This is an optimization exercise on Yosys and OpenROAD, whose aim is small area, not a production implementation.
In this exercise RTL edits were held to simulation tests only and were not proved equivalent to the original.
Not every run is shown, and edits may drop behaviour that the tests do not exercise.
Power and IR drop assume default switching activity.

==> design.v <==
module synchroniser (input clk, rst, x, output y);
    reg x_q0, x_q1;
    always @(posedge clk)
    begin
        if (rst) begin
            x_q0 <= 1'b0;
            x_q1 <= 1'b0;
        end
        else begin
            x_q0 <= x;     
            x_q1 <= x_q0;  
        end
    end
    assign y = x_q1;
endmodule
module debounce #(
  parameter DELAY_COUNTS = 2500   
) (
    input clk, rst, button,
    output reg button_pressed
);
  wire button_sync;  
  synchroniser button_synchroniser (.clk(clk), .rst(rst), .x(button), .y(button_sync));
  reg [$clog2(DELAY_COUNTS) -1:0] count;
  reg prev_button;
  always @(posedge clk) begin
      if (rst) begin
        count <= 0;
      end
      else if (button_sync != prev_button) begin
        count <= 0;
      end
      else if (count == DELAY_COUNTS) begin
        count <= count;
      end
      else begin
        count <= count + 1; 
      end
  end
  always @(posedge clk) begin
    if (rst) begin
      prev_button <= 1'b0;
    end
    else if (button_sync != prev_button) begin
      prev_button <= button_sync;
    end
    else begin
      prev_button <= prev_button;
    end
  end
  always @(posedge clk) begin
    if (rst) begin
      button_pressed <= 1'b0;
    end
    else if (button_sync == prev_button && count == DELAY_COUNTS) begin
      button_pressed <= prev_button;
    end
    else begin
      button_pressed <= button_pressed; 
    end
  end
endmodule
module posedge_detection(
    input           		  clk,
    input                     rst,
    input           		  button,
    output                button_edge
);
    logic button_q0;
    always_ff @(posedge clk) begin : edge_detect
        if (rst) button_q0 <= 1'b0;
        else     button_q0 <= button;
    end : edge_detect
    assign button_edge = (button > button_q0);
endmodule
module difficulty_fsm(
    input           		  clk,
    input                     rst,
    input           		  button_edge,
    output logic [1:0]        level
);
    typedef enum logic [1:0] {
        LVL1 = 2'b00,
        LVL2 = 2'b01,
        LVL3 = 2'b10,
        LVL4 = 2'b11
    } state_type;
    state_type current_state, next_state;
    always_comb begin
        next_state = current_state;
        case(current_state)
            LVL1: begin
                next_state = (button_edge == 1'b1) ? LVL2 : LVL1;
            end
            LVL2: begin
                next_state = (button_edge == 1'b1) ? LVL3 : LVL2;
            end
            LVL3: begin
                next_state = (button_edge == 1'b1) ? LVL4 : LVL3;
            end
            LVL4: begin
                next_state = (button_edge == 1'b1) ? LVL1: LVL4;
            end
            default: next_state = LVL1;
        endcase
    end
    always_ff @(posedge clk) begin
        if (rst) current_state <= LVL1;
        else     current_state <= next_state;
    end
    assign level = current_state;
endmodule
module rng #(
    parameter OFFSET=200,
    parameter MAX_VALUE=1223,
    parameter SEED= 483   
) (
    input clk,
    input rst,
    output reg [$clog2(MAX_VALUE)-1:0] random_value  
);
    reg [10:1] lfsr;  
    wire feedback;
    assign feedback = lfsr[10] + lfsr[7];  
    always @(posedge clk) begin
        if (rst) lfsr <= SEED;
        else     lfsr <= {lfsr[9:1], feedback};  
    end
	 always @(posedge clk) begin
		if (rst) random_value <= 0;
		else     random_value <= lfsr + OFFSET;
    end
endmodule
module rng_mole #(
    parameter OFFSET=600,
    parameter LVL_OFFSET = 300,
    parameter MAX_VALUE=2047,
    parameter SEED= 483   
) (
    input clk,
    input rst,
    input [1:0] level,
    output reg [$clog2(MAX_VALUE)-1:0] random_value  
);
    wire lvl_adder = level + 1;  
    wire [$clog2(MAX_VALUE)-1:0]init;
    reg [$clog2(MAX_VALUE)-1:0]temp_value;
    reg [10:1] lfsr;  
    wire feedback;
    assign feedback = lfsr[10] + lfsr[7]; 
    always @(posedge clk) begin
        if (rst) lfsr <= SEED;
        else     lfsr <= {lfsr[9:1], feedback};  
    end
    assign init = lfsr + OFFSET;
    always @(posedge clk)begin
        if (rst) temp_value <= 0;
        else case(level)
            2'b00 : temp_value <= init;                  
            2'b01 : temp_value <= {1'b0, init[9:1]};     
            2'b10 : temp_value <= {2'b00, init[9:2]};    
            2'b11 : temp_value <= {3'b000, init[9:3]};   
            default: temp_value <= init;
        endcase
	 end
	 always @(posedge clk) begin
		if (rst) random_value <= 0;
		else     random_value <= temp_value + LVL_OFFSET;
    end
endmodule
module timer #(
    parameter MAX_MS = 2047,             
    parameter CLKS_PER_MS = 50000  
) (
    input                       clk,
    input                       rst,
    input                       reset,
    input                       up,
    input  [$clog2(MAX_MS)-1:0] start_value,  
    input                       enable,
    output [$clog2(MAX_MS)-1:0] timer_value
);
    reg [$clog2(CLKS_PER_MS):0]clock_tracker;  
    reg [$clog2(MAX_MS)-1:0] milli_tracker;
    reg count_up;
    always @(posedge clk)
    begin
        if(rst)
        begin
            clock_tracker <= 0;
            milli_tracker <= 0;
            count_up <= 0;
        end
        else if(reset)
        begin
            if(up)
            begin
                milli_tracker <= 0;
                count_up <= 1;
            end
            else
            begin
                milli_tracker <= start_value;
                count_up <= 0;
            end
        end
        else if(enable)
        begin
            if(clock_tracker >= CLKS_PER_MS -1)
            begin
                clock_tracker <= 0;
                milli_tracker <= (count_up) ? milli_tracker + 1 : milli_tracker - 1;
            end
            else
            begin
                clock_tracker <= clock_tracker + 1;
            end
        end
    end 
    assign timer_value = milli_tracker;
endmodule
module mole_control_fsm #(
    parameter MAX_MS=2047  
)(
    input                             clk,
    input                             rst,
    input        [$clog2(MAX_MS)-1:0] timer_value,
    output logic                      reset,
    output logic                      up,
    output logic                      enable,
    output logic                      led_on
);
    typedef enum logic [1:0] {RESET_0, LED_OFF, RESET_1, LED_ON} state_type;
    (* syn_encoding = "one-hot" *) state_type current_state, next_state;
    always_comb begin
        next_state = current_state;
        case(current_state)
            RESET_0: begin
                next_state = LED_OFF;
            end
            LED_OFF: begin
                next_state = (reset == 1'b1) ? RESET_1 : LED_OFF;
            end
            RESET_1: begin
                next_state = LED_ON;
            end
            LED_ON: begin
                next_state = (reset == 1'b1) ? RESET_0: LED_ON;
            end
        endcase
    end
    always_ff @(posedge clk) begin
        if (rst) current_state <= RESET_0;
        else     current_state <= next_state;
    end
    assign led_on = (current_state == LED_ON) ? 1 : 0;
    always_comb begin
        if(current_state == RESET_0)begin            
            enable = 0;
            reset = 1;
            up = 0;
        end
        else if(current_state == RESET_1) begin      
            enable = 0;
            up = 0;
            reset = 1;
        end
        else if(current_state == LED_OFF) begin      
            enable = 1;
            up = 0;
            reset = (timer_value == 0); 
        end
        else begin                                   
            enable = 1;
            up = 0;
            reset = (timer_value == 0); 
        end
    end
endmodule
module LED_randomiser#(
    parameter SEED=1
)(
    input           		  		enable,
    input                     clk,
    input                     rst,
    input                [6:0]probability,
    output logic              led
);
    logic on_q0, LED_Change;
    logic [10:0] random_value;
    always_ff @(posedge clk) begin : edge_detect
        if (rst) on_q0 <= 1'b0;
        else     on_q0 <= enable;
    end : edge_detect
    assign LED_Change = (enable > on_q0);
    rng #(.SEED(SEED)) random_module (
        .clk(clk),
        .rst(rst),
        .random_value(random_value)
    );
    always_ff @(posedge clk) begin
        if (rst) begin
            led <= 1'b0;
        end
        else if (enable) begin
            if (LED_Change) begin
                led <= (random_value%probability == 0) ? 1'b1 : 1'b0;
            end
        end
        else begin
            led <= 1'b0;
        end
    end
endmodule
module MultiLedRandomiser(
    input           		  enable,
    input                     clk,
    input                     rst,
    input               [1:0] level,
    output logic        [17:0]ledr
);
   logic [6:0] probability;
	logic [6:0] double_level;
	always_comb begin
		double_level = level << 2;
		probability = 15 - double_level;
	end
    genvar i;
    generate
        for(i = 0; i < 18; i++) begin : generateRandomisers
            LED_randomiser #(.SEED(i + 1)) randomiser ( .clk(clk), .rst(rst),
                                                        .enable(enable),
																		  .probability(probability),
                                                        .led(ledr[i]));
        end : generateRandomisers
    endgenerate
endmodule
module edge_detect_posneg #(
	  parameter NUM_BITS = 18
	  )(
    input clk,
    input rst,
    input[NUM_BITS - 1:0] SW_pressed,
    output[NUM_BITS - 1:0] SW_edge_det
);
    logic[NUM_BITS - 1:0] button_current;
    logic [NUM_BITS - 1:0] button_prev;
    always_ff @(posedge clk) begin : edge_detect_posneg
        if (rst) begin
            button_current <= 0;
            button_prev <= 0;
        end
        else begin
            button_current <= SW_pressed;
            button_prev <= button_current;
        end
    end : edge_detect_posneg
    assign SW_edge_det = (button_prev ^ button_current);
endmodule
module game_logic(
    input clk,
    input rst,
    input [17:0] SW_pressed,
    input logic [17:0] input_num,
	output logic [17:0] ledr_real,
    output logic point_1
);
    logic [17:0] SW_edge_det;
    logic [17:0] mole_hit;
	 logic [17:0] ledr_current;
	 logic [17:0] ledr_next;
	 logic [17:0] previous_input;
	 always_ff @(posedge clk) begin
		if (rst) previous_input <= 0;
		else     previous_input <= input_num;
	 end
	 always_ff @(posedge clk) begin
		if (rst) begin
			ledr_current <= 0;
		end
		else if (input_num != previous_input) begin
			ledr_current <= input_num;
		end
		else begin
			ledr_current <= ledr_next;
		end
	 end
	 assign ledr_real = ledr_current;
    edge_detect_posneg u0 ( .clk(clk), .rst(rst),
                    .SW_pressed(SW_pressed),
                    .SW_edge_det(SW_edge_det));
    assign mole_hit = (SW_edge_det & ledr_current);
    always_ff @(posedge clk) begin
        if (rst) begin
            point_1 <= 0;
        end
        else if (mole_hit) begin
            point_1 <= 1;
        end
        else begin
            point_1 <= 0;
        end
    end
	 assign ledr_next = (ledr_current & (~mole_hit));
endmodule
module score_counter #(
    parameter MAX_SCORE = 2047
)(
    input                               clk,
    input                               rst,
    input                               restart,
    input                               increase_score,
    output reg [10:0]  score
);
    always_ff @(posedge clk) begin
        if(rst || restart) begin
            score <= 0;      
        end
        else if(increase_score) begin
            score <= score + 1;   
            end
        else begin
            score <= score;
        end 
    end
endmodule
module seven_seg (
    input      [3:0]  bcd,
    output reg [6:0]  segments  
);
    always @(*) begin
        case (bcd)
        4'd9: segments = 7'b0010000;
        4'd8: segments = 7'b0000000;
        4'd7: segments = 7'b1111000;
        4'd6: segments = 7'b0000010;
        4'd5: segments = 7'b0010010;
        4'd4: segments = 7'b0011001;
        4'd3: segments = 7'b0110000;
        4'd2: segments = 7'b0100100;
        4'd1: segments = 7'b1111001;
        4'd0: segments = 7'b1000000;
        default: segments = 7'b1111111;
        endcase
    end 
endmodule
module display (
    input         clk,
    input         rst,
    input  [10:0] value,
    output [6:0]  display0,
    output [6:0]  display1,
    output [6:0]  display2,
    output [6:0]  display3
);
    enum { Initialise, Add3, Shift, Result } next_state, current_state;  
    logic init, add, done;  
    logic [3:0] count;  
    always_comb begin : double_dabble_fsm_next_state_logic
        case (current_state)
            Shift:      next_state = (count == 10) ? Result: Add3;  
            Result:     next_state = Initialise;
            Initialise: next_state = Add3;
            Add3:       next_state = Shift;
            default:    next_state = Initialise;                     
        endcase
    end
    always_ff @(posedge clk) begin : double_dabble_fsm_ff
        current_state <= rst ? Initialise : next_state;
        if(rst || current_state == Result)begin
            count <= 0;
        end
        else begin
            count <= (current_state == Shift) ? count + 1 : count;
        end
    end
    always_comb begin : double_dabble_fsm_output
        init = (current_state == Initialise) ? 1 : 0;
        add = (current_state == Add3) ? 1 : 0;
        done = (current_state == Result) ? 1 : 0;
    end
    logic [3:0] digit0, digit1, digit2, digit3;
    seven_seg u_digit0 (.bcd(digit0), .segments(display0));
    seven_seg u_digit1 (.bcd(digit1), .segments(display1));
    seven_seg u_digit2 (.bcd(digit2), .segments(display2));
    seven_seg u_digit3 (.bcd(digit3), .segments(display3));
    logic [3:0]  bcd0, bcd1, bcd2, bcd3;  
    logic [10:0] temp_value;  
    always_ff @(posedge clk) begin : double_dabble_shiftreg
        if (init) begin  
            {bcd3, bcd2, bcd1, bcd0, temp_value} <= {16'b0, value};  
        end
        else begin
            if (add) begin  
                bcd0 <= bcd0 > 4 ? bcd0 + 3 : bcd0;   
                bcd1 <= bcd1 > 4 ? bcd1 + 3 : bcd1;
                bcd2 <= bcd2 > 4 ? bcd2 + 3 : bcd2;
                bcd3 <= bcd3 > 4 ? bcd3 + 3 : bcd3;
            end
            else begin  
                {bcd3, bcd2, bcd1, bcd0, temp_value} <= {bcd3, bcd2, bcd1, bcd0, temp_value} << 1;  
            end
        end
    end
    always_ff @(posedge clk) begin : double_dabble_ff_output
        if (rst) begin
            digit0 <= 4'd0;
            digit1 <= 4'd0;
            digit2 <= 4'd0;
            digit3 <= 4'd0;
        end
        else if (done) begin   
            digit0 <= bcd0;
            digit1 <= bcd1;
            digit2 <= bcd2;
            digit3 <= bcd3;
        end
    end
endmodule
module top_level #(
	parameter MAX_MS=2047,
	parameter CLKS_PER_MS=4,        
	parameter DEBOUNCE_COUNTS=100   
)(
	input 	CLOCK2_50,
	input   rst,                    
	input	[3:0]  KEY,
   input   [17:0] SW,
	output	[17:0] LEDR,
	output 	[6:0]  HEX0,
	output 	[6:0]  HEX1,
	output 	[6:0]  HEX2,
	output 	[6:0]  HEX3,
	output	[6:0]  HEX4
);
    logic reset, up, enable;
	logic [$clog2(MAX_MS)-1:0] timer_value;
	logic [$clog2(MAX_MS)-1:0] random_value;
    logic increment;
    logic [1:0] level;
	 logic level_pressed;
	 logic [3:0] segment_level;
    logic [17:0] switches;
    logic restart, restart_pressed;
    logic activate_mole;
    logic increase_point;
    logic [10:0] score;
    debounce #(.DELAY_COUNTS(DEBOUNCE_COUNTS)) d0 (.clk(CLOCK2_50), .rst(rst),               
                 .button(KEY[1]),
                 .button_pressed(increment));
    genvar i;
    generate
        for(i=0; i<18; i++) begin  : debounce_switches
            debounce #(.DELAY_COUNTS(DEBOUNCE_COUNTS)) d_i (.clk(CLOCK2_50), .rst(rst),
                          .button(SW[i]),
                          .button_pressed(switches[i]));
        end : debounce_switches
    endgenerate
    debounce #(.DELAY_COUNTS(DEBOUNCE_COUNTS)) d2 (.clk(CLOCK2_50), .rst(rst),
                 .button(KEY[0]),
                 .button_pressed(restart));
    posedge_detection pos1 (.clk(CLOCK2_50), .rst(rst), .button(restart), .button_edge(restart_pressed));
    posedge_detection pos2 (.clk(CLOCK2_50), .rst(rst), .button(increment), .button_edge(level_pressed));
	difficulty_fsm diff_fsm ( .clk(CLOCK2_50), .rst(rst),
                              .button_edge(level_pressed),
                              .level(level));
   rng_mole mole_timing (.clk(CLOCK2_50), .rst(rst),
                         .level(level),
                         .random_value(random_value));
    timer #(.CLKS_PER_MS(CLKS_PER_MS)) u0 (.clk(CLOCK2_50), .rst(rst),
              .reset(reset),
              .up(up),
              .start_value(random_value),
              .enable(enable),
              .timer_value(timer_value));
    mole_control_fsm mole_fsm (
        .clk(CLOCK2_50),
        .rst(rst),
        .timer_value(timer_value),
        .reset(reset),
        .up(up),
        .enable(enable),
        .led_on(activate_mole)
    );
    logic [17:0]input_num;
    MultiLedRandomiser led_randomiser (.clk(CLOCK2_50), .rst(rst),
                                       .enable(activate_mole),
                                       .ledr(input_num),
													.level(level));
    always_comb begin
		segment_level = {2'b00, level};
	end
	seven_seg sseg (.bcd(segment_level),
						 .segments(HEX4));
    game_logic g_logic (
        .clk(CLOCK2_50),
        .rst(rst),
        .SW_pressed(switches),
        .input_num(input_num),
        .ledr_real(LEDR),
        .point_1(increase_point)
    );
    score_counter score_count (
        .clk(CLOCK2_50),
        .rst(rst),
        .restart(restart_pressed),
        .increase_score(increase_point),
        .score(score)
    );
    display display_0 (
        .clk(CLOCK2_50),
        .rst(rst),
        .value(score),
        .display0(HEX0),
        .display1(HEX1),
        .display2(HEX2),
        .display3(HEX3)
    );
endmodule
==> run.sh <==
#!/bin/bash
# synth_recipe.tcl (not shown) runs the flow's synth.tcl, then flattens the netlist and writes it again
# the make line also repeats each setting of config.mk as NAME=value (left out here)
make -C /OpenROAD-flow-scripts/flow DESIGN_CONFIG=/design/flow/config.mk WORK_HOME=/design/flow/orfs CLKGATE_MAP_FILE= SYNTH_SCRIPT=/design/flow/synth_recipe.tcl finish
==> config.mk <==
export PLATFORM = sky130hd
export DESIGN_NAME = top_level
export DESIGN_NICKNAME = top_level
export VERILOG_FILES = /design/flow/design.v
export SDC_FILE = /design/flow/constraint.sdc
export NUM_CORES = 4
export LEC_CHECK = 0
export CAP_MARGIN = 20
export CORE_MARGIN = 2
export CORE_UTILIZATION = 40
export PLACE_DENSITY = 0.6
export SLEW_MARGIN = 20
==> constraint.sdc <==
create_clock -name core_clock -period 20.0 [get_ports {CLOCK2_50}]
set_input_delay 4.0000 -clock core_clock [delete_from_list [all_inputs] [get_ports {CLOCK2_50}]]
set_output_delay 4.0000 -clock core_clock [all_outputs]
set_load 0.01 [all_outputs]
### Clock wires, drivers and flops, run 1

The bar under the picture is 100 µm long.
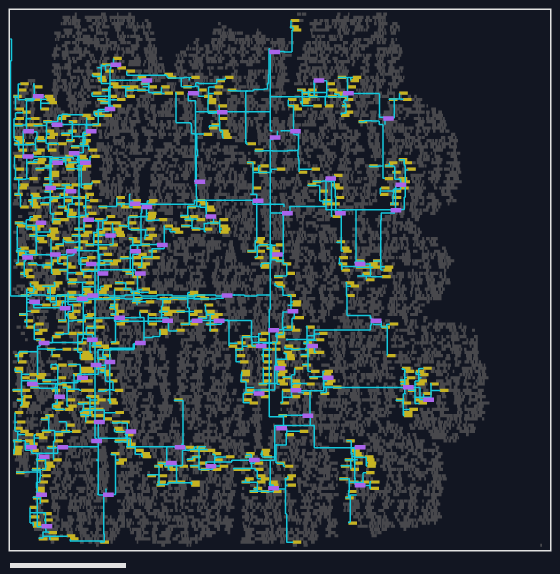
Key: flip-flops = yellow [count 806]; clock wires = cyan [length 11700 µm]; clock drivers = purple [count 90]
There are 91 routed clock nets.
Worst-Skew Late Latency: 0.72 ns
Clock power frac: 32.2%
Fin Clk Skew: 0.0397 ns

### Signal wires by layer, run 1

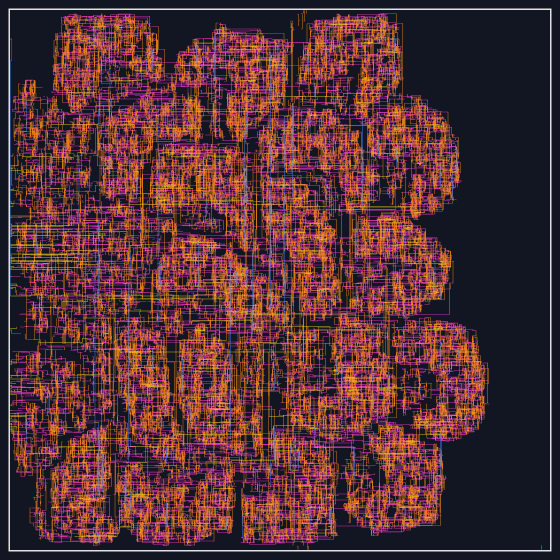
Key: metal 3 = yellow [wire length 8990 µm]; metal 4 = blue [wire length 5390 µm]; metal 2 = orange [wire length 105 mm]; metal 1 = magenta [wire length 109 mm]
total routed wirelength: 229000 µm
Total Routing Usage GR: 20.1%
WL/cell: 16.3 µm
Vias: 84100

==> metrics.yaml, run 1 <==
critical_path:
  required_ns: 20.62
  slowest_delay_ns: 0.66
  cp-end-kind: "flip-flop"
  reg2reg_setup_slack_ns: 1.46
power:
  p_total_mw: 5.47
  vdd_drop_max_uv: 67.1
  power.leakage_nw: 38.0
sta:
  timing.final.ws_setup_ns: 1.46
  maxSlewViolCount: 0
  setup_tns_ns: 0
  grt_setup_unrepaired: "false"
  fin_crit_sh_pct: 92.7
  slew_headroom_pct: 26.3
  max_freq_mhz: 53.9
synth:
  synth-async-reset-ratio_pct: 0
  synth.distinct_cells: 156
  synth_mux_area_share_pct: 4.26
  syn_inst: 11300
  synth_top_family_by_area: "simple AND/OR/NAND/NOR gates"
  synth_area_leaders: "dfxtp_1 (19%), ha_1 (6.8%), xnor2_1 (5.7%)"
  yosysSeqAreaShare_pct: 19.1
  synthFlopType: "dfxtp_1"
  synth_warnings: 50
layout:
  drive_gt1_share_pct: 7.21
  nets: 11700
  nFillCells: 21500
  syn_to_final_growth_pct: 7.62
cts:
  cts.sinks: 806
  cts_setup_buffers: 0
  numCtsBuffers: 90
  ctsHoldBuffers: 0
  cts_tree: "yes"
die:
  num_rows: 169
  die_area_um2: 216000
  initial_utilization_pct: 40.1
placed_design:
  gp_congestion: 0.892
route:
  viasPerCell: 5.96
  drt_iter0_drc: 5110
  drc: 0
worst_hold_path:
  hold_path.class: "flip-flop to flip-flop"
outcome:
  status: "no timing/DRC/antenna violations"
### I/O nets highlighted, run 1

The bar under the picture is 100 µm long.
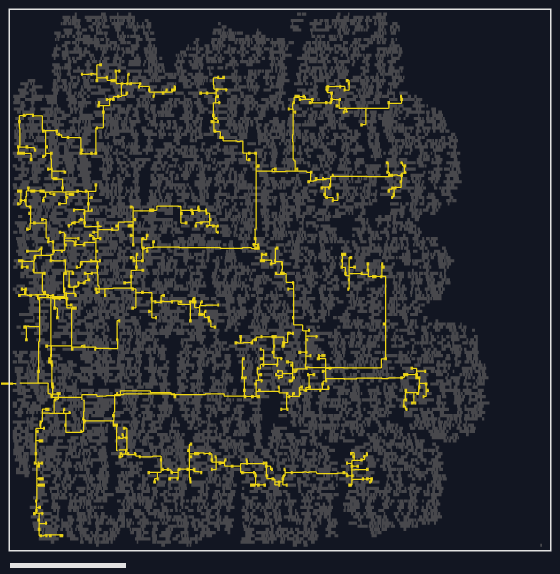
Key: rst = yellow [bits 1, direction input, edge west, end cells 556, buffers 8, wire 5570 µm]

### Routing view, run 1

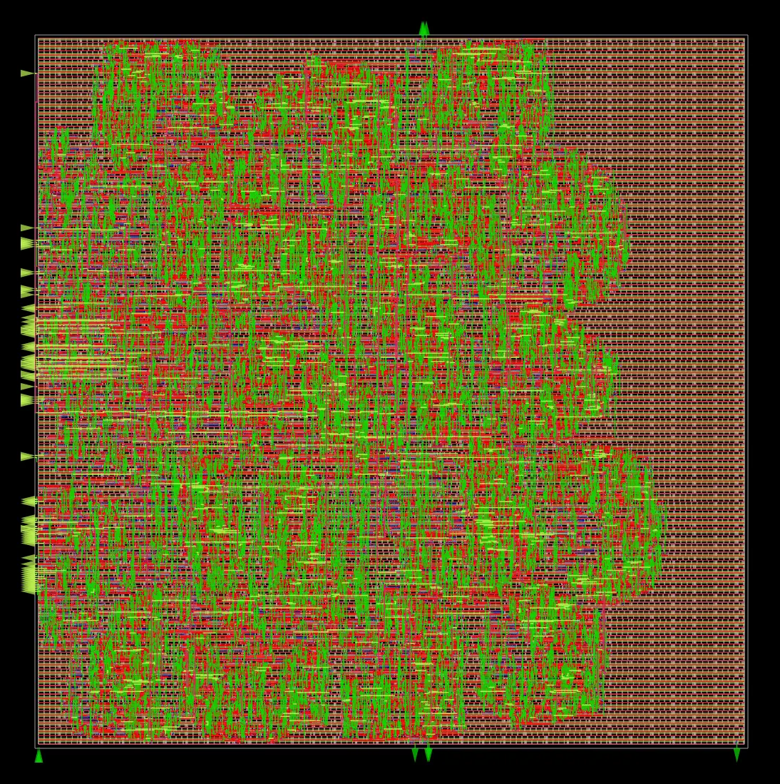
met3 routed WL: 8990 µm
met2 WL: 105000 µm
top layer in use: met4
WL met1: 109000 µm

==> run 1: logic make-up (layout without fill, tap and decap cells) <==
family                   Yosys count  count (layout)
adder cells (fa/ha/maj)          468             468
XOR/XNOR                         904             904
buffers and inverters            746             696
other                              1              15
AO/OA/AOI/OAI                   3134            3134
multiplexers                     342             342
AND/OR/NAND/NOR                 4923            4923
flip-flops                       806             806
==> run 1: metrics by stage <==
stage / util (%) / hold slack [ns] / std cells / area, µm²
finish: 43.2 / 0.417 / 14100 / 91300
global placement: 41.6 / 0.411 / 13900 / 88100
detailed placement: 41.6 / 0.413 / 13900 / 88100
floorplan: - / 0.406 / 11300 / 84900
global route: 43.2 / 0.435 / 14100 / 91300
CTS: 43.1 / 0.414 / 14100 / 91200
==> run 1: worst paths after layout <==
path                     to  cells after the start
hold / removal    flip-flop                      1
setup reg to reg  flip-flop                     70
setup / recovery  flip-flop                     70
hold reg to reg   flip-flop                      1
==> run 1: layout by cell type, fill, tap and decap left out, drive strengths merged, types with 340 or more instances in the layout <==
master / count
a21oi: 699
dfxtp: 795
ha: 461
inv: 419
nand2: 1040
nand3: 538
nor2: 996
nor2b: 359
nor3: 340
o21ai: 574
xnor2: 552
xor2: 352
==> run 1: where the power goes <==
part / switching, mW / internal [mW] / total [mW]
sequential: 0.0726 / 1.67 / 1.74
combinational: 1.18 / 0.794 / 1.97
clock: 0.743 / 1.02 / 1.76
==> run 1: metal layers <==
metal | GRT usage [%] | up-vias | share of wire (%)
li1 | - | 42100 | -
met1 | 26.7 | 40000 | 48
met2 | 34.3 | 1727 | 46
met3 | 1.91 | 331 | 3.9
met4 | 5.80 | 0 | 2.3
met5 | 0 | - | 0
==> run 1: layout make-up <==
cell class                      instances  area, µm²  area share, %
Clock inverter                         49        663          0.726
Clock buffer                          118       2510           2.75
Timing Repair Buffer                  119       1110           1.22
Tap cell                             2821       3530           3.86
Multi-Input combinational cell       9783      65700           72.0
Sequential cell                       806      16300           17.8
Inverter                              410       1540           1.68
Antenna cell                            3       7.51        0.00822
==> run 1: worst max-delay path, delay by kind of cell, from the launching register on <==
kind / cells / cell delay (ns)
flip-flops: 1 / 0.59
AND/OR/NAND/NOR: 28 / 6.52
buffers and inverters: 4 / 0.38
adder cells (fa/ha/maj): 9 / 3.07
multiplexers: 1 / 0.18
AO/OA/AOI/OAI: 23 / 6.72
XOR/XNOR: 5 / 1.00
==> run 2: a larger rewrite; changed files in full <==
==> design.v <==
module debounce_key (
    input  clk, rst, x,
    output rise,           
    output rise_next       
);
  localparam [6:0] EQ1 = 7'b0001111, EQ = 7'b1001111, D100 = 7'b1000111;
  reg q0, q1, prev;
  reg [6:0] s;
  wire e     = q1 ^ prev;
  wire eqt   = (s[5:0] == EQ1[5:0]);
  wire eq1   = eqt & ~s[6];
  wire [6:0] stp = {s[5:0], s[6] ^ s[5] ^ eq1};
  always @(posedge clk) begin
    if (rst) begin q0 <= 1'b0; q1 <= 1'b0; prev <= 1'b0; end
    else     begin q0 <= x;    q1 <= q0;   prev <= q1;   end
  end
  always @(posedge clk) begin
    if (rst)            s <= EQ;
    else if (e == eqt)  s <= stp;
    else                s <= EQ;
  end
  assign rise      = eq1 & prev;
  assign rise_next = (s == D100) & ~e & prev;
endmodule
module debounce_sw (
    input  clk, rst, x,
    output edg
);
  localparam [6:0] EQ1 = 7'b0001111, EQ = 7'b1001111;
  reg q0, q1, prev;
  reg [6:0] s;
  reg was;
  wire e     = q1 ^ prev;
  wire eqt   = (s[5:0] == EQ1[5:0]);
  wire eq1   = eqt & ~s[6];
  wire [6:0] stp = {s[5:0], s[6] ^ s[5] ^ eq1};
  always @(posedge clk) begin
    if (rst) begin q0 <= 1'b0; q1 <= 1'b0; prev <= 1'b0; end
    else     begin q0 <= x;    q1 <= q0;   prev <= q1;   end
  end
  always @(posedge clk) begin
    if (rst)            s <= EQ;
    else if (e == eqt)  s <= stp;
    else                s <= EQ;
    was <= eq1;
  end
  assign edg = was;
endmodule
module seven_seg (
    input      [3:0]  bcd,
    output     [6:0]  segments
);
    localparam [15:0] TT0 = 16'b1111110000010010;
    localparam [15:0] TT1 = 16'b1111110001100000;
    localparam [15:0] TT2 = 16'b1111110000000100;
    localparam [15:0] TT3 = 16'b1111110010010010;
    localparam [15:0] TT4 = 16'b1111111010111010;
    localparam [15:0] TT5 = 16'b1111110010001110;
    localparam [15:0] TT6 = 16'b1111110010000011;
    assign segments[0] = TT0[bcd];
    assign segments[1] = TT1[bcd];
    assign segments[2] = TT2[bcd];
    assign segments[3] = TT3[bcd];
    assign segments[4] = TT4[bcd];
    assign segments[5] = TT5[bcd];
    assign segments[6] = TT6[bcd];
endmodule
module top_level #(
	parameter MAX_MS=2047,
	parameter CLKS_PER_MS=4,
	parameter DEBOUNCE_COUNTS=100
)(
	input 	CLOCK2_50,
	input   rst,
	input	[3:0]  KEY,
	input   [17:0] SW,
	output	[17:0] LEDR,
	output 	[6:0]  HEX0,
	output 	[6:0]  HEX1,
	output 	[6:0]  HEX2,
	output 	[6:0]  HEX3,
	output	[6:0]  HEX4
);
  wire clk = CLOCK2_50;
  wire [17:0] sw_edge;
  genvar gi;
  generate
    for (gi = 0; gi < 18; gi = gi + 1) begin : dsw
      debounce_sw u (.clk(clk), .rst(rst), .x(SW[gi]), .edg(sw_edge[gi]));
    end
  endgenerate
  wire restart, lp_now, lp_next, unused_next0;
  debounce_key d_key0 (.clk(clk), .rst(rst), .x(KEY[0]), .rise(restart), .rise_next(unused_next0));
  debounce_key d_key1 (.clk(clk), .rst(rst), .x(KEY[1]), .rise(lp_now), .rise_next(lp_next));
  reg [1:0] level;
  reg lp_d1, lp_d2;             
  always @(posedge clk) begin
    if (rst) level <= 2'd0;
    else     level <= level + {1'b0, lp_now};
    lp_d1 <= lp_now;
    lp_d2 <= lp_d1;
  end
  localparam [2:0] S_OFF = 3'd0, S_OFF1 = 3'd1, S_R1 = 3'd2, S_ON1 = 3'd3,
                   S_ON2 = 3'd4, S_ON = 3'd5, S_R0 = 3'd6;
  reg [2:0] ms;
  reg [1:0] ct;                 
  reg [10:0] mt;                
  reg [10:1] L;                 
  wire z      = (mt == 11'd1748);    
  wire off_t  = (ms == S_OFF) | (ms == S_OFF1);
  wire on_t   = (ms == S_ON1) | (ms == S_ON2) | (ms == S_ON);
  wire cnt_en = (off_t | on_t) & ~z;
  wire load   = (ms == S_R0) | (ms == S_R1);
  wire [1:0] lvl2 = level - {1'b0, lp_d1 | lp_d2};    
  wire [10:0] a = {1'b0, L} + 11'd600;
  reg  [10:0] loadval;
  always @* begin
    case (lvl2)
      2'd0: loadval = a;
      2'd1: loadval = {1'b0, a[9:1]};
      2'd2: loadval = {2'b0, a[9:2]};
      default: loadval = {3'b0, a[9:3]};
    endcase
  end
  always @(posedge clk) begin
    if (rst) begin
      ms <= S_OFF; ct <= 2'd3; mt <= 11'd1749;
    end else begin
      case (ms)
        S_OFF, S_OFF1: ms <= z ? S_R1 : S_OFF;
        S_R1:          ms <= S_ON1;
        S_ON1:         ms <= z ? S_R0 : S_ON2;
        S_ON2, S_ON:   ms <= z ? S_R0 : S_ON;
        default:       ms <= S_OFF1;
      endcase
      if (cnt_en) ct <= ct + 2'd1;
      if (load) mt <= loadval;
      else if (cnt_en & (ct == 2'd3)) mt <= mt - 11'd1;
    end
  end
  always @(posedge clk) begin
    if (rst) L <= 10'd120;
    else     L <= {L[9:1], L[10] ^ L[7]};
  end
  wire tb_b = L[1] ^ L[3] ^ L[6] ^ L[7] ^ L[8];
  wire tb_f = L[1] ^ L[4] ^ L[6] ^ L[10];
  reg [3:0] r15, r11;
  reg [2:0] r7;
  wire [3:0] n15, n11;
  wire [2:0] n7;
  localparam [63:0] T15_0 = 64'h655555198aaaaa66;
  localparam [63:0] T15_1 = 64'h4a5a5a52d0f0f0b4;
  localparam [63:0] T15_2 = 64'h836c936c13cc33c8;
  localparam [63:0] T15_3 = 64'hcfb3204cdf3300cc;
  assign n15[0] = T15_0[{r15, tb_b, tb_f}];
  assign n15[1] = T15_1[{r15, tb_b, tb_f}];
  assign n15[2] = T15_2[{r15, tb_b, tb_f}];
  assign n15[3] = T15_3[{r15, tb_b, tb_f}];
  localparam [63:0] T11_0 = 64'h6666299999466662;
  localparam [63:0] T11_1 = 64'h4b4b42d2d294b4b4;
  localparam [63:0] T11_2 = 64'h4fb000df2004fb00;
  localparam [63:0] T11_3 = 64'hb0004f2000db0004;
  assign n11[0] = T11_0[{r11, tb_b, tb_f}];
  assign n11[1] = T11_1[{r11, tb_b, tb_f}];
  assign n11[2] = T11_2[{r11, tb_b, tb_f}];
  assign n11[3] = T11_3[{r11, tb_b, tb_f}];
  localparam [31:0] T7_0 = 32'h65518aa6;
  localparam [31:0] T7_1 = 32'h86961c38;
  localparam [31:0] T7_2 = 32'hcb24d30c;
  assign n7[0] = T7_0[{r7, tb_b, tb_f}];
  assign n7[1] = T7_1[{r7, tb_b, tb_f}];
  assign n7[2] = T7_2[{r7, tb_b, tb_f}];
  always @(posedge clk) begin
    if (rst) begin r15 <= 4'd2; r11 <= 4'd2; r7 <= 3'd2; end
    else begin r15 <= n15; r11 <= n11; r7 <= n7; end
  end
  function [3:0] conds(input [3:0] x15, input [3:0] x11, input [2:0] x7);
    conds = {(x15 == 4'd1) | (x15 == 4'd4) | (x15 == 4'd7) | (x15 == 4'd10) | (x15 == 4'd13),
             x7 == 3'd3, x11 == 4'd9, x15 == 4'd10};
  endfunction
  wire [3:0] cnd_r  = conds(r15, r11, r7);
  wire [3:0] cnd_rn = conds(n15, n11, n7);
  wire lv_inc = (off_t & (lp_now | lp_next)) | ((ms == S_R1) & lp_now);
  wire lv_dec = (ms == S_ON2) & lp_d1;
  wire [1:0] lvT = level + {lv_dec, lv_dec | lv_inc};
  wire cr  = cnd_r[lvT];
  wire crn = cnd_rn[lvT];
  reg n0, n1, n2;
  always @(posedge clk) begin
    if (off_t & z) n0 <= cr;
    if (ms == S_R1) begin n1 <= cr; n2 <= crn; end
  end
  wire wr_1014 = off_t & (mt == 11'd2002) & (ct == 2'd3);
  reg [3:0] far_8;
  reg [3:0] far_17;
  wire wr_947 = off_t & (mt == 11'd1985) & (ct == 2'd2);
  reg [3:0] far_2;
  reg [3:0] far_5;
  wire wr_945 = off_t & (mt == 11'd1984) & (ct == 2'd0);
  reg [3:0] far_11;
  wire wr_870 = off_t & (mt == 11'd1966) & (ct == 2'd3);
  reg [3:0] far_4;
  reg [3:0] far_9;
  wire wr_793 = off_t & (mt == 11'd1946) & (ct == 2'd0);
  reg [3:0] far_14;
  wire wr_716 = off_t & (mt == 11'd1927) & (ct == 2'd1);
  reg [3:0] far_16;
  wire wr_699 = off_t & (mt == 11'd1923) & (ct == 2'd2);
  reg [3:0] far_10;
  wire wr_406 = off_t & (mt == 11'd1850) & (ct == 2'd3);
  reg [3:0] far_12;
  wire wr_68 = off_t & (mt == 11'd1765) & (ct == 2'd1);
  reg [3:0] far_6;
  reg [3:0] far_13;
  always @(posedge clk) begin
    if (rst) far_8[0] <= 1'b0;
    else if (wr_1014) far_8[0] <= cnd_r[0];
    if (wr_1014) far_8[3:1] <= cnd_r[3:1];
    if (rst) far_17[0] <= 1'b0;
    else if (wr_1014) far_17[0] <= cnd_rn[0];
    if (wr_1014) far_17[3:1] <= cnd_rn[3:1];
    if (rst) far_2[0] <= 1'b0;
    else if (wr_947) far_2[0] <= cnd_r[0];
    if (wr_947) far_2[3:1] <= cnd_r[3:1];
    if (rst) far_5[0] <= 1'b0;
    else if (wr_947) far_5[0] <= cnd_rn[0];
    if (wr_947) far_5[3:1] <= cnd_rn[3:1];
    if (rst) far_11[0] <= 1'b0;
    else if (wr_945) far_11[0] <= cnd_r[0];
    if (wr_945) far_11[3:1] <= cnd_r[3:1];
    if (rst) far_4[0] <= 1'b0;
    else if (wr_870) far_4[0] <= cnd_r[0];
    if (wr_870) far_4[3:1] <= cnd_r[3:1];
    if (rst) far_9[0] <= 1'b1;
    else if (wr_870) far_9[0] <= cnd_rn[0];
    if (wr_870) far_9[3:1] <= cnd_rn[3:1];
    if (rst) far_14[0] <= 1'b0;
    else if (wr_793) far_14[0] <= cnd_r[0];
    if (wr_793) far_14[3:1] <= cnd_r[3:1];
    if (rst) far_16[0] <= 1'b0;
    else if (wr_716) far_16[0] <= cnd_r[0];
    if (wr_716) far_16[3:1] <= cnd_r[3:1];
    if (rst) far_10[0] <= 1'b0;
    else if (wr_699) far_10[0] <= cnd_r[0];
    if (wr_699) far_10[3:1] <= cnd_r[3:1];
    if (rst) far_12[0] <= 1'b0;
    else if (wr_406) far_12[0] <= cnd_r[0];
    if (wr_406) far_12[3:1] <= cnd_r[3:1];
    if (rst) far_6[0] <= 1'b0;
    else if (wr_68) far_6[0] <= cnd_r[0];
    if (wr_68) far_6[3:1] <= cnd_r[3:1];
    if (rst) far_13[0] <= 1'b0;
    else if (wr_68) far_13[0] <= cnd_rn[0];
    if (wr_68) far_13[3:1] <= cnd_rn[3:1];
  end
  wire [17:0] pat;
  assign pat[2] = far_2[lvT];
  assign pat[4] = far_4[lvT];
  assign pat[5] = far_5[lvT];
  assign pat[6] = far_6[lvT];
  assign pat[8] = far_8[lvT];
  assign pat[9] = far_9[lvT];
  assign pat[10] = far_10[lvT];
  assign pat[11] = far_11[lvT];
  assign pat[12] = far_12[lvT];
  assign pat[13] = far_13[lvT];
  assign pat[14] = far_14[lvT];
  assign pat[16] = far_16[lvT];
  assign pat[17] = far_17[lvT];
  assign pat[0] = n0;
  assign pat[1] = n1;
  assign pat[3] = n2;
  assign pat[7] = cr;
  assign pat[15] = crn;
  reg [17:0] ledr;
  reg point;
  wire [17:0] hit = sw_edge & ledr;
  always @(posedge clk) begin
    if (rst) begin
      ledr <= 18'd0; point <= 1'b0;
    end else begin
      if (ms == S_ON2)       ledr <= pat;
      else if (ms == S_OFF1) ledr <= 18'd0;
      else                   ledr <= ledr & ~hit;
      point <= |hit;
    end
  end
  assign LEDR = ledr;
  reg [3:0] s0, s1, s2;
  reg [1:0] s3;
  wire wrap = (s3 == 2'd2) & (s2 == 4'd0) & (s1 == 4'd4) & (s0 == 4'd7);
  always @(posedge clk) begin
    if (rst | restart | (point & wrap)) begin
      s0 <= 4'd0; s1 <= 4'd0; s2 <= 4'd0; s3 <= 2'd0;
    end else if (point) begin
      if (s0 != 4'd9) s0 <= s0 + 4'd1;
      else begin
        s0 <= 4'd0;
        if (s1 != 4'd9) s1 <= s1 + 4'd1;
        else begin
          s1 <= 4'd0;
          if (s2 != 4'd9) s2 <= s2 + 4'd1;
          else begin
            s2 <= 4'd0;
            s3 <= s3 + 2'd1;
          end
        end
      end
    end
  end
  reg [4:0] ph;
  reg [13:0] samp;
  reg [13:0] dig;
  always @(posedge clk) begin
    if (rst) ph <= 5'd0;
    else     ph <= (ph == 5'd23) ? 5'd0 : ph + 5'd1;
    if (ph == 5'd0) samp <= {s3, s2, s1, s0};
    if (rst) dig <= 14'd0;
    else if (ph == 5'd23) dig <= samp;
  end
  seven_seg u_hex0 (.bcd(dig[3:0]),            .segments(HEX0));
  seven_seg u_hex1 (.bcd(dig[7:4]),            .segments(HEX1));
  seven_seg u_hex2 (.bcd(dig[11:8]),           .segments(HEX2));
  seven_seg u_hex3 (.bcd({2'b00, dig[13:12]}), .segments(HEX3));
  seven_seg u_hex4 (.bcd({2'b00, level}),      .segments(HEX4));
endmodule
==> config.mk <==
export PLATFORM = sky130hd
export DESIGN_NAME = top_level
export DESIGN_NICKNAME = top_level
export VERILOG_FILES = /design/flow/design.v
export SDC_FILE = /design/flow/constraint.sdc
export NUM_CORES = 4
export LEC_CHECK = 0
export CAP_MARGIN = 0
export CORE_MARGIN = 2
export CORE_UTILIZATION = 60
export CTS_BUF_LIST = sky130_fd_sc_hd__clkbuf_4
export CTS_CLUSTER_SIZE = 20
export PLACE_DENSITY = 0.7
export SLEW_MARGIN = 0
### Clock wires, drivers and flops, run 2

The bar under the picture is 50 µm long.
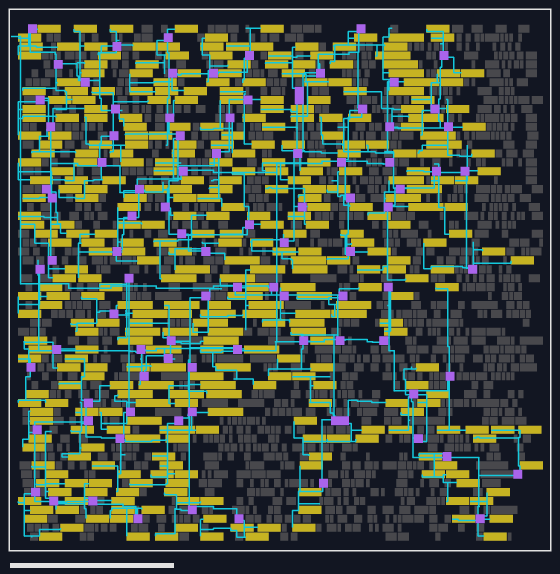
Key: clock drivers = purple [count 93]; clock wires = cyan [length 4500 µm]; flip-flops = yellow [count 380]
There are 94 routed clock nets. Position of the flops: all over the die.
Clock power frac: 32.1%
Worst-Skew Late Latency: 0.71 ns
Fin Clk Skew: 0.0637 ns
Clk power: 0.614 mW

### I/O nets highlighted, run 2

The bar under the picture is 50 µm long.
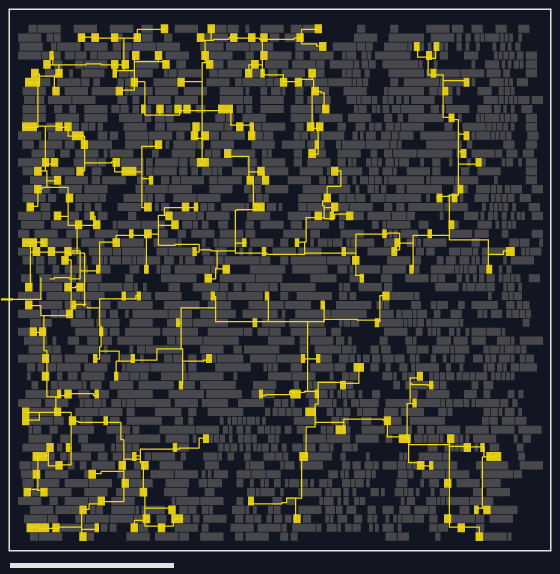
Key: rst = yellow [bits 1, direction input, edge west, end cells 235, buffers 3, wire 1960 µm]
# IOs: 77
Port-buffer cells: 72

### Logic cells by family, run 2

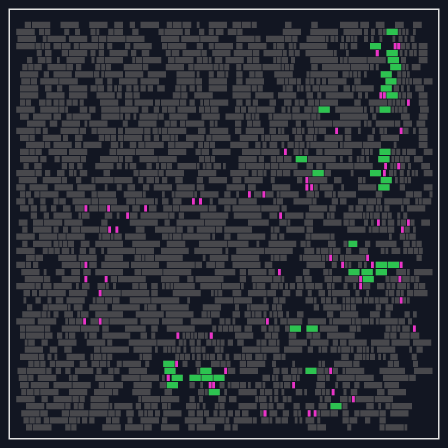
Key: inv cells = magenta [cells 61, most used inv_1]; fa/ha/maj cells = green [cells 38, most used ha_1]

==> run 2 against run 1 <==
- still clean
- global-route usage up 2.5 points
- setup slack better by 12 ns
- clock-buffer cell count up 13
- sequential share of layout area up 29 points
- worst hold slack worse by 0.024 ns
- non-clock buffer count down 41
- utilization up 26 points
- register-to-register slack better by 15 ns
- final cell count down 85%
- first-iteration DRC count down 86%
- total power down 65%
- largest power group is now sequential cells
==> metrics.yaml, run 2 <==
outcome:
  status: "no timing/DRC/antenna violations"
layout:
  layout.cells.non_filler: 2059
  final_common_cell: "dfxtp_1"
  mostFrequentLayoutCells: "dfxtp_1 (324), nor2_1 (154), clkbuf_4 (131)"
  nets: 1718
  final_area_um2: 17600
worst_hold_path:
  hold_path.class: "flip-flop to flip-flop"
  whs_endpoint: "lp_d2"
  whs_path_depth: 0
sta:
  setup_tns_ns: 0
  slew_headroom_pct: 20.5
  max_freq_mhz: 152
  holdWs_ns: 0.393
  fin_crit_sh_pct: 32.9
route:
  drc: 0
  viasPerCell: 5.47
  via_count: 11300
  wl_um: 30100
  post_drt_wl_per_cell_um: 14.6
power:
  p_total_mw: 1.91
  power_switching_mw: 0.592
  netSwitchingFraction_pct: 31.0
  seqPwrFrac_pct: 47.7
  power.leakage_nw: 6.70
  vdd_drop_max_uv: 77.6
  internal_power_mw: 1.32
synth:
  synth_warnings: 3
  yosysSeqAreaShare_pct: 52.6
  synth-async-reset-ratio_pct: 0
  syn_inst: 1561
  synth_area_leaders: "dfxtp_1 (42%), edfxtp_1 (11%), or3_1 (4.1%)"
  synth.distinct_cells: 78
placed_design:
  postPlaceCellArea_um2: 16400
  place_inst: 1892
  gp_congestion: 0.879
cts:
  cts.sinks: 380
  cts_setup_buffers: 0
  ctsHoldBuffers: 0
  cts_tree: "yes"
critical_path:
  r2r-end: "n2"
  cp-end-kind: "output pin"
  slowest_delay_ns: 0.78
  worstRegToRegCells: 12
  reg2reg_setup_slack_ns: 16.08
grt:
  grtUsageTotal_pct: 22.5
die:
  initial_utilization_pct: 61.3
  num_rows: 58
  die_area_um2: 27200
## run 2: cell types whose count changed in the layout (fill, tap and decap cells not counted), sizes merged, moves of 492 or more
| cell | previous run | this run |
|---|---|---|
| a21oi | 699 | 54 |
| nand2 | 1040 | 113 |
| nand3 | 538 | 37 |
| nor2 | 996 | 155 |
| o21ai | 574 | 51 |
| xnor2 | 552 | 60 |
## run 2: metal layers
| layer | GRT usage (%) | vias up | routed length (µm) | part of all wire (%) |
|---|---|---|---|---|
| li1 | - | 5683 | - | - |
| met1 | 30.8 | 5243 | 14100 | 47 |
| met2 | 35.0 | 285 | 13500 | 45 |
| met3 | 5.93 | 42 | 1950 | 6.5 |
| met4 | 7.43 | 0 | 468 | 1.6 |
| met5 | 0 | - | 0 | 0 |
## run 2: worst max path at each step
stage / startpoint / to / cells after the start
2_1_floorplan: rst / ph[0] / 5
3_3_place_gp: rst / d_key1.s[5] / 5
3_5_place_dp: rst / d_key1.s[4] / 5
4_1_cts: level[1] / HEX4[2] / 3
5_1_grt: level[1] / HEX4[2] / 3
6_report: level[1] / HEX4[2] / 3
## run 2: critical path, delay by kind of cell (launching register included)
family / cells / cell delay, ns
AND/OR/NAND/NOR: 1 / 0.18
flip-flops: 1 / 0.78
buffers and inverters: 2 / 0.97
## run 2: power groups by stage
stage / Combinational [mW] / Clock (mW) / Sequential, mW
floorplan: 0.333 / 0 / 0.887
global placement: 0.375 / 0 / 0.926
detailed placement: 0.383 / 0 / 0.928
CTS: 0.385 / 0.634 / 0.911
global route: 0.431 / 0.676 / 0.923
finish: 0.386 / 0.614 / 0.913
## run 2: kinds of logic (layout without fill, tap and decap cells)
kind of cell / after synthesis / after routing / share of synthesized area [%]
adders and majority gates: 38 / 38 / 3.05
AOI/OAI and AO/OA: 224 / 224 / 9.79
and+or+nand+nor: 652 / 652 / 21.8
other: 1 / 3 / 0.0242
buffers and inverters: 139 / 305 / 3.58
DFF: 380 / 380 / 52.6
muxes: 36 / 36 / 3.66
xor gates and xnor gates: 91 / 91 / 5.51
## run 2: layout make-up
cell class              count  area [µm²]  area share [%]
flip-flops and latches    380        8170            46.5
well taps                 330         413            2.35
multi-input cells        1043        6820            38.8
inverters                  61         229            1.30
clock buffers             131         983            5.60
repair buffers             78         767            4.37
diodes                      1        2.50          0.0142
clock inverters            35         186            1.06
==> run 2 -> run 3 <==
==> config.mk (replaced) <==
export PLATFORM = sky130hd
export DESIGN_NAME = top_level
export DESIGN_NICKNAME = top_level
export VERILOG_FILES = /design/flow/design.v
export SDC_FILE = /design/flow/constraint.sdc
export NUM_CORES = 4
export LEC_CHECK = 0
export CAP_MARGIN = 20
export CORE_MARGIN = 2
export CORE_UTILIZATION = 40
export PLACE_DENSITY = 0.6
export SLEW_MARGIN = 20
### Routing view, run 3

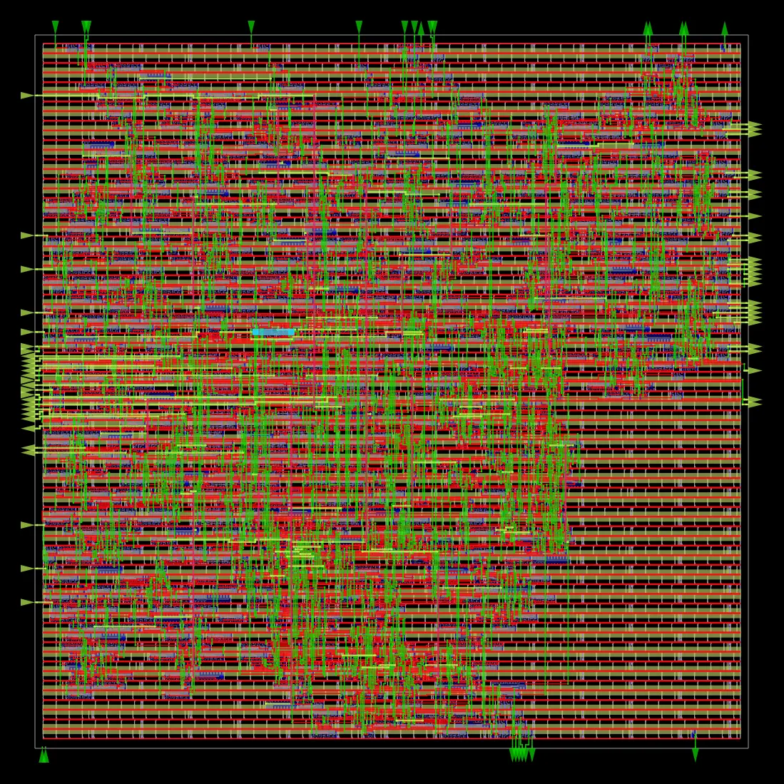
WL/cell: 14.2 µm
WL met1: 14300 µm

### Signal wires by layer, run 3

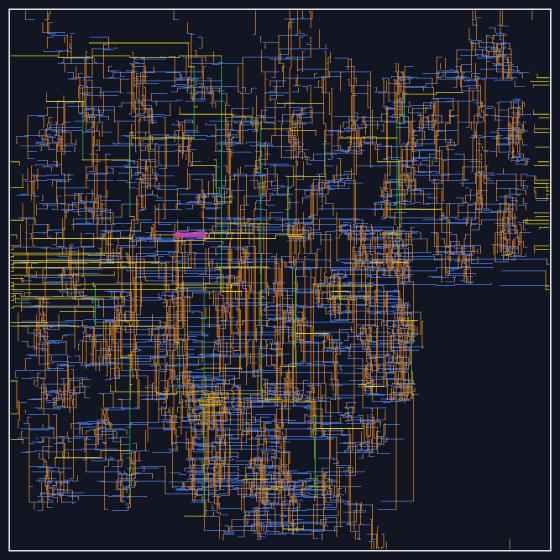
Key: metal 3 = yellow [wire length 1650 µm]; metal 5 = magenta [wire length 10.1 µm]; metal 4 = green [wire length 673 µm]; metal 2 = orange [wire length 13800 µm]; metal 1 = blue [wire length 14300 µm]

### Clock wires, drivers and flops, run 3

The bar under the picture is 50 µm long.
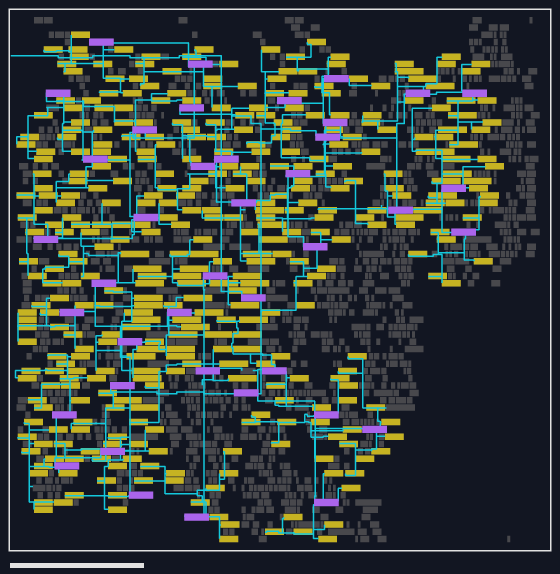
Key: clock drivers = purple [count 40]; clock wires = cyan [length 4360 µm]; flip-flops = yellow [count 380]
There are 41 routed clock nets. Position of the flops: all over the die.
Clock power frac: 35.4%
Worst-Skew Late Latency: 0.53 ns
Clk power: 0.715 mW
Fin Clk Skew: 0.0130 ns

==> run 3 against run 2 <==
- largest power group unchanged
- utilization decreased by 23 points
- setup slack improved by 0.099 ns
- synthesized cell count unchanged
- total power increased by 5.5%
- highest routed layer is now met5
- critical path type unchanged
- largest cell class unchanged
==> metrics.yaml, run 3 <==
synth:
  syn_inst: 1561
  synth.distinct_cells: 78
  yosysSeqAreaShare_pct: 52.6
  synthFlopType: "dfxtp_1"
  synth-async-reset-ratio_pct: 0
  synth_area_leaders: "dfxtp_1 (42%), edfxtp_1 (11%), or3_1 (4.1%)"
  synth_warnings: 3
power:
  power.leakage_nw: 6.65
  power_switching_mw: 0.588
  netSwitchingFraction_pct: 29.1
  p_total_mw: 2.02
  power.combinational.fraction_pct: 19.3
  seqPwrFrac_pct: 45.3
cts:
  cts.sinks: 380
  ctsHoldBuffers: 0
  numCtsBuffers: 40
  cts_setup_buffers: 0
  cts_tree: "yes"
route:
  viasPerCell: 5.04
  drc: 0
  via_count: 10800
  drt_iter0_drc: 708
  wl_um: 30500
die:
  die_area_um2: 40400
  num_rows: 72
  initial_utilization_pct: 40.4
sta:
  max_freq_mhz: 154
  holdWs_ns: 0.396
  fin_crit_sh_pct: 32.4
  slew_headroom_pct: 36.7
  maxSlewViolCount: 0
placed_design:
  postPlaceCellArea_um2: 16600
  gp_congestion: 0.829
layout:
  mostFrequentLayoutCells: "dfxtp_1 (324), nor2_1 (154), nand2_1 (113)"
  nets: 1666
  final_area_um2: 17900
  syn_to_final_growth_pct: 15.6
critical_path:
  reg2reg_setup_slack_ns: 15.88
  cp-end-kind: "output pin"
  required_ns: 16.00
worst_hold_path:
  hold_path.class: "flip-flop to flip-flop"
outcome:
  status: "no timing/DRC/antenna violations"
-- run 3: final timing paths --
check,endpoint,start,cells past startpoint
worst min register to register,lp_d2,lp_d1,0
worst min-delay path,lp_d2,lp_d1,0
worst max register to register,n2,L[7],12
worst max-delay path,HEX4[2],level[1],3
-- run 3: through the flow --
stage / instances / utilization, %
2_1_floorplan: 1562 / -
6_report: 2151 / 46.6
3_3_place_gp: 2081 / 43.3
3_5_place_dp: 2081 / 43.3
5_1_grt: 2151 / 46.6
4_1_cts: 2151 / 46.6
-- run 3: metal layers --
layer	track usage [%]	routed length [µm]
met1	19.9	14300
met2	24.6	13800
met3	3.85	1650
met4	4.60	672
met5	0	10
-- run 3: cell type report --
type	instances	area [µm²]
clock buffers	51	1090
clock inverters	19	190
fillers	3639	20500
inverters	61	229
multi-input cells	1043	6830
flip-flops and latches	380	8170
well taps	518	648
repair buffers	79	787
-- run 3: cells by family (layout without fill, tap and decap cells) --
kind of cell / Yosys count / in the layout / synth area share (%)
compound gates: 224 / 224 / 9.79
xor+xnor: 91 / 91 / 5.51
fa+ha+maj: 38 / 38 / 3.05
buf+inv: 139 / 210 / 3.58
flops: 380 / 380 / 52.6
mux: 36 / 36 / 3.66
other cells: 1 / 2 / 0.0242
simple gates: 652 / 652 / 21.8
-- run 3: power groups by stage --
stage	clock, mW	sequential, mW	combinational, mW
final	0.715	0.913	0.390
after global routing	0.772	0.923	0.437
after CTS	0.738	0.912	0.389
after detailed placement	0	0.928	0.387
after global placement	0	0.927	0.382
after floorplan	0	0.887	0.333
-- run 3: critical path: stages, from the launching register on --
cell and delay (ns):
dfxtp_1 0.80, clkinv_1 0.44, nor2_1 0.18, clkdlybuf4s50_1 0.54
==> run 3 -> run 4 <==
--- a/design.v
+++ b/design.v
@@ -5,5 +5,8 @@
 );
+  localparam [6:0] P = 7'b1010101;
   localparam [6:0] EQ1 = 7'b0001111, EQ = 7'b1001111, D100 = 7'b1000111;
-  reg q0, q1, prev;
-  reg [6:0] s;
+  reg q0n, q1, prevn;
+  reg [6:0] t;
+  wire [6:0] s = t ^ P;
+  wire prev  = ~prevn;
   wire e     = q1 ^ prev;
@@ -13,9 +16,9 @@
   always @(posedge clk) begin
-    if (rst) begin q0 <= 1'b0; q1 <= 1'b0; prev <= 1'b0; end
-    else     begin q0 <= x;    q1 <= q0;   prev <= q1;   end
+    if (rst) begin q0n <= 1'b1; q1 <= 1'b0; prevn <= 1'b1; end
+    else     begin q0n <= ~x;   q1 <= ~q0n; prevn <= ~q1;  end
   end
   always @(posedge clk) begin
-    if (rst)            s <= EQ;
-    else if (e == eqt)  s <= stp;
-    else                s <= EQ;
+    if (rst)            t <= EQ ^ P;
+    else if (e == eqt)  t <= stp ^ P;
+    else                t <= EQ ^ P;
   end
@@ -28,7 +31,9 @@
 );
+  localparam [6:0] P = 7'b1010101;
   localparam [6:0] EQ1 = 7'b0001111, EQ = 7'b1001111;
-  reg q0, q1, prev;
-  reg [6:0] s;
+  reg q0n, q1, prevn;
+  reg [6:0] t;
   reg was;
-  wire e     = q1 ^ prev;
+  wire [6:0] s = t ^ P;
+  wire e     = q1 ^ ~prevn;
   wire eqt   = (s[5:0] == EQ1[5:0]);
@@ -37,9 +42,9 @@
   always @(posedge clk) begin
-    if (rst) begin q0 <= 1'b0; q1 <= 1'b0; prev <= 1'b0; end
-    else     begin q0 <= x;    q1 <= q0;   prev <= q1;   end
+    if (rst) begin q0n <= 1'b1; q1 <= 1'b0; prevn <= 1'b1; end
+    else     begin q0n <= ~x;   q1 <= ~q0n; prevn <= ~q1;  end
   end
   always @(posedge clk) begin
-    if (rst)            s <= EQ;
-    else if (e == eqt)  s <= stp;
-    else                s <= EQ;
+    if (rst)            t <= EQ ^ P;
+    else if (e == eqt)  t <= stp ^ P;
+    else                t <= EQ ^ P;
     was <= eq1;
@@ -52,16 +57,9 @@
 );
-    localparam [15:0] TT0 = 16'b1111110000010010;
-    localparam [15:0] TT1 = 16'b1111110001100000;
-    localparam [15:0] TT2 = 16'b1111110000000100;
-    localparam [15:0] TT3 = 16'b1111110010010010;
-    localparam [15:0] TT4 = 16'b1111111010111010;
-    localparam [15:0] TT5 = 16'b1111110010001110;
-    localparam [15:0] TT6 = 16'b1111110010000011;
-    assign segments[0] = TT0[bcd];
-    assign segments[1] = TT1[bcd];
-    assign segments[2] = TT2[bcd];
-    assign segments[3] = TT3[bcd];
-    assign segments[4] = TT4[bcd];
-    assign segments[5] = TT5[bcd];
-    assign segments[6] = TT6[bcd];
+    assign segments[0] = ~((~bcd[2] & ~bcd[0]) | (bcd[1]) | (bcd[3]) | (bcd[2] & bcd[0]));
+    assign segments[1] = ~((~bcd[2]) | (~bcd[1] & ~bcd[0]) | (bcd[1] & bcd[0]));
+    assign segments[2] = (~bcd[2] & bcd[1] & ~bcd[0]);
+    assign segments[3] = (~bcd[3] & ~bcd[2] & ~bcd[1] & bcd[0]) | (bcd[2] & ~bcd[1] & ~bcd[0]) | (bcd[2] & bcd[1] & bcd[0]);
+    assign segments[4] = (bcd[0]) | (bcd[2] & ~bcd[1]);
+    assign segments[5] = (~bcd[3] & ~bcd[2] & bcd[0]) | (~bcd[2] & bcd[1]) | (bcd[1] & bcd[0]);
+    assign segments[6] = (~bcd[3] & ~bcd[2] & ~bcd[1]) | (bcd[2] & bcd[1] & bcd[0]);
 endmodule
@@ -150,24 +148,13 @@
   wire [2:0] n7;
-  localparam [63:0] T15_0 = 64'h655555198aaaaa66;
-  localparam [63:0] T15_1 = 64'h4a5a5a52d0f0f0b4;
-  localparam [63:0] T15_2 = 64'h836c936c13cc33c8;
-  localparam [63:0] T15_3 = 64'hcfb3204cdf3300cc;
-  assign n15[0] = T15_0[{r15, tb_b, tb_f}];
-  assign n15[1] = T15_1[{r15, tb_b, tb_f}];
-  assign n15[2] = T15_2[{r15, tb_b, tb_f}];
-  assign n15[3] = T15_3[{r15, tb_b, tb_f}];
-  localparam [63:0] T11_0 = 64'h6666299999466662;
-  localparam [63:0] T11_1 = 64'h4b4b42d2d294b4b4;
-  localparam [63:0] T11_2 = 64'h4fb000df2004fb00;
-  localparam [63:0] T11_3 = 64'hb0004f2000db0004;
-  assign n11[0] = T11_0[{r11, tb_b, tb_f}];
-  assign n11[1] = T11_1[{r11, tb_b, tb_f}];
-  assign n11[2] = T11_2[{r11, tb_b, tb_f}];
-  assign n11[3] = T11_3[{r11, tb_b, tb_f}];
-  localparam [31:0] T7_0 = 32'h65518aa6;
-  localparam [31:0] T7_1 = 32'h86961c38;
-  localparam [31:0] T7_2 = 32'hcb24d30c;
-  assign n7[0] = T7_0[{r7, tb_b, tb_f}];
-  assign n7[1] = T7_1[{r7, tb_b, tb_f}];
-  assign n7[2] = T7_2[{r7, tb_b, tb_f}];
+  assign n15[0] = ~((~r15[3] & ~tb_b & ~tb_f) | (~r15[3] & ~r15[2] & ~r15[1] & tb_b & tb_f) | (~r15[3] & r15[1] & ~tb_f) | (r15[3] & ~tb_b & tb_f) | (r15[3] & ~r15[2] & ~r15[1] & tb_b & ~tb_f) | (r15[3] & r15[1] & tb_f) | (~r15[3] & r15[2] & ~tb_f) | (r15[2] & r15[1] & r15[0] & ~tb_b) | (r15[3] & r15[2] & tb_f) | (r15[3] & r15[0] & tb_f));
+  assign n15[1] = ~((~r15[3] & ~r15[2] & ~r15[1] & r15[0] & tb_b & ~tb_f) | (r15[3] & r15[0] & tb_f) | (~r15[3] & ~r15[0] & ~tb_b) | (r15[3] & ~r15[0] & ~tb_f) | (~r15[3] & ~r15[0] & tb_f) | (r15[1] & ~r15[0] & ~tb_f) | (r15[2] & ~r15[0] & ~tb_f) | (r15[3] & ~r15[2] & ~r15[1] & tb_b & tb_f) | (r15[2] & r15[1] & r15[0] & ~tb_b & tb_f));
+  assign n15[2] = ~((~r15[3] & ~r15[1] & ~tb_b) | (~r15[3] & r15[1] & tb_b) | (~r15[1] & ~r15[0] & ~tb_b) | (~r15[1] & ~tb_b & ~tb_f) | (r15[3] & ~r15[1] & r15[0] & tb_b & tb_f) | (r15[1] & ~r15[0] & tb_b) | (r15[3] & r15[1] & r15[0] & ~tb_b & tb_f) | (r15[1] & tb_b & ~tb_f) | (r15[2] & r15[1] & r15[0] & tb_f) | (~r15[3] & ~r15[2] & ~r15[1] & ~r15[0] & ~tb_f));
+  assign n15[3] = (~r15[3] & ~r15[2] & ~r15[1] & tb_b) | (r15[2] & ~r15[1] & ~tb_b) | (~r15[2] & ~r15[1] & ~r15[0] & tb_b) | (~r15[2] & ~r15[1] & tb_b & ~tb_f) | (r15[3] & r15[1] & r15[0] & ~tb_b & tb_f) | (r15[3] & r15[2] & r15[0] & tb_f) | (r15[2] & r15[1] & tb_b) | (r15[2] & r15[1] & ~r15[0]) | (r15[2] & r15[1] & ~tb_f);
+  assign n11[0] = (~r11[3] & ~r11[2] & ~tb_b & tb_f) | (r11[3] & ~tb_b & ~tb_f) | (r11[3] & tb_b & tb_f) | (~r11[3] & ~r11[2] & r11[1] & tb_b & ~tb_f) | (r11[2] & ~r11[1] & tb_b & ~tb_f) | (r11[2] & r11[1] & ~tb_b & ~tb_f) | (r11[2] & r11[1] & tb_b & tb_f) | (~r11[3] & ~r11[2] & r11[0] & tb_b & ~tb_f) | (r11[2] & ~r11[1] & ~r11[0] & ~tb_b & tb_f);
+  assign n11[1] = (~r11[3] & ~r11[2] & ~r11[0] & tb_b & ~tb_f) | (r11[3] & ~r11[0] & ~tb_b & tb_f) | (r11[0] & ~tb_b & ~tb_f) | (r11[0] & tb_b & tb_f) | (r11[2] & r11[1] & ~r11[0] & ~tb_b & tb_f) | (~r11[3] & ~r11[2] & r11[0] & ~tb_b) | (r11[3] & r11[0] & ~tb_f) | (r11[2] & r11[1] & r11[0] & tb_b) | (~r11[3] & ~r11[1] & ~r11[0] & tb_b & ~tb_f);
+  assign n11[2] = ~((r11[3] & r11[1]) | (~r11[3] & ~r11[2] & ~r11[1]) | (r11[2] & ~r11[1] & tb_f) | (r11[2] & ~tb_b & ~tb_f) | (r11[2] & r11[1] & tb_b) | (r11[2] & ~r11[0] & ~tb_b) | (r11[2] & ~r11[1] & r11[0]) | (r11[3] & r11[0] & ~tb_b & tb_f) | (r11[1] & ~r11[0] & tb_b & ~tb_f));
+  assign n11[3] = ~((~r11[3] & r11[1]) | (r11[2] & ~r11[0] & tb_b & ~tb_f) | (~r11[2] & r11[0] & tb_b) | (~r11[3] & ~r11[2] & ~tb_b) | (r11[3] & ~r11[1] & ~r11[0]) | (~r11[3] & ~r11[2] & tb_f) | (~r11[2] & r11[0] & ~tb_f) | (~r11[3] & r11[0] & ~tb_b & tb_f));
+  assign n7[0] = ~((~r7[2] & ~tb_b & ~tb_f) | (~r7[1] & ~r7[0] & tb_b & tb_f) | (~r7[2] & r7[0] & ~tb_f) | (~r7[2] & r7[1] & ~tb_f) | (r7[1] & r7[0] & ~tb_b) | (r7[2] & tb_f) | (r7[2] & ~r7[1] & ~r7[0] & tb_b));
+  assign n7[1] = (~r7[2] & ~r7[0] & tb_b & tb_f) | (~r7[2] & ~r7[1] & r7[0] & ~tb_b) | (r7[0] & ~tb_b & ~tb_f) | (r7[2] & ~r7[0] & ~tb_b & tb_f) | (r7[2] & ~r7[0] & tb_b & ~tb_f) | (r7[2] & r7[0] & tb_b & tb_f) | (~r7[2] & r7[1] & ~r7[0] & tb_b);
+  assign n7[2] = (~r7[2] & ~r7[1] & ~r7[0] & tb_b) | (r7[1] & ~r7[0] & ~tb_b) | (r7[1] & r7[0] & tb_b) | (~r7[1] & ~r7[0] & tb_b & ~tb_f) | (r7[2] & r7[1] & tb_f) | (r7[2] & r7[0] & ~tb_b & tb_f) | (r7[1] & ~tb_b & ~tb_f);
   always @(posedge clk) begin
--- a/config.mk
+++ b/config.mk
@@ -9,4 +9,7 @@
 export CORE_MARGIN = 2
-export CORE_UTILIZATION = 40
-export PLACE_DENSITY = 0.6
+export CORE_UTILIZATION = 60
+export CTS_BUF_LIST = sky130_fd_sc_hd__clkbuf_8
+export CTS_CLUSTER_DIAMETER = 60
+export CTS_CLUSTER_SIZE = 14
+export PLACE_DENSITY = 0.7
 export SLEW_MARGIN = 20
### I/O nets highlighted, run 4

The bar under the picture is 50 µm long.
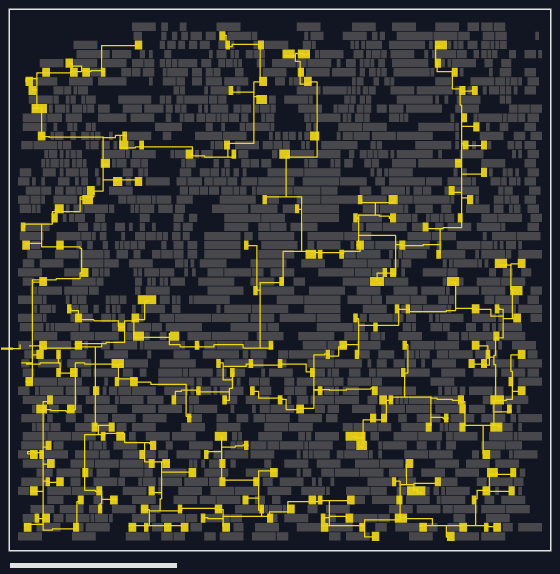
Key: rst = yellow [bits 1, direction input, edge west, end cells 240, buffers 3, wire 1970 µm]

### Routing view, run 4

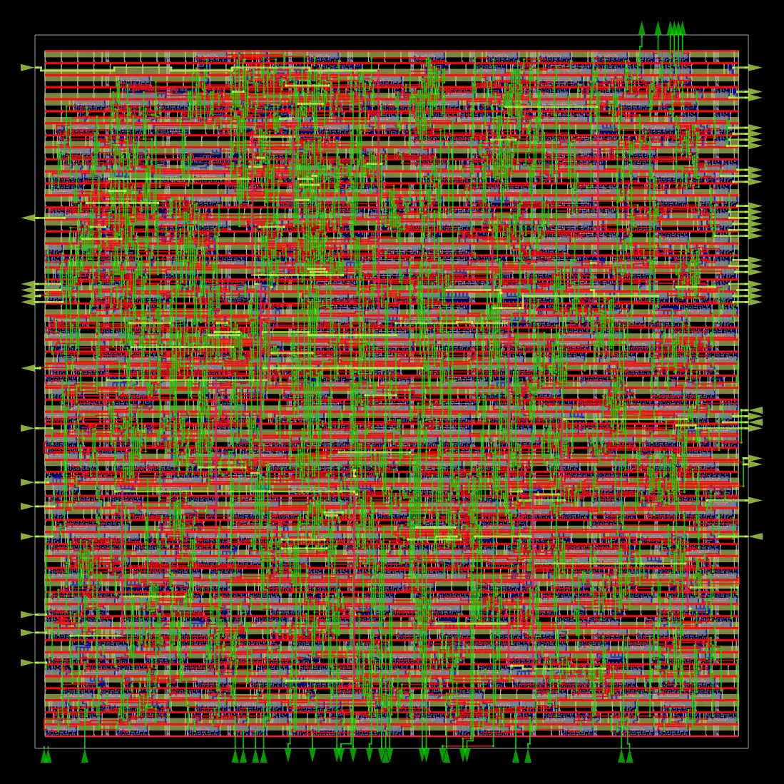
WL/cell: 14.3 µm
WL met1: 12700 µm
met3 routed WL: 1010 µm

### Signal wires by layer, run 4

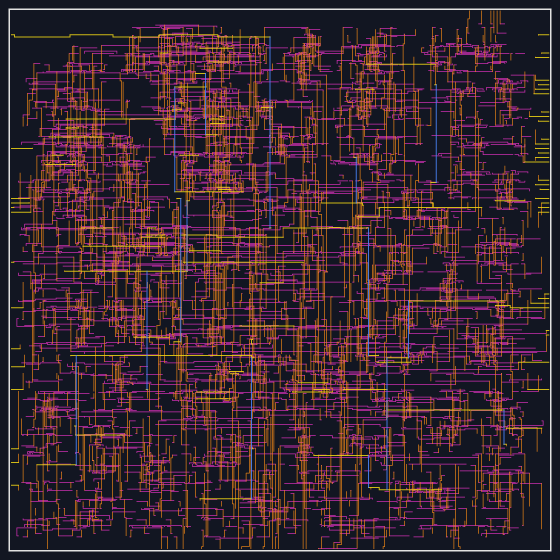
Key: metal 1 = magenta [wire length 12700 µm]; metal 3 = yellow [wire length 1010 µm]; metal 4 = blue [wire length 438 µm]; metal 2 = orange [wire length 12200 µm]

==> run 4 against run 3 <==
- maximum frequency is 1.1% higher
- total power shrank 17%
- first-iteration DRC count fell by 18%
- largest cell class unchanged
- highest routed layer is now met4
- register-to-register slack improved by 0.53 ns
- largest power group unchanged
==> metrics.yaml, run 4 <==
route:
  wl_um: 26400
  viasPerCell: 5.44
  drt_iter0_drc: 580
  via_count: 10000
sta:
  max_freq_mhz: 156
  grt_setup_unrepaired: "false"
  slew_headroom_pct: 27.8
  finClkSkew_ns: 0.0312
  setup_tns_ns: 0
  maxSlewViolCount: 0
layout:
  diodes: 0
  drive_gt1_share_pct: 6.91
  final_common_cell: "dfxtp_1"
  nets: 1543
  mostFrequentLayoutCells: "dfxtp_1 (324), nor2_1 (161), nand2_1 (139)"
power:
  netSwitchingFraction_pct: 30.0
  power.combinational.fraction_pct: 20.3
  seqPwrFrac_pct: 54.8
  internal_power_mw: 1.17
  power.leakage_nw: 5.98
  vdd_drop_max_uv: 67.8
  power_switching_mw: 0.503
  pwr-share-clk_pct: 24.9
grt:
  grtUsageTotal_pct: 20.7
cts:
  ctsHoldBuffers: 0
  clkLatencyLatePin_ns: 0.55
  numCtsBuffers: 34
critical_path:
  reg2reg_setup_slack_ns: 16.41
  worstRegToRegCells: 8
  r2r-start: "L[8]"
  cp-endpoint: "HEX4[2]"
synth:
  synth_warnings: 3
  synth_area_leaders: "dfxtp_1 (44%), edfxtp_1 (11%), nor2_1 (4.1%)"
  yosysSeqAreaShare_pct: 54.9
worst_hold_path:
  hold_path.class: "flip-flop to flip-flop"
placed_design:
  gp_congestion: 0.853
outcome:
  status: "no timing/DRC/antenna violations"
run 4: final cells by class:
class	count	area, µm²	area share [%]
Sequential cell	380	8170	50.0
Multi-Input combinational cell	958	6180	37.9
Inverter	47	176	1.08
Tap cell	324	405	2.48
Clock buffer	35	482	2.95
Timing Repair Buffer	83	805	4.93
Clock inverter	17	108	0.659
run 4: worst min-delay path by stage:
stage,from,to,slack (ns),cells past startpoint
after floorplan,dsw[4].u.t[0],dsw[4].u.t[1],0.35,1
after global placement,dsw[7].u.t[2],dsw[7].u.t[3],0.36,1
after detailed placement,dsw[13].u.t[0],dsw[13].u.t[1],0.36,1
after CTS,dsw[3].u.q0n,dsw[3].u.q1,0.37,1
after global routing,dsw[3].u.q0n,dsw[3].u.q1,0.38,1
final,dsw[3].u.q0n,dsw[3].u.q1,0.38,1
run 4: cell families (layout without fill, tap and decap cells):
family                   count (synthesis)  after routing  synth area share, %
multiplexers                            36             36                 3.63
flip-flops                             380            380                 54.9
AO/OA/AOI/OAI                          184            184                 8.41
AND/OR/NAND/NOR                        614            614                 21.0
XOR/XNOR                               107            107                 7.09
adder cells (fa/ha/maj)                 15             15                 1.26
other                                    1              2               0.0252
buffers and inverters                  128            182                 3.59
run 4: layer usage:
layer / part of all wire (%) / routed length (µm) / global-route usage, %
met5: 0 / 0 / 0
met4: 1.7 / 437 / 4.63
met3: 3.8 / 1010 / 2.90
met2: 46 / 12200 / 34.1
met1: 48 / 12700 / 29.3
run 4: critical path, stage by stage (launching register included):
cell and delay [ns]:
dfxtp_1 0.71, clkinv_1 0.42, nor2_1 0.18, clkdlybuf4s50_1 0.55
run 4: power groups by stage:
stage | Clock, mW | Sequential [mW] | Combinational, mW
floorplan | 0 | 0.902 | 0.290
global placement | 0 | 0.933 | 0.331
detailed placement | 0 | 0.934 | 0.339
CTS | 0.434 | 0.917 | 0.341
global route | 0.465 | 0.929 | 0.387
finish | 0.418 | 0.918 | 0.340
run 4: through the flow:
step,instance area [µm²],power [mW],std cells,hold WS (ns)
finish,16300,1.68,1844,0.375
CTS,16300,1.69,1844,0.375
global route,16300,1.78,1844,0.381
global placement,15700,1.26,1792,0.357
floorplan,14900,1.19,1466,0.353
detailed placement,15700,1.27,1792,0.364
==> run 4 -> run 5 <==
--- a/config.mk
+++ b/config.mk
@@ -10,5 +10,5 @@
 export CORE_UTILIZATION = 60
-export CTS_BUF_LIST = sky130_fd_sc_hd__clkbuf_8
-export CTS_CLUSTER_DIAMETER = 60
-export CTS_CLUSTER_SIZE = 14
+export CTS_BUF_LIST = sky130_fd_sc_hd__clkbuf_16
+export CTS_CLUSTER_DIAMETER = 100
+export CTS_CLUSTER_SIZE = 24
 export PLACE_DENSITY = 0.7
### Logic cells by family, run 5

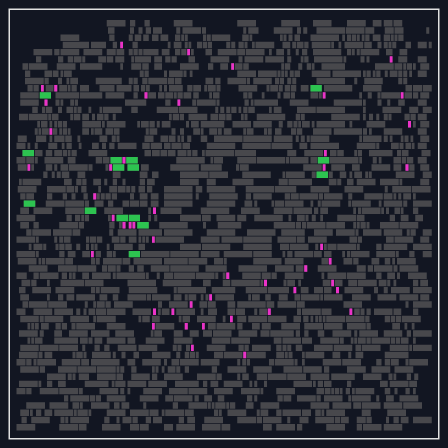
Key: fa/ha/maj cells = green [cells 15, most used ha_1]; inv cells = magenta [cells 47, most used inv_1]
multi-input gate share of total cell area: 38.0%
Finished Layout Cells: 1820
commonest non-fill, non-tap cell in the layout: dfxtp_1

### Clock wires, drivers and flops, run 5

The bar under the picture is 50 µm long.
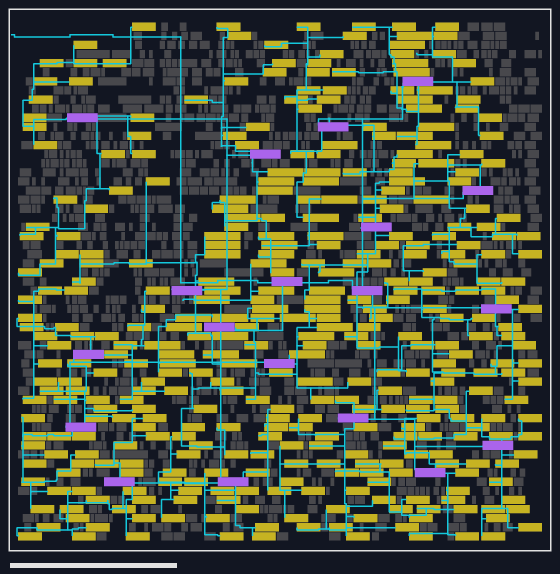
Key: clock drivers = purple [count 19]; flip-flops = yellow [count 380]; clock wires = cyan [length 3670 µm]
There are 20 routed clock nets. Position of the flops: all over the die.
Clk power: 0.412 mW
Worst-Skew Late Latency: 0.52 ns

==> run 5 against run 4 <==
- still clean on timing, DRC and antenna
- combinational power barely moved
- final cell count fell by 1.3%
- clock power fell by 1%
- non-clock buffer count did not move
- wire length fell by 0.38%
- die area did not move
- total power fell by 0.37%
- largest cell class unchanged
- largest power group unchanged
==> metrics.yaml, run 5 <==
worst_hold_path:
  min-delay-start: "dsw[11].u.q0n"
  hold_path.class: "flip-flop to flip-flop"
  whs_endpoint: "dsw[11].u.q1"
route:
  post_drt_wl_per_cell_um: 14.4
  drt_iter0_drc: 489
  viasPerCell: 5.45
  wl_um: 26300
sta:
  finClkSkew_ns: 0.0180
  max_freq_mhz: 157
  holdWs_ns: 0.378
  setup_tns_ns: 0
placed_design:
  io_buffers: 72
  gp_congestion: 0.853
  postPlaceCellArea_um2: 15700
critical_path:
  reg2reg_setup_slack_ns: 16.44
  cp-end-kind: "output pin"
  crit_chain: "clkinv_1, nor2_1, clkdlybuf4s50_1"
  required_ns: 16.00
  slowest_delay_ns: 0.71
  critPathSlowestCell: "dfxtp_1"
cts:
  cts_setup_buffers: 0
  cts.sinks: 380
synth:
  synth-async-reset-ratio_pct: 0
  syn_inst: 1465
  yosysSeqAreaShare_pct: 54.9
outcome:
  status: "no timing/DRC/antenna violations"
die:
  num_rows: 57
  ios: 77
layout:
  drive_gt1_share_pct: 5.68
  nets: 1528
  final_area_um2: 16300
  syn_to_final_growth_pct: 9.45
grt:
  grtUsageTotal_pct: 20.6
### I/O nets highlighted, run 5

The bar under the picture is 50 µm long.
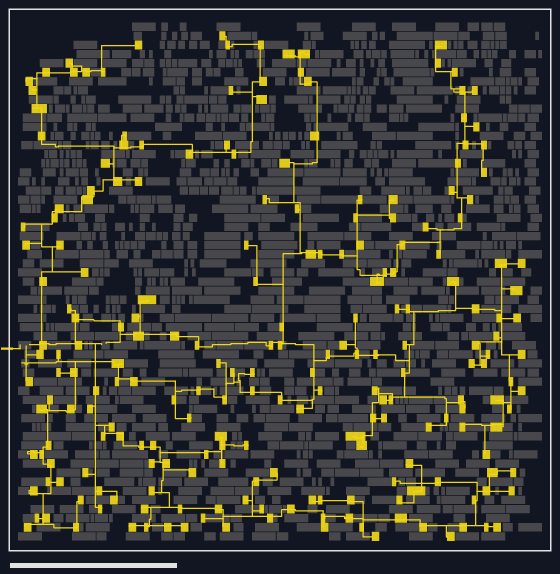
Key: rst = yellow [bits 1, direction input, edge west, end cells 240, buffers 3, wire 1950 µm]

==> run 5: cell counts after synthesis <==
No cell type changed its count.
==> run 5: worst max path at each step <==
| stage | from | end | slack [ns] | cells after the start |
|---|---|---|---|---|
| detailed placement | rst | s3[0] | 14.08 | 5 |
| CTS | level[1] | HEX4[2] | 13.63 | 3 |
| global route | level[1] | HEX4[2] | 13.48 | 3 |
| floorplan | dig[2] | HEX0[3] | 14.94 | 3 |
| global placement | rst | s2[2] | 14.12 | 5 |
| finish | level[1] | HEX4[2] | 13.62 | 3 |
==> run 5: area by class of cell <==
| type | count | area, µm² |
|---|---|---|
| sequential | 380 | 8170 |
| clock inverter | 9 | 60.1 |
| tap | 324 | 405 |
| inverter | 47 | 176 |
| timing repair buffer | 83 | 805 |
| multi-input combinational | 958 | 6180 |
| clock buffer | 19 | 475 |
| fill | 1961 | 8050 |
==> run 5: cell families after synthesis <==
family	Yosys count	synth area share [%]
xor+xnor	107	7.09
flops	380	54.9
buf+inv	128	3.59
other cells	1	0.0252
compound gates	184	8.41
simple gates	614	21.0
fa+ha+maj	15	1.26
mux	36	3.63
==> run 5: report_power, final <==
part	total, mW	internal, mW	switching (mW)
combinational	0.340	0.144	0.196
sequential	0.918	0.852	0.0658
clock	0.412	0.186	0.226
==> run 5: worst reg2reg max path: stages (launching register included) <==
cell and delay [ns]:
dfxtp_1 0.47, xnor3_2 0.65, xnor2_2 0.64, a311oi_1 0.13, a311oi_2 0.51, a21boi_2 0.16, a22o_1 0.23, nor4_2 0.42
nor2_1 0.10
==> run 5: per-stage QoR <==
stage	std cells	total power, mW	setup slack (ns)
after floorplan	1466	1.19	14.94
after global placement	1792	1.26	14.12
after detailed placement	1792	1.27	14.08
after CTS	1820	1.69	13.63
after global routing	1820	1.77	13.48
final	1820	1.67	13.62
==> run 5: layer usage <==
metal	wire [µm]	global-route usage [%]
met5	0	0
met4	350	3.21
met3	829	2.47
met2	12300	35.0
met1	12700	29.1
### Signal wires by layer, run 5

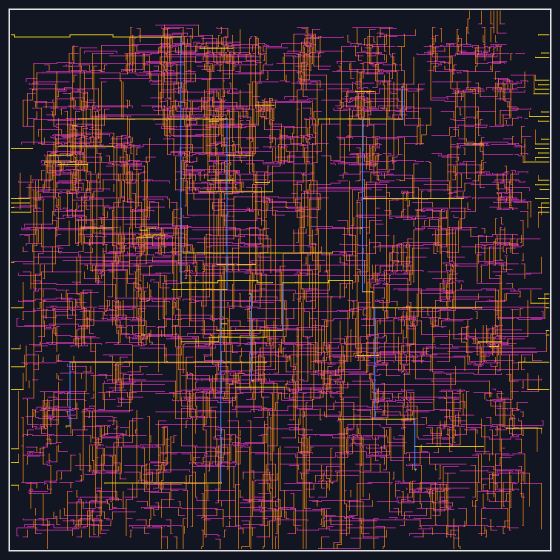

==> run 5 -> run 6 <==
--- a/config.mk
+++ b/config.mk
@@ -9,7 +9,7 @@
 export CORE_MARGIN = 2
-export CORE_UTILIZATION = 60
+export CORE_UTILIZATION = 70
 export CTS_BUF_LIST = sky130_fd_sc_hd__clkbuf_16
 export CTS_CLUSTER_DIAMETER = 100
-export CTS_CLUSTER_SIZE = 24
-export PLACE_DENSITY = 0.7
+export CTS_CLUSTER_SIZE = 30
+export PLACE_DENSITY = 0.8
 export SLEW_MARGIN = 20
### Signal wires by layer, run 6

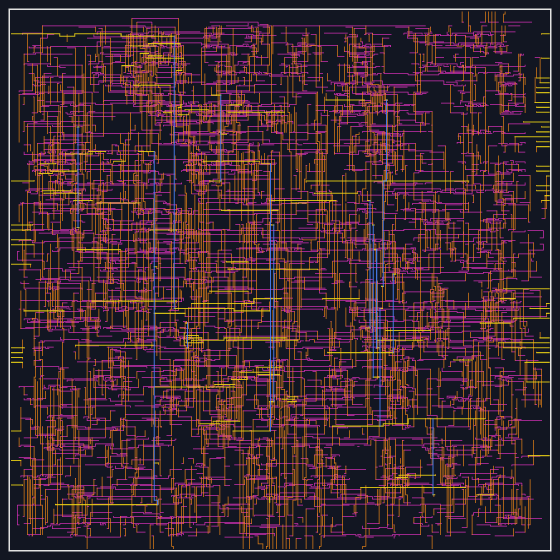
Key: metal 4 = blue [wire length 589 µm]; metal 2 = orange [wire length 12900 µm]; metal 1 = magenta [wire length 12200 µm]; metal 3 = yellow [wire length 1070 µm]
total routed wirelength: 26800 µm
Total Routing Usage GR: 24.1%

### Clock wires, drivers and flops, run 6

The bar under the picture is 50 µm long.
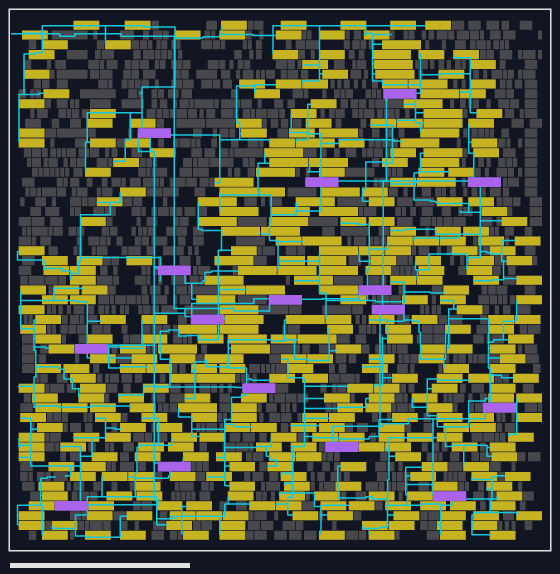
Key: clock drivers = purple [count 16]; clock wires = cyan [length 3320 µm]; flip-flops = yellow [count 380]
Position of the flops: all over the die.

==> run 6 against run 5 <==
- first-iteration DRC count is 6.5% higher
- wire length increased by 1.9%
- cell area decreased by 0.96%
- global-route usage rose by 3.5 points
- total power fell by 2.2%
- via count is 2.2% higher
- utilization increased by 10 points
==> metrics.yaml, run 6 <==
outcome:
  status: "no timing/DRC/antenna violations"
cts:
  cts_tree: "yes"
  cts_setup_buffers: 0
  numCtsBuffers: 16
sta:
  slew_headroom_pct: 28.4
  maxSlewViolCount: 0
  holdWs_ns: 0.381
  max_freq_mhz: 159
layout:
  diodes: 0
  seq_area_um2: 8170
  final_common_cell: "dfxtp_1"
die:
  initial_utilization_pct: 70.9
  ios: 77
worst_hold_path:
  hold_path.class: "flip-flop to flip-flop"
  min-delay-start: "dsw[10].u.q0n"
power:
  power_switching_mw: 0.481
  internal_power_mw: 1.15
  seqPwrFrac_pct: 56.2
  vdd_drop_max_uv: 105
critical_path:
  startpoint: "level[1]"
  required_ns: 16.00
  cp-end-kind: "output pin"
  worstRegToRegCells: 8
synth:
  synth_area_leaders: "dfxtp_1 (44%), edfxtp_1 (11%), nor2_1 (4.1%)"
  synth_warnings: 3
  syn_inst: 1465
placed_design:
  io_buffers: 72
  place_inst: 1741
### I/O nets highlighted, run 6

The bar under the picture is 50 µm long.
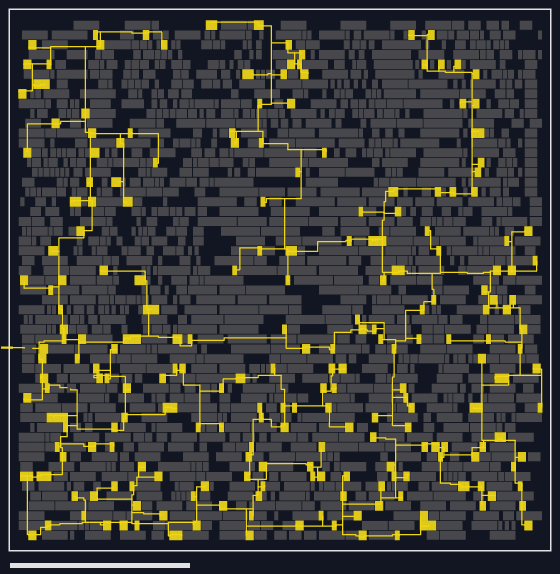
Key: rst = yellow [bits 1, direction input, edge west, end cells 240, buffers 2, wire 1880 µm]

## run 6: cell counts after synthesis
Identical to the previous run, type by type.
## run 6: power groups by stage
stage / combinational (mW) / clock, mW / sequential (mW)
2_1_floorplan: 0.290 / 0 / 0.902
5_1_grt: 0.383 / 0.412 / 0.928
3_5_place_dp: 0.338 / 0 / 0.933
3_3_place_gp: 0.328 / 0 / 0.930
6_report: 0.341 / 0.375 / 0.917
4_1_cts: 0.342 / 0.386 / 0.916
## run 6: cells by family (layout without fill, tap and decap cells)
logic type | Yosys count | in the layout | share of synthesized area (%)
XOR/XNOR | 107 | 107 | 7.09
buffers and inverters | 128 | 153 | 3.59
AND/OR/NAND/NOR | 614 | 614 | 21.0
multiplexers | 36 | 36 | 3.63
flip-flops | 380 | 380 | 54.9
adder cells (fa/ha/maj) | 15 | 15 | 1.26
other | 1 | 2 | 0.0252
AO/OA/AOI/OAI | 184 | 184 | 8.41
## run 6: worst min path at each step
stage,to
floorplan,dsw[4].u.t[1]
global placement,dsw[9].u.t[3]
detailed placement,dsw[10].u.t[1]
CTS,dsw[10].u.q1
global route,dsw[12].u.q1
finish,dsw[10].u.q1
## run 6: layer usage
metal	GRT usage (%)	vias up	part of all wire, %
li1	-	5081	-
met1	32.9	4797	46
met2	41.4	223	48
met3	2.74	34	4.0
met4	5.80	0	2.2
met5	0	-	0
## run 6: cell type report
cell class	instances	area share [%]
clock buffer	17	2.64
clock inverter	8	0.233
inverter	47	1.09
multi-input combinational	958	38.3
sequential	380	50.7
tap	275	2.14
timing repair buffer	81	4.90
## run 6: critical path: stages, from the launching register on
cell and delay, ns:
dfxtp_1 0.69, clkinv_1 0.39, nor2_1 0.17, clkdlybuf4s50_1 0.55
### Routing view, run 6

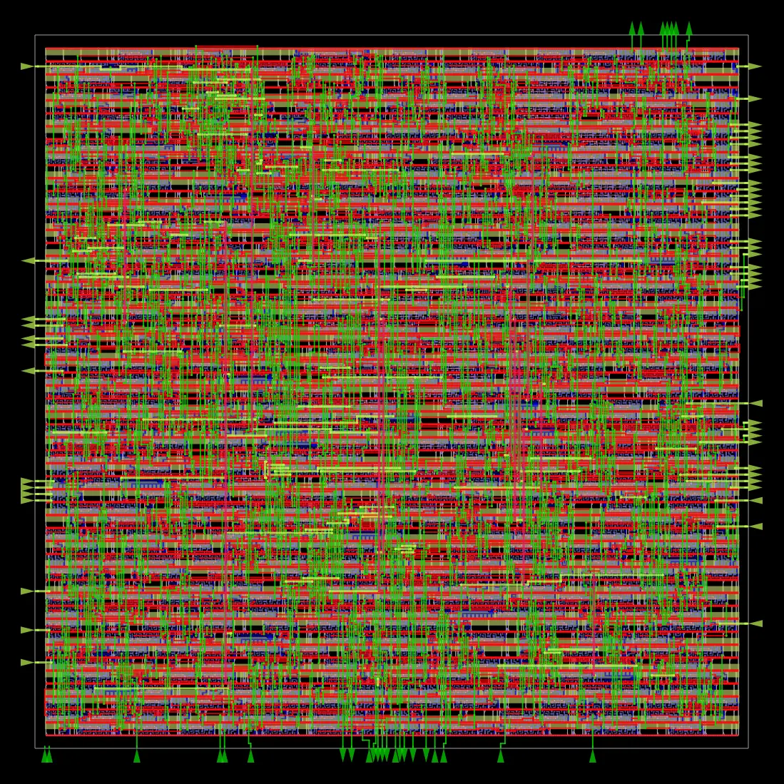

==> run 6 -> run 7 <==
--- a/design.v
+++ b/design.v
@@ -15,10 +15,8 @@
   wire [6:0] stp = {s[5:0], s[6] ^ s[5] ^ eq1};
+  wire ld    = rst | (e != eqt);
   always @(posedge clk) begin
-    if (rst) begin q0n <= 1'b1; q1 <= 1'b0; prevn <= 1'b1; end
-    else     begin q0n <= ~x;   q1 <= ~q0n; prevn <= ~q1;  end
-  end
-  always @(posedge clk) begin
-    if (rst)            t <= EQ ^ P;
-    else if (e == eqt)  t <= stp ^ P;
-    else                t <= EQ ^ P;
+    q0n <= ~x | rst;
+    q1 <= ~q0n & ~rst;
+    prevn <= ~q1 | rst;
+    t <= ld ? (EQ ^ P) : (stp ^ P);
   end
@@ -41,10 +39,8 @@
   wire [6:0] stp = {s[5:0], s[6] ^ s[5] ^ eq1};
+  wire ld    = rst | (e != eqt);
   always @(posedge clk) begin
-    if (rst) begin q0n <= 1'b1; q1 <= 1'b0; prevn <= 1'b1; end
-    else     begin q0n <= ~x;   q1 <= ~q0n; prevn <= ~q1;  end
-  end
-  always @(posedge clk) begin
-    if (rst)            t <= EQ ^ P;
-    else if (e == eqt)  t <= stp ^ P;
-    else                t <= EQ ^ P;
+    q0n <= ~x | rst;
+    q1 <= ~q0n & ~rst;
+    prevn <= ~q1 | rst;
+    t <= ld ? (EQ ^ P) : (stp ^ P);
     was <= eq1;
==> flow/run.sh (new file) <==
#!/bin/bash
# The standard layout (standard.sh, unchanged synthesis and steps), with
# one change: the input/output port buffers that global placement inserts are
# the smallest buffer cell instead of the default pick.  All of make's output
# goes to standard.log here; ORFS's per-step logs stay under orfs/logs.
set -euo pipefail
export BUFFER_PORTS_ARGS="-buffer_cell sky130_fd_sc_hd__buf_1"
bash standard.sh > standard.log 2>&1
==> standard.sh (new file) <==
#!/bin/bash
# synth_recipe.tcl (not shown) runs the flow's synth.tcl, then flattens the netlist and writes it again
# the make line also repeats each setting of config.mk as NAME=value (left out here)
make -C /OpenROAD-flow-scripts/flow DESIGN_CONFIG=/design/flow/config.mk WORK_HOME=/design/flow/orfs CLKGATE_MAP_FILE= SYNTH_SCRIPT=/design/flow/synth_recipe.tcl "${@:-finish}"
removed: run.sh
### Routing view, run 7

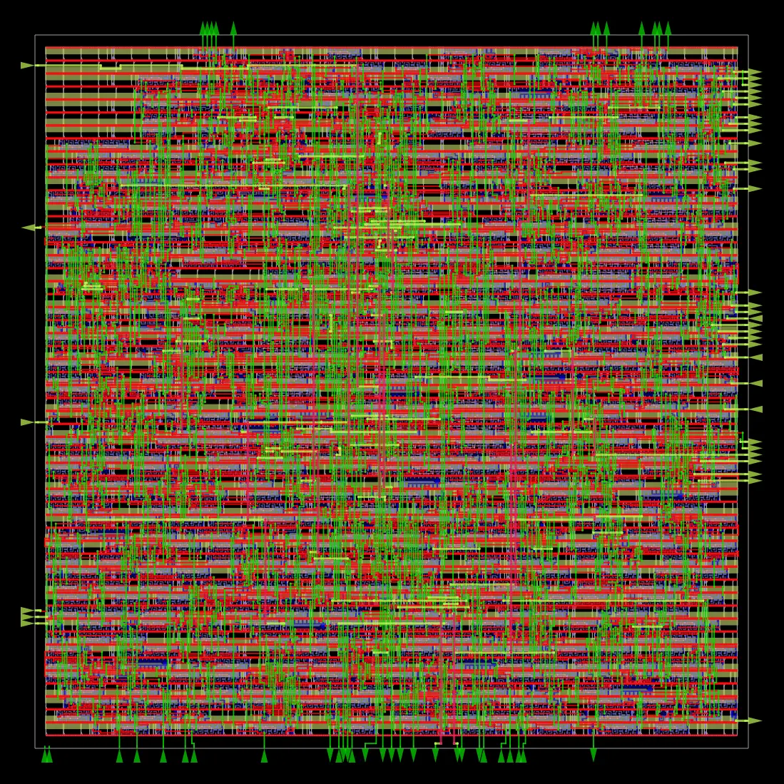
total routed wirelength: 26500 µm
Total Routing Usage GR: 23.7%

### I/O nets highlighted, run 7

The bar under the picture is 50 µm long.
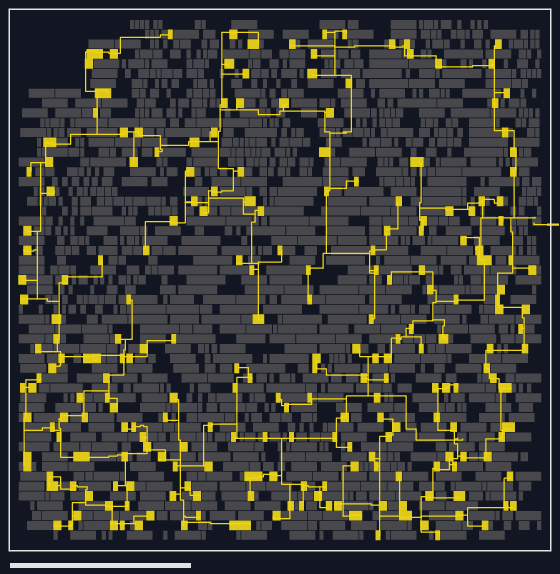
Key: rst = yellow [bits 1, direction input, edge east, end cells 242, buffers 3, wire 2010 µm]

==> run 7 against run 6 <==
- critical path type unchanged
- combinational power about the same
- largest power group unchanged
- wire length decreased by 0.89%
- die area decreased by 0.28%
==> metrics.yaml, run 7 <==
route:
  viasPerCell: 5.74
  drc: 0
  via_count: 10100
  drt_iter0_drc: 559
  post_drt_wl_per_cell_um: 15.0
cts:
  cts.sinks: 380
  cts_setup_buffers: 0
  cts_tree: "yes"
  numCtsBuffers: 16
  clkLatencyLatePin_ns: 0.52
  ctsHoldBuffers: 0
worst_hold_path:
  hold_path.class: "flip-flop to flip-flop"
synth:
  synth-async-reset-ratio_pct: 0
  synth_compound_area_share_pct: 8.61
  synth_mux_area_share_pct: 3.66
  synth_fa_ha_area_share_pct: 1.27
  synth.distinct_cells: 74
  synth_area_leaders: "dfxtp_1 (44%), edfxtp_1 (11%), nor2_1 (3.9%)"
  synth_warnings: 3
  syn_inst: 1469
  synthFlopType: "dfxtp_1"
die:
  initial_utilization_pct: 71.0
  die_area_um2: 22400
  num_rows: 53
sta:
  fin_crit_sh_pct: 29.0
  timing.final.ws_setup_ns: 14.21
  setup_tns_ns: 0
  slew_headroom_pct: 26.0
power:
  power.combinational.fraction_pct: 20.9
  internal_power_mw: 1.16
  power.leakage_nw: 5.69
  pwr-share-clk_pct: 22.9
  seqPwrFrac_pct: 56.2
  power_switching_mw: 0.490
  vdd_drop_max_uv: 99.0
layout:
  syn_to_final_growth_pct: 5.30
  diodes: 0
  nets: 1520
  mostFrequentLayoutCells: "dfxtp_1 (324), nor2_1 (155), nand2_1 (144)"
  final_common_cell: "dfxtp_1"
  nFillCells: 1506
  drive_gt1_share_pct: 4.97
  utilization_pct: 74.7
outcome:
  status: "no timing/DRC/antenna violations"
critical_path:
  cp-end-kind: "output pin"
  reg2reg_setup_slack_ns: 16.42
placed_design:
  pre_cts_slack_ns: 13.80
### Logic cells by family, run 7

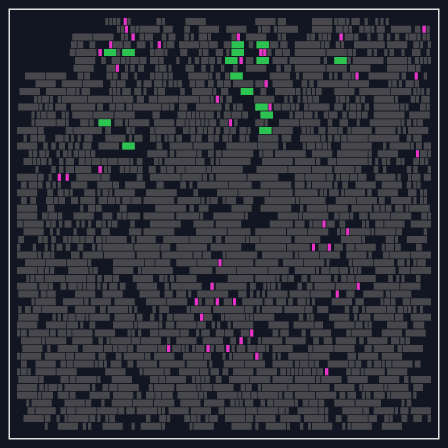
Key: fa/ha/maj cells = green [cells 15, most used ha_1, where north]; inv cells = magenta [cells 42, most used inv_1]
Finished Layout Cells: 1763
multi-input gate share of total cell area: 39.4%

-- run 7: changes by cell type in the layout (fill, tap and decap cells not counted), sizes merged, moves of 6 or more --
| cell | change |
|---|---|
| a21oi | +10 |
| and3 | +8 |
| and4 | -6 |
| buf | +69 |
| clkdlybuf4s50 | -71 |
| nand2b | +6 |
| nor2 | -6 |
| nor3 | -7 |
| o211ai | -7 |
-- run 7: cell type report --
cell class / instances / area, µm² / share of cell area, %
tap: 275 / 344 / 2.20
timing repair buffer: 80 / 334 / 2.14
sequential: 380 / 8170 / 52.3
multi-input combinational: 961 / 6140 / 39.4
clock inverter: 8 / 37.5 / 0.240
clock buffer: 17 / 425 / 2.73
inverter: 42 / 158 / 1.01
-- run 7: power groups by stage --
stage          clock network, mW  registers [mW]  logic (mW)
6_report                   0.377           0.925       0.343
5_1_grt                    0.415           0.935       0.387
4_1_cts                    0.388           0.923       0.342
3_5_place_dp                   0           0.940       0.338
3_3_place_gp                   0           0.937       0.328
2_1_floorplan                  0           0.899       0.309
-- run 7: cell families after synthesis --
| group | count (synthesis) |
|---|---|
| buffers and inverters | 129 |
| AND/OR/NAND/NOR | 616 |
| multiplexers | 36 |
| adder cells (fa/ha/maj) | 15 |
| AO/OA/AOI/OAI | 191 |
| other | 1 |
| XOR/XNOR | 101 |
| flip-flops | 380 |
-- run 7: worst paths after layout --
path	depth (start not counted)	to	start
setup reg to reg	9	n2	L[6]
hold reg to reg	0	lp_d2	lp_d1
hold / removal	0	lp_d2	lp_d1
setup / recovery	3	HEX4[2]	level[1]
-- run 7: critical path: stages, from the launching register on --
cell and delay, ns:
dfxtp_1 0.77, inv_2 0.22, nor2_1 0.13, buf_1 0.16
-- run 7: layer usage --
metal  wire length [µm]  track usage [%]
met2              12900             40.9
met5                  0                0
met3                945             3.05
met1              12100             31.4
met4                583             6.81
-- run 7: per-stage QoR --
step	std cells	total power [mW]	hold slack (ns)	cell area, µm²
CTS	1763	1.65	0.380	15600
floorplan	1470	1.21	0.343	14800
finish	1763	1.65	0.368	15600
global route	1763	1.74	0.390	15600
global placement	1738	1.27	0.358	15100
detailed placement	1738	1.28	0.365	15100
==> run 7 -> run 8 <==
--- a/design.v
+++ b/design.v
@@ -61,2 +61,22 @@
 endmodule
+module dstep (
+    input  [3:0] c,
+    output [3:0] n,       
+    output       last     
+);
+  assign n = {c[2:0], ~((c[3] & ~c[0]) | (~c[3] & c[1] & c[0]))};
+  assign last = (c[3] & ~c[2] & ~c[1]);
+endmodule
+module dseg (
+    input  [3:0] c,
+    output [6:0] segments    
+);
+  assign segments[0] = (~c[1] & c[0]);
+  assign segments[1] = ~((~c[3] & ~c[2]) | (~c[0]) | (~c[1]));
+  assign segments[2] = (~c[3] & ~c[2] & c[1]);
+  assign segments[3] = (~c[1] & c[0]) | (c[3] & c[2] & c[1]);
+  assign segments[4] = (~c[1] & c[0]) | (c[3] & ~c[2]) | (c[1] & ~c[0]);
+  assign segments[5] = (c[1] & ~c[0]) | (~c[3] & ~c[2] & c[0]);
+  assign segments[6] = (~c[3] & ~c[1]) | (c[3] & c[2] & c[1]);
+endmodule
 module top_level #(
@@ -175,2 +195,7 @@
   end
+  reg first;
+  always @(posedge clk) begin
+    if (rst) first <= 1'b1;
+    else if (ms == S_OFF1) first <= 1'b0;
+  end
   wire wr_1014 = off_t & (mt == 11'd2002) & (ct == 2'd3);
@@ -198,56 +223,30 @@
   always @(posedge clk) begin
-    if (rst) far_8[0] <= 1'b0;
-    else if (wr_1014) far_8[0] <= cnd_r[0];
-    if (wr_1014) far_8[3:1] <= cnd_r[3:1];
-    if (rst) far_17[0] <= 1'b0;
-    else if (wr_1014) far_17[0] <= cnd_rn[0];
-    if (wr_1014) far_17[3:1] <= cnd_rn[3:1];
-    if (rst) far_2[0] <= 1'b0;
-    else if (wr_947) far_2[0] <= cnd_r[0];
-    if (wr_947) far_2[3:1] <= cnd_r[3:1];
-    if (rst) far_5[0] <= 1'b0;
-    else if (wr_947) far_5[0] <= cnd_rn[0];
-    if (wr_947) far_5[3:1] <= cnd_rn[3:1];
-    if (rst) far_11[0] <= 1'b0;
-    else if (wr_945) far_11[0] <= cnd_r[0];
-    if (wr_945) far_11[3:1] <= cnd_r[3:1];
-    if (rst) far_4[0] <= 1'b0;
-    else if (wr_870) far_4[0] <= cnd_r[0];
-    if (wr_870) far_4[3:1] <= cnd_r[3:1];
-    if (rst) far_9[0] <= 1'b1;
-    else if (wr_870) far_9[0] <= cnd_rn[0];
-    if (wr_870) far_9[3:1] <= cnd_rn[3:1];
-    if (rst) far_14[0] <= 1'b0;
-    else if (wr_793) far_14[0] <= cnd_r[0];
-    if (wr_793) far_14[3:1] <= cnd_r[3:1];
-    if (rst) far_16[0] <= 1'b0;
-    else if (wr_716) far_16[0] <= cnd_r[0];
-    if (wr_716) far_16[3:1] <= cnd_r[3:1];
-    if (rst) far_10[0] <= 1'b0;
-    else if (wr_699) far_10[0] <= cnd_r[0];
-    if (wr_699) far_10[3:1] <= cnd_r[3:1];
-    if (rst) far_12[0] <= 1'b0;
-    else if (wr_406) far_12[0] <= cnd_r[0];
-    if (wr_406) far_12[3:1] <= cnd_r[3:1];
-    if (rst) far_6[0] <= 1'b0;
-    else if (wr_68) far_6[0] <= cnd_r[0];
-    if (wr_68) far_6[3:1] <= cnd_r[3:1];
-    if (rst) far_13[0] <= 1'b0;
-    else if (wr_68) far_13[0] <= cnd_rn[0];
-    if (wr_68) far_13[3:1] <= cnd_rn[3:1];
+    if (wr_1014) far_8 <= cnd_r;
+    if (wr_1014) far_17 <= cnd_rn;
+    if (wr_947) far_2 <= cnd_r;
+    if (wr_947) far_5 <= cnd_rn;
+    if (wr_945) far_11 <= cnd_r;
+    if (wr_870) far_4 <= cnd_r;
+    if (wr_870) far_9 <= cnd_rn;
+    if (wr_793) far_14 <= cnd_r;
+    if (wr_716) far_16 <= cnd_r;
+    if (wr_699) far_10 <= cnd_r;
+    if (wr_406) far_12 <= cnd_r;
+    if (wr_68) far_6 <= cnd_r;
+    if (wr_68) far_13 <= cnd_rn;
   end
   wire [17:0] pat;
-  assign pat[2] = far_2[lvT];
-  assign pat[4] = far_4[lvT];
-  assign pat[5] = far_5[lvT];
-  assign pat[6] = far_6[lvT];
-  assign pat[8] = far_8[lvT];
-  assign pat[9] = far_9[lvT];
-  assign pat[10] = far_10[lvT];
-  assign pat[11] = far_11[lvT];
-  assign pat[12] = far_12[lvT];
-  assign pat[13] = far_13[lvT];
-  assign pat[14] = far_14[lvT];
-  assign pat[16] = far_16[lvT];
-  assign pat[17] = far_17[lvT];
+  assign pat[2] = first ? 1'b0 : far_2[lvT];
+  assign pat[4] = first ? 1'b0 : far_4[lvT];
+  assign pat[5] = first ? 1'b0 : far_5[lvT];
+  assign pat[6] = first ? 1'b0 : far_6[lvT];
+  assign pat[8] = first ? 1'b0 : far_8[lvT];
+  assign pat[9] = first ? 1'b1 : far_9[lvT];
+  assign pat[10] = first ? 1'b0 : far_10[lvT];
+  assign pat[11] = first ? 1'b0 : far_11[lvT];
+  assign pat[12] = first ? 1'b0 : far_12[lvT];
+  assign pat[13] = first ? 1'b0 : far_13[lvT];
+  assign pat[14] = first ? 1'b0 : far_14[lvT];
+  assign pat[16] = first ? 1'b0 : far_16[lvT];
+  assign pat[17] = first ? 1'b0 : far_17[lvT];
   assign pat[0] = n0;
@@ -273,3 +272,9 @@
   reg [1:0] s3;
-  wire wrap = (s3 == 2'd2) & (s2 == 4'd0) & (s1 == 4'd4) & (s0 == 4'd7);
+  wire [3:0] sn0, sn1, sn2;
+  wire l0, l1, l2;
+  dstep u_st0 (.c(s0), .n(sn0), .last(l0));
+  dstep u_st1 (.c(s1), .n(sn1), .last(l1));
+  dstep u_st2 (.c(s2), .n(sn2), .last(l2));
+  wire wrap = (s3 == 2'd2) & (s2 == 4'd0) & (s1 == 4'd13) & (s0 == 4'd14);
+  wire c1 = point & l0, c2 = c1 & l1, c3 = c2 & l2;
   always @(posedge clk) begin
@@ -277,16 +282,7 @@
       s0 <= 4'd0; s1 <= 4'd0; s2 <= 4'd0; s3 <= 2'd0;
-    end else if (point) begin
-      if (s0 != 4'd9) s0 <= s0 + 4'd1;
-      else begin
-        s0 <= 4'd0;
-        if (s1 != 4'd9) s1 <= s1 + 4'd1;
-        else begin
-          s1 <= 4'd0;
-          if (s2 != 4'd9) s2 <= s2 + 4'd1;
-          else begin
-            s2 <= 4'd0;
-            s3 <= s3 + 2'd1;
-          end
-        end
-      end
+    end else begin
+      if (point) s0 <= sn0;
+      if (c1) s1 <= sn1;
+      if (c2) s2 <= sn2;
+      if (c3) s3 <= s3 + 2'd1;
     end
@@ -296,12 +292,14 @@
   reg [13:0] dig;
+  wire ph_first = (~ph[4] & ~ph[3] & ~ph[1] & ~ph[0]);
+  wire ph_last  = (ph[4] & ~ph[3] & ~ph[2] & ~ph[0]);
   always @(posedge clk) begin
     if (rst) ph <= 5'd0;
-    else     ph <= (ph == 5'd23) ? 5'd0 : ph + 5'd1;
-    if (ph == 5'd0) samp <= {s3, s2, s1, s0};
+    else     ph <= {ph[3:0], ~((~ph[4] & ph[3] & ph[1]) | (ph[4] & ~ph[1]) | (ph[4] & ph[2] & ph[0]))};
+    if (ph_first) samp <= {s3, s2, s1, s0};
     if (rst) dig <= 14'd0;
-    else if (ph == 5'd23) dig <= samp;
+    else if (ph_last) dig <= samp;
   end
-  seven_seg u_hex0 (.bcd(dig[3:0]),            .segments(HEX0));
-  seven_seg u_hex1 (.bcd(dig[7:4]),            .segments(HEX1));
-  seven_seg u_hex2 (.bcd(dig[11:8]),           .segments(HEX2));
+  dseg      u_hex0 (.c(dig[3:0]),             .segments(HEX0));
+  dseg      u_hex1 (.c(dig[7:4]),             .segments(HEX1));
+  dseg      u_hex2 (.c(dig[11:8]),            .segments(HEX2));
   seven_seg u_hex3 (.bcd({2'b00, dig[13:12]}), .segments(HEX3));
==> run 8 against run 7 <==
- still clean
- wire length grew 2.4%
- flip-flop and latch count grew 1
- final cell count shrank 3.3%
- sequential share of layout area grew 2.1 points
- setup slack lost 0.22 ns
- synthesized cell count shrank 4.8%
- clock power is essentially flat
==> metrics.yaml, run 8 <==
die:
  ios: 77
  initial_utilization_pct: 71.2
  die_area_um2: 21800
synth:
  synth_warnings: 3
  yosysSeqAreaShare_pct: 57.7
  synth.distinct_cells: 76
  synthFlopType: "dfxtp_1"
  synth-async-reset-ratio_pct: 0
cts:
  ctsHoldBuffers: 0
  clkLatencyLatePin_ns: 0.52
  numCtsBuffers: 16
  cts.sinks: 381
  cts_tree: "yes"
layout:
  diodes: 0
  nets: 1464
  multi_input_comb_area_um2: 5660
  final_common_cell: "dfxtp_1"
  syn_to_final_growth_pct: 6.12
  mostFrequentLayoutCells: "dfxtp_1 (312), nand2_1 (178), nor2_1 (158)"
  seq_area_um2: 8320
  nFillCells: 1429
  drive_gt1_share_pct: 5.37
placed_design:
  io_buffers: 72
  pre_cts_slack_ns: 13.72
  gp_congestion: 0.820
critical_path:
  worstRegToRegCells: 9
  r2r-end: "n2"
  startpoint: "level[1]"
  reg2reg_setup_slack_ns: 16.36
  r2r-start: "L[7]"
  critPathSlowestCell: "dfxtp_1"
  required_ns: 16.00
  crit_chain: "inv_1, nor2_1, buf_1"
outcome:
  status: "no timing/DRC/antenna violations"
power:
  vdd_drop_max_uv: 87.8
  power.leakage_nw: 5.49
  p_total_mw: 1.64
sta:
  maxSlewViolCount: 0
  max_freq_mhz: 166
  timing.final.ws_setup_ns: 13.99
  grt_setup_unrepaired: "false"
  finClkSkew_ns: 0.0264
  setup_tns_ns: 0
  slew_headroom_pct: 27.6
route:
  drc: 0
  viasPerCell: 5.75
  drt_iter0_drc: 724
worst_hold_path:
  whs_path_depth: 1
  whs_endpoint: "dsw[15].u.q1"
  hold_path.class: "flip-flop to flip-flop"
==> run 8: cell types whose count changed after synthesis, moves of 6 or more <==
cell      delta
a211oi_1     +6
dfxtp_1     -12
and3_1       -8
nand2_1     +34
nand2b_1    -47
o21ai_0      -7
mux2i_1      -6
xor2_1       -8
edfxtp_1    +13
a21oi_1     -10
==> run 8: worst max path at each step <==
stage,end,slack [ns],cells past startpoint
2_1_floorplan,HEX4[3],14.74,4
6_report,HEX4[2],13.99,3
3_3_place_gp,dsw[10].u.t[2],13.78,5
4_1_cts,HEX4[2],13.98,3
5_1_grt,HEX4[2],13.83,3
3_5_place_dp,s2[0],13.72,4
==> run 8: cells by family (layout without fill, tap and decap cells) <==
kind of cell,Yosys count,count (layout),share of synthesized area (%)
and+or+nand+nor,594,594,20.1
DFF,381,381,57.7
adders and majority gates,13,13,1.13
buffers and inverters,117,151,3.24
AOI/OAI and AO/OA,166,166,7.99
xor gates and xnor gates,97,97,6.47
other,1,2,0.0260
muxes,30,30,3.32
==> run 8: area by class of cell <==
class / count / area share (%)
Sequential cell: 381 / 54.4
Tap cell: 270 / 2.21
Clock inverter: 8 / 0.245
Timing Repair Buffer: 83 / 2.33
Multi-Input combinational cell: 902 / 37.0
Clock buffer: 17 / 2.78
Inverter: 43 / 1.06
==> run 8: per-stage QoR <==
stage          util (%)  cells  hold WS, ns  cell area [µm²]
3_3_place_gp       73.2   1679        0.355            14800
6_report           75.6   1704        0.371            15300
2_1_floorplan         -   1400        0.343            14400
3_5_place_dp       73.2   1679        0.364            14800
5_1_grt            75.6   1704        0.391            15300
4_1_cts            75.5   1704        0.372            15300
==> run 8: worst max-delay path, delay by kind of cell (launching register included) <==
| family | cells | cell delay, ns |
|---|---|---|
| AND/OR/NAND/NOR | 1 | 0.15 |
| flip-flops | 1 | 0.86 |
| buffers and inverters | 2 | 0.49 |
==> run 8: metal layers <==
metal	GRT usage [%]	vias up	wire length [µm]
met1	33.9	4622	12100
met2	42.4	254	12800
li1	-	4876	-
met3	3.36	50	1530
met5	0	-	0
met4	7.40	0	777
==> run 8: where the power goes <==
group / switching, mW / internal [mW] / leakage [nW] / total [mW]
Combinational: 0.195 / 0.134 / 2.05 / 0.329
Sequential: 0.0717 / 0.857 / 3.19 / 0.929
Clock: 0.222 / 0.157 / 0.253 / 0.379
Total: 0.489 / 1.15 / 5.49 / 1.64
### Signal wires by layer, run 8

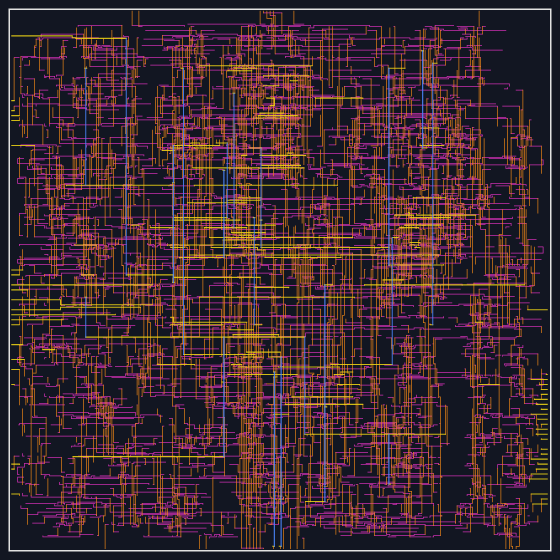
Key: metal 3 = yellow [wire length 1530 µm]; metal 4 = blue [wire length 777 µm]; metal 1 = magenta [wire length 12100 µm]; metal 2 = orange [wire length 12800 µm]
Total Routing Usage GR: 25.0%
Vias: 9802
total routed wirelength: 27200 µm
WL/cell: 15.9 µm

### Routing view, run 8

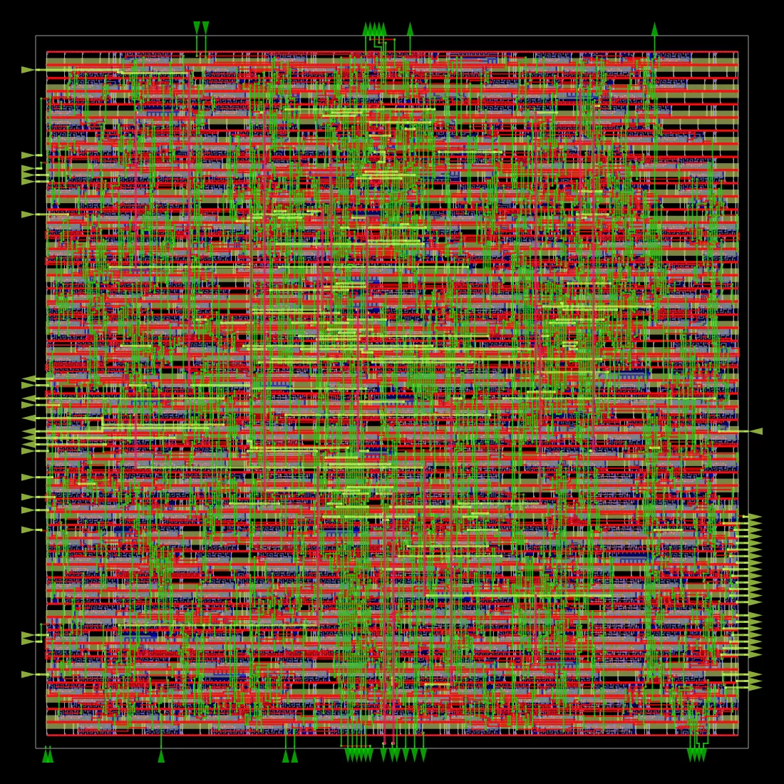
met3 routed WL: 1530 µm
met2 WL: 12800 µm

### Clock wires, drivers and flops, run 8

The bar under the picture is 50 µm long.
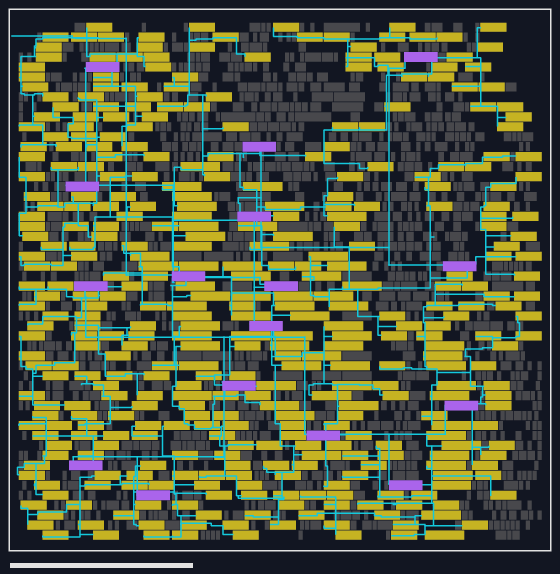
Key: clock drivers = purple [count 16]; clock wires = cyan [length 3380 µm]; flip-flops = yellow [count 381]
Position of the flops: all over the die. There are 17 routed clock nets.


==> layout pictures side by side <==
Logic cells by family.
(a)
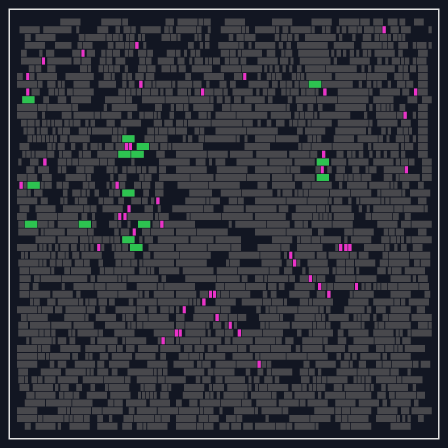
(b)
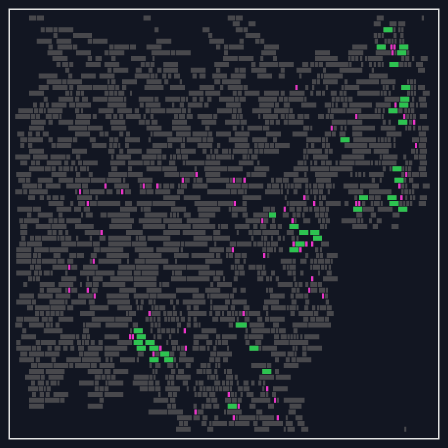
(c)
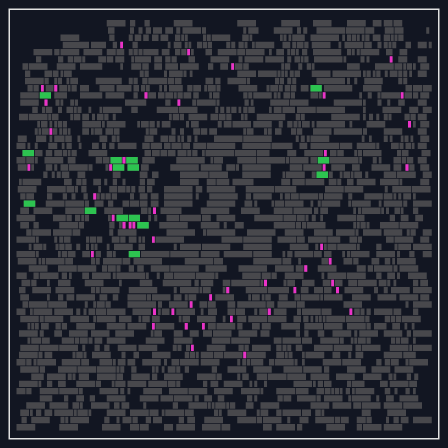
(d)
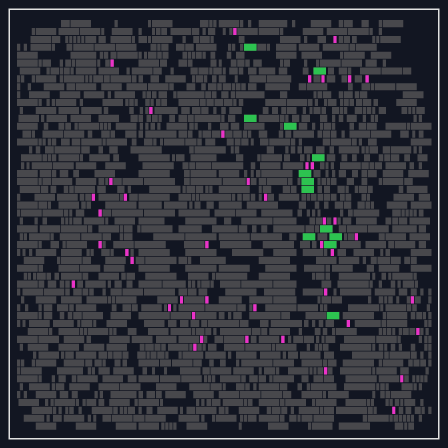
- most cells: (b)
(a) comes from run 6.
(d) comes from run 8.
(b) comes from run 3.
(c) comes from run 4.

==> re-timing with driven ports <==
No port has a modelled driver above. Below, the same layouts with a new extraction and two added sets of constraints. Step 1 sets driving cells, clkbuf_16 on the clock port and buf_2 on the other inputs (assumed; they add their load-dependent delay and slew). Step 2 adds t to the input delays and takes it off the output delays; t is the mean of the earliest and latest rising clock arrival at the registers after step 1. Input paths then give back, and output paths get back, about the clock's delay inside the block. Three values: ideal ports, drivers, drivers and shift; two values: the first two.
run | t (ns) | slack for setup (ns) | worst setup path after step 2 | clock arrival spread, ns
run 1 | 0.774 | 1.461 / 1.461 / 1.461 | register to register | 0.041 / 0.040
run 2 | 0.723 | 13.416 / 13.372 / 13.562 | input to register | 0.064 / 0.064
run 3 | 0.577 | 13.515 / 13.465 / 14.042 | register to output | 0.015 / 0.014
run 4 | 0.572 | 13.585 / 13.545 / 14.103 | input to register | 0.031 / 0.031
run 5 | 0.557 | 13.617 / 13.567 / 14.112 | input to register | 0.021 / 0.021
run 6 | 0.546 | 13.696 / 13.646 / 13.903 | input to register | 0.025 / 0.025
run 7 | 0.553 | 14.207 / 14.160 / 13.807 | input to register | 0.021 / 0.021
run 8 | 0.556 | 13.986 / 13.938 / 13.692 | input to register | 0.031 / 0.030
After both steps setup and hold are still met in every run listed. For run 7, which loses most, drivers alone change the setup slack by -0.047 ns; drivers and shift together by -0.400 ns.
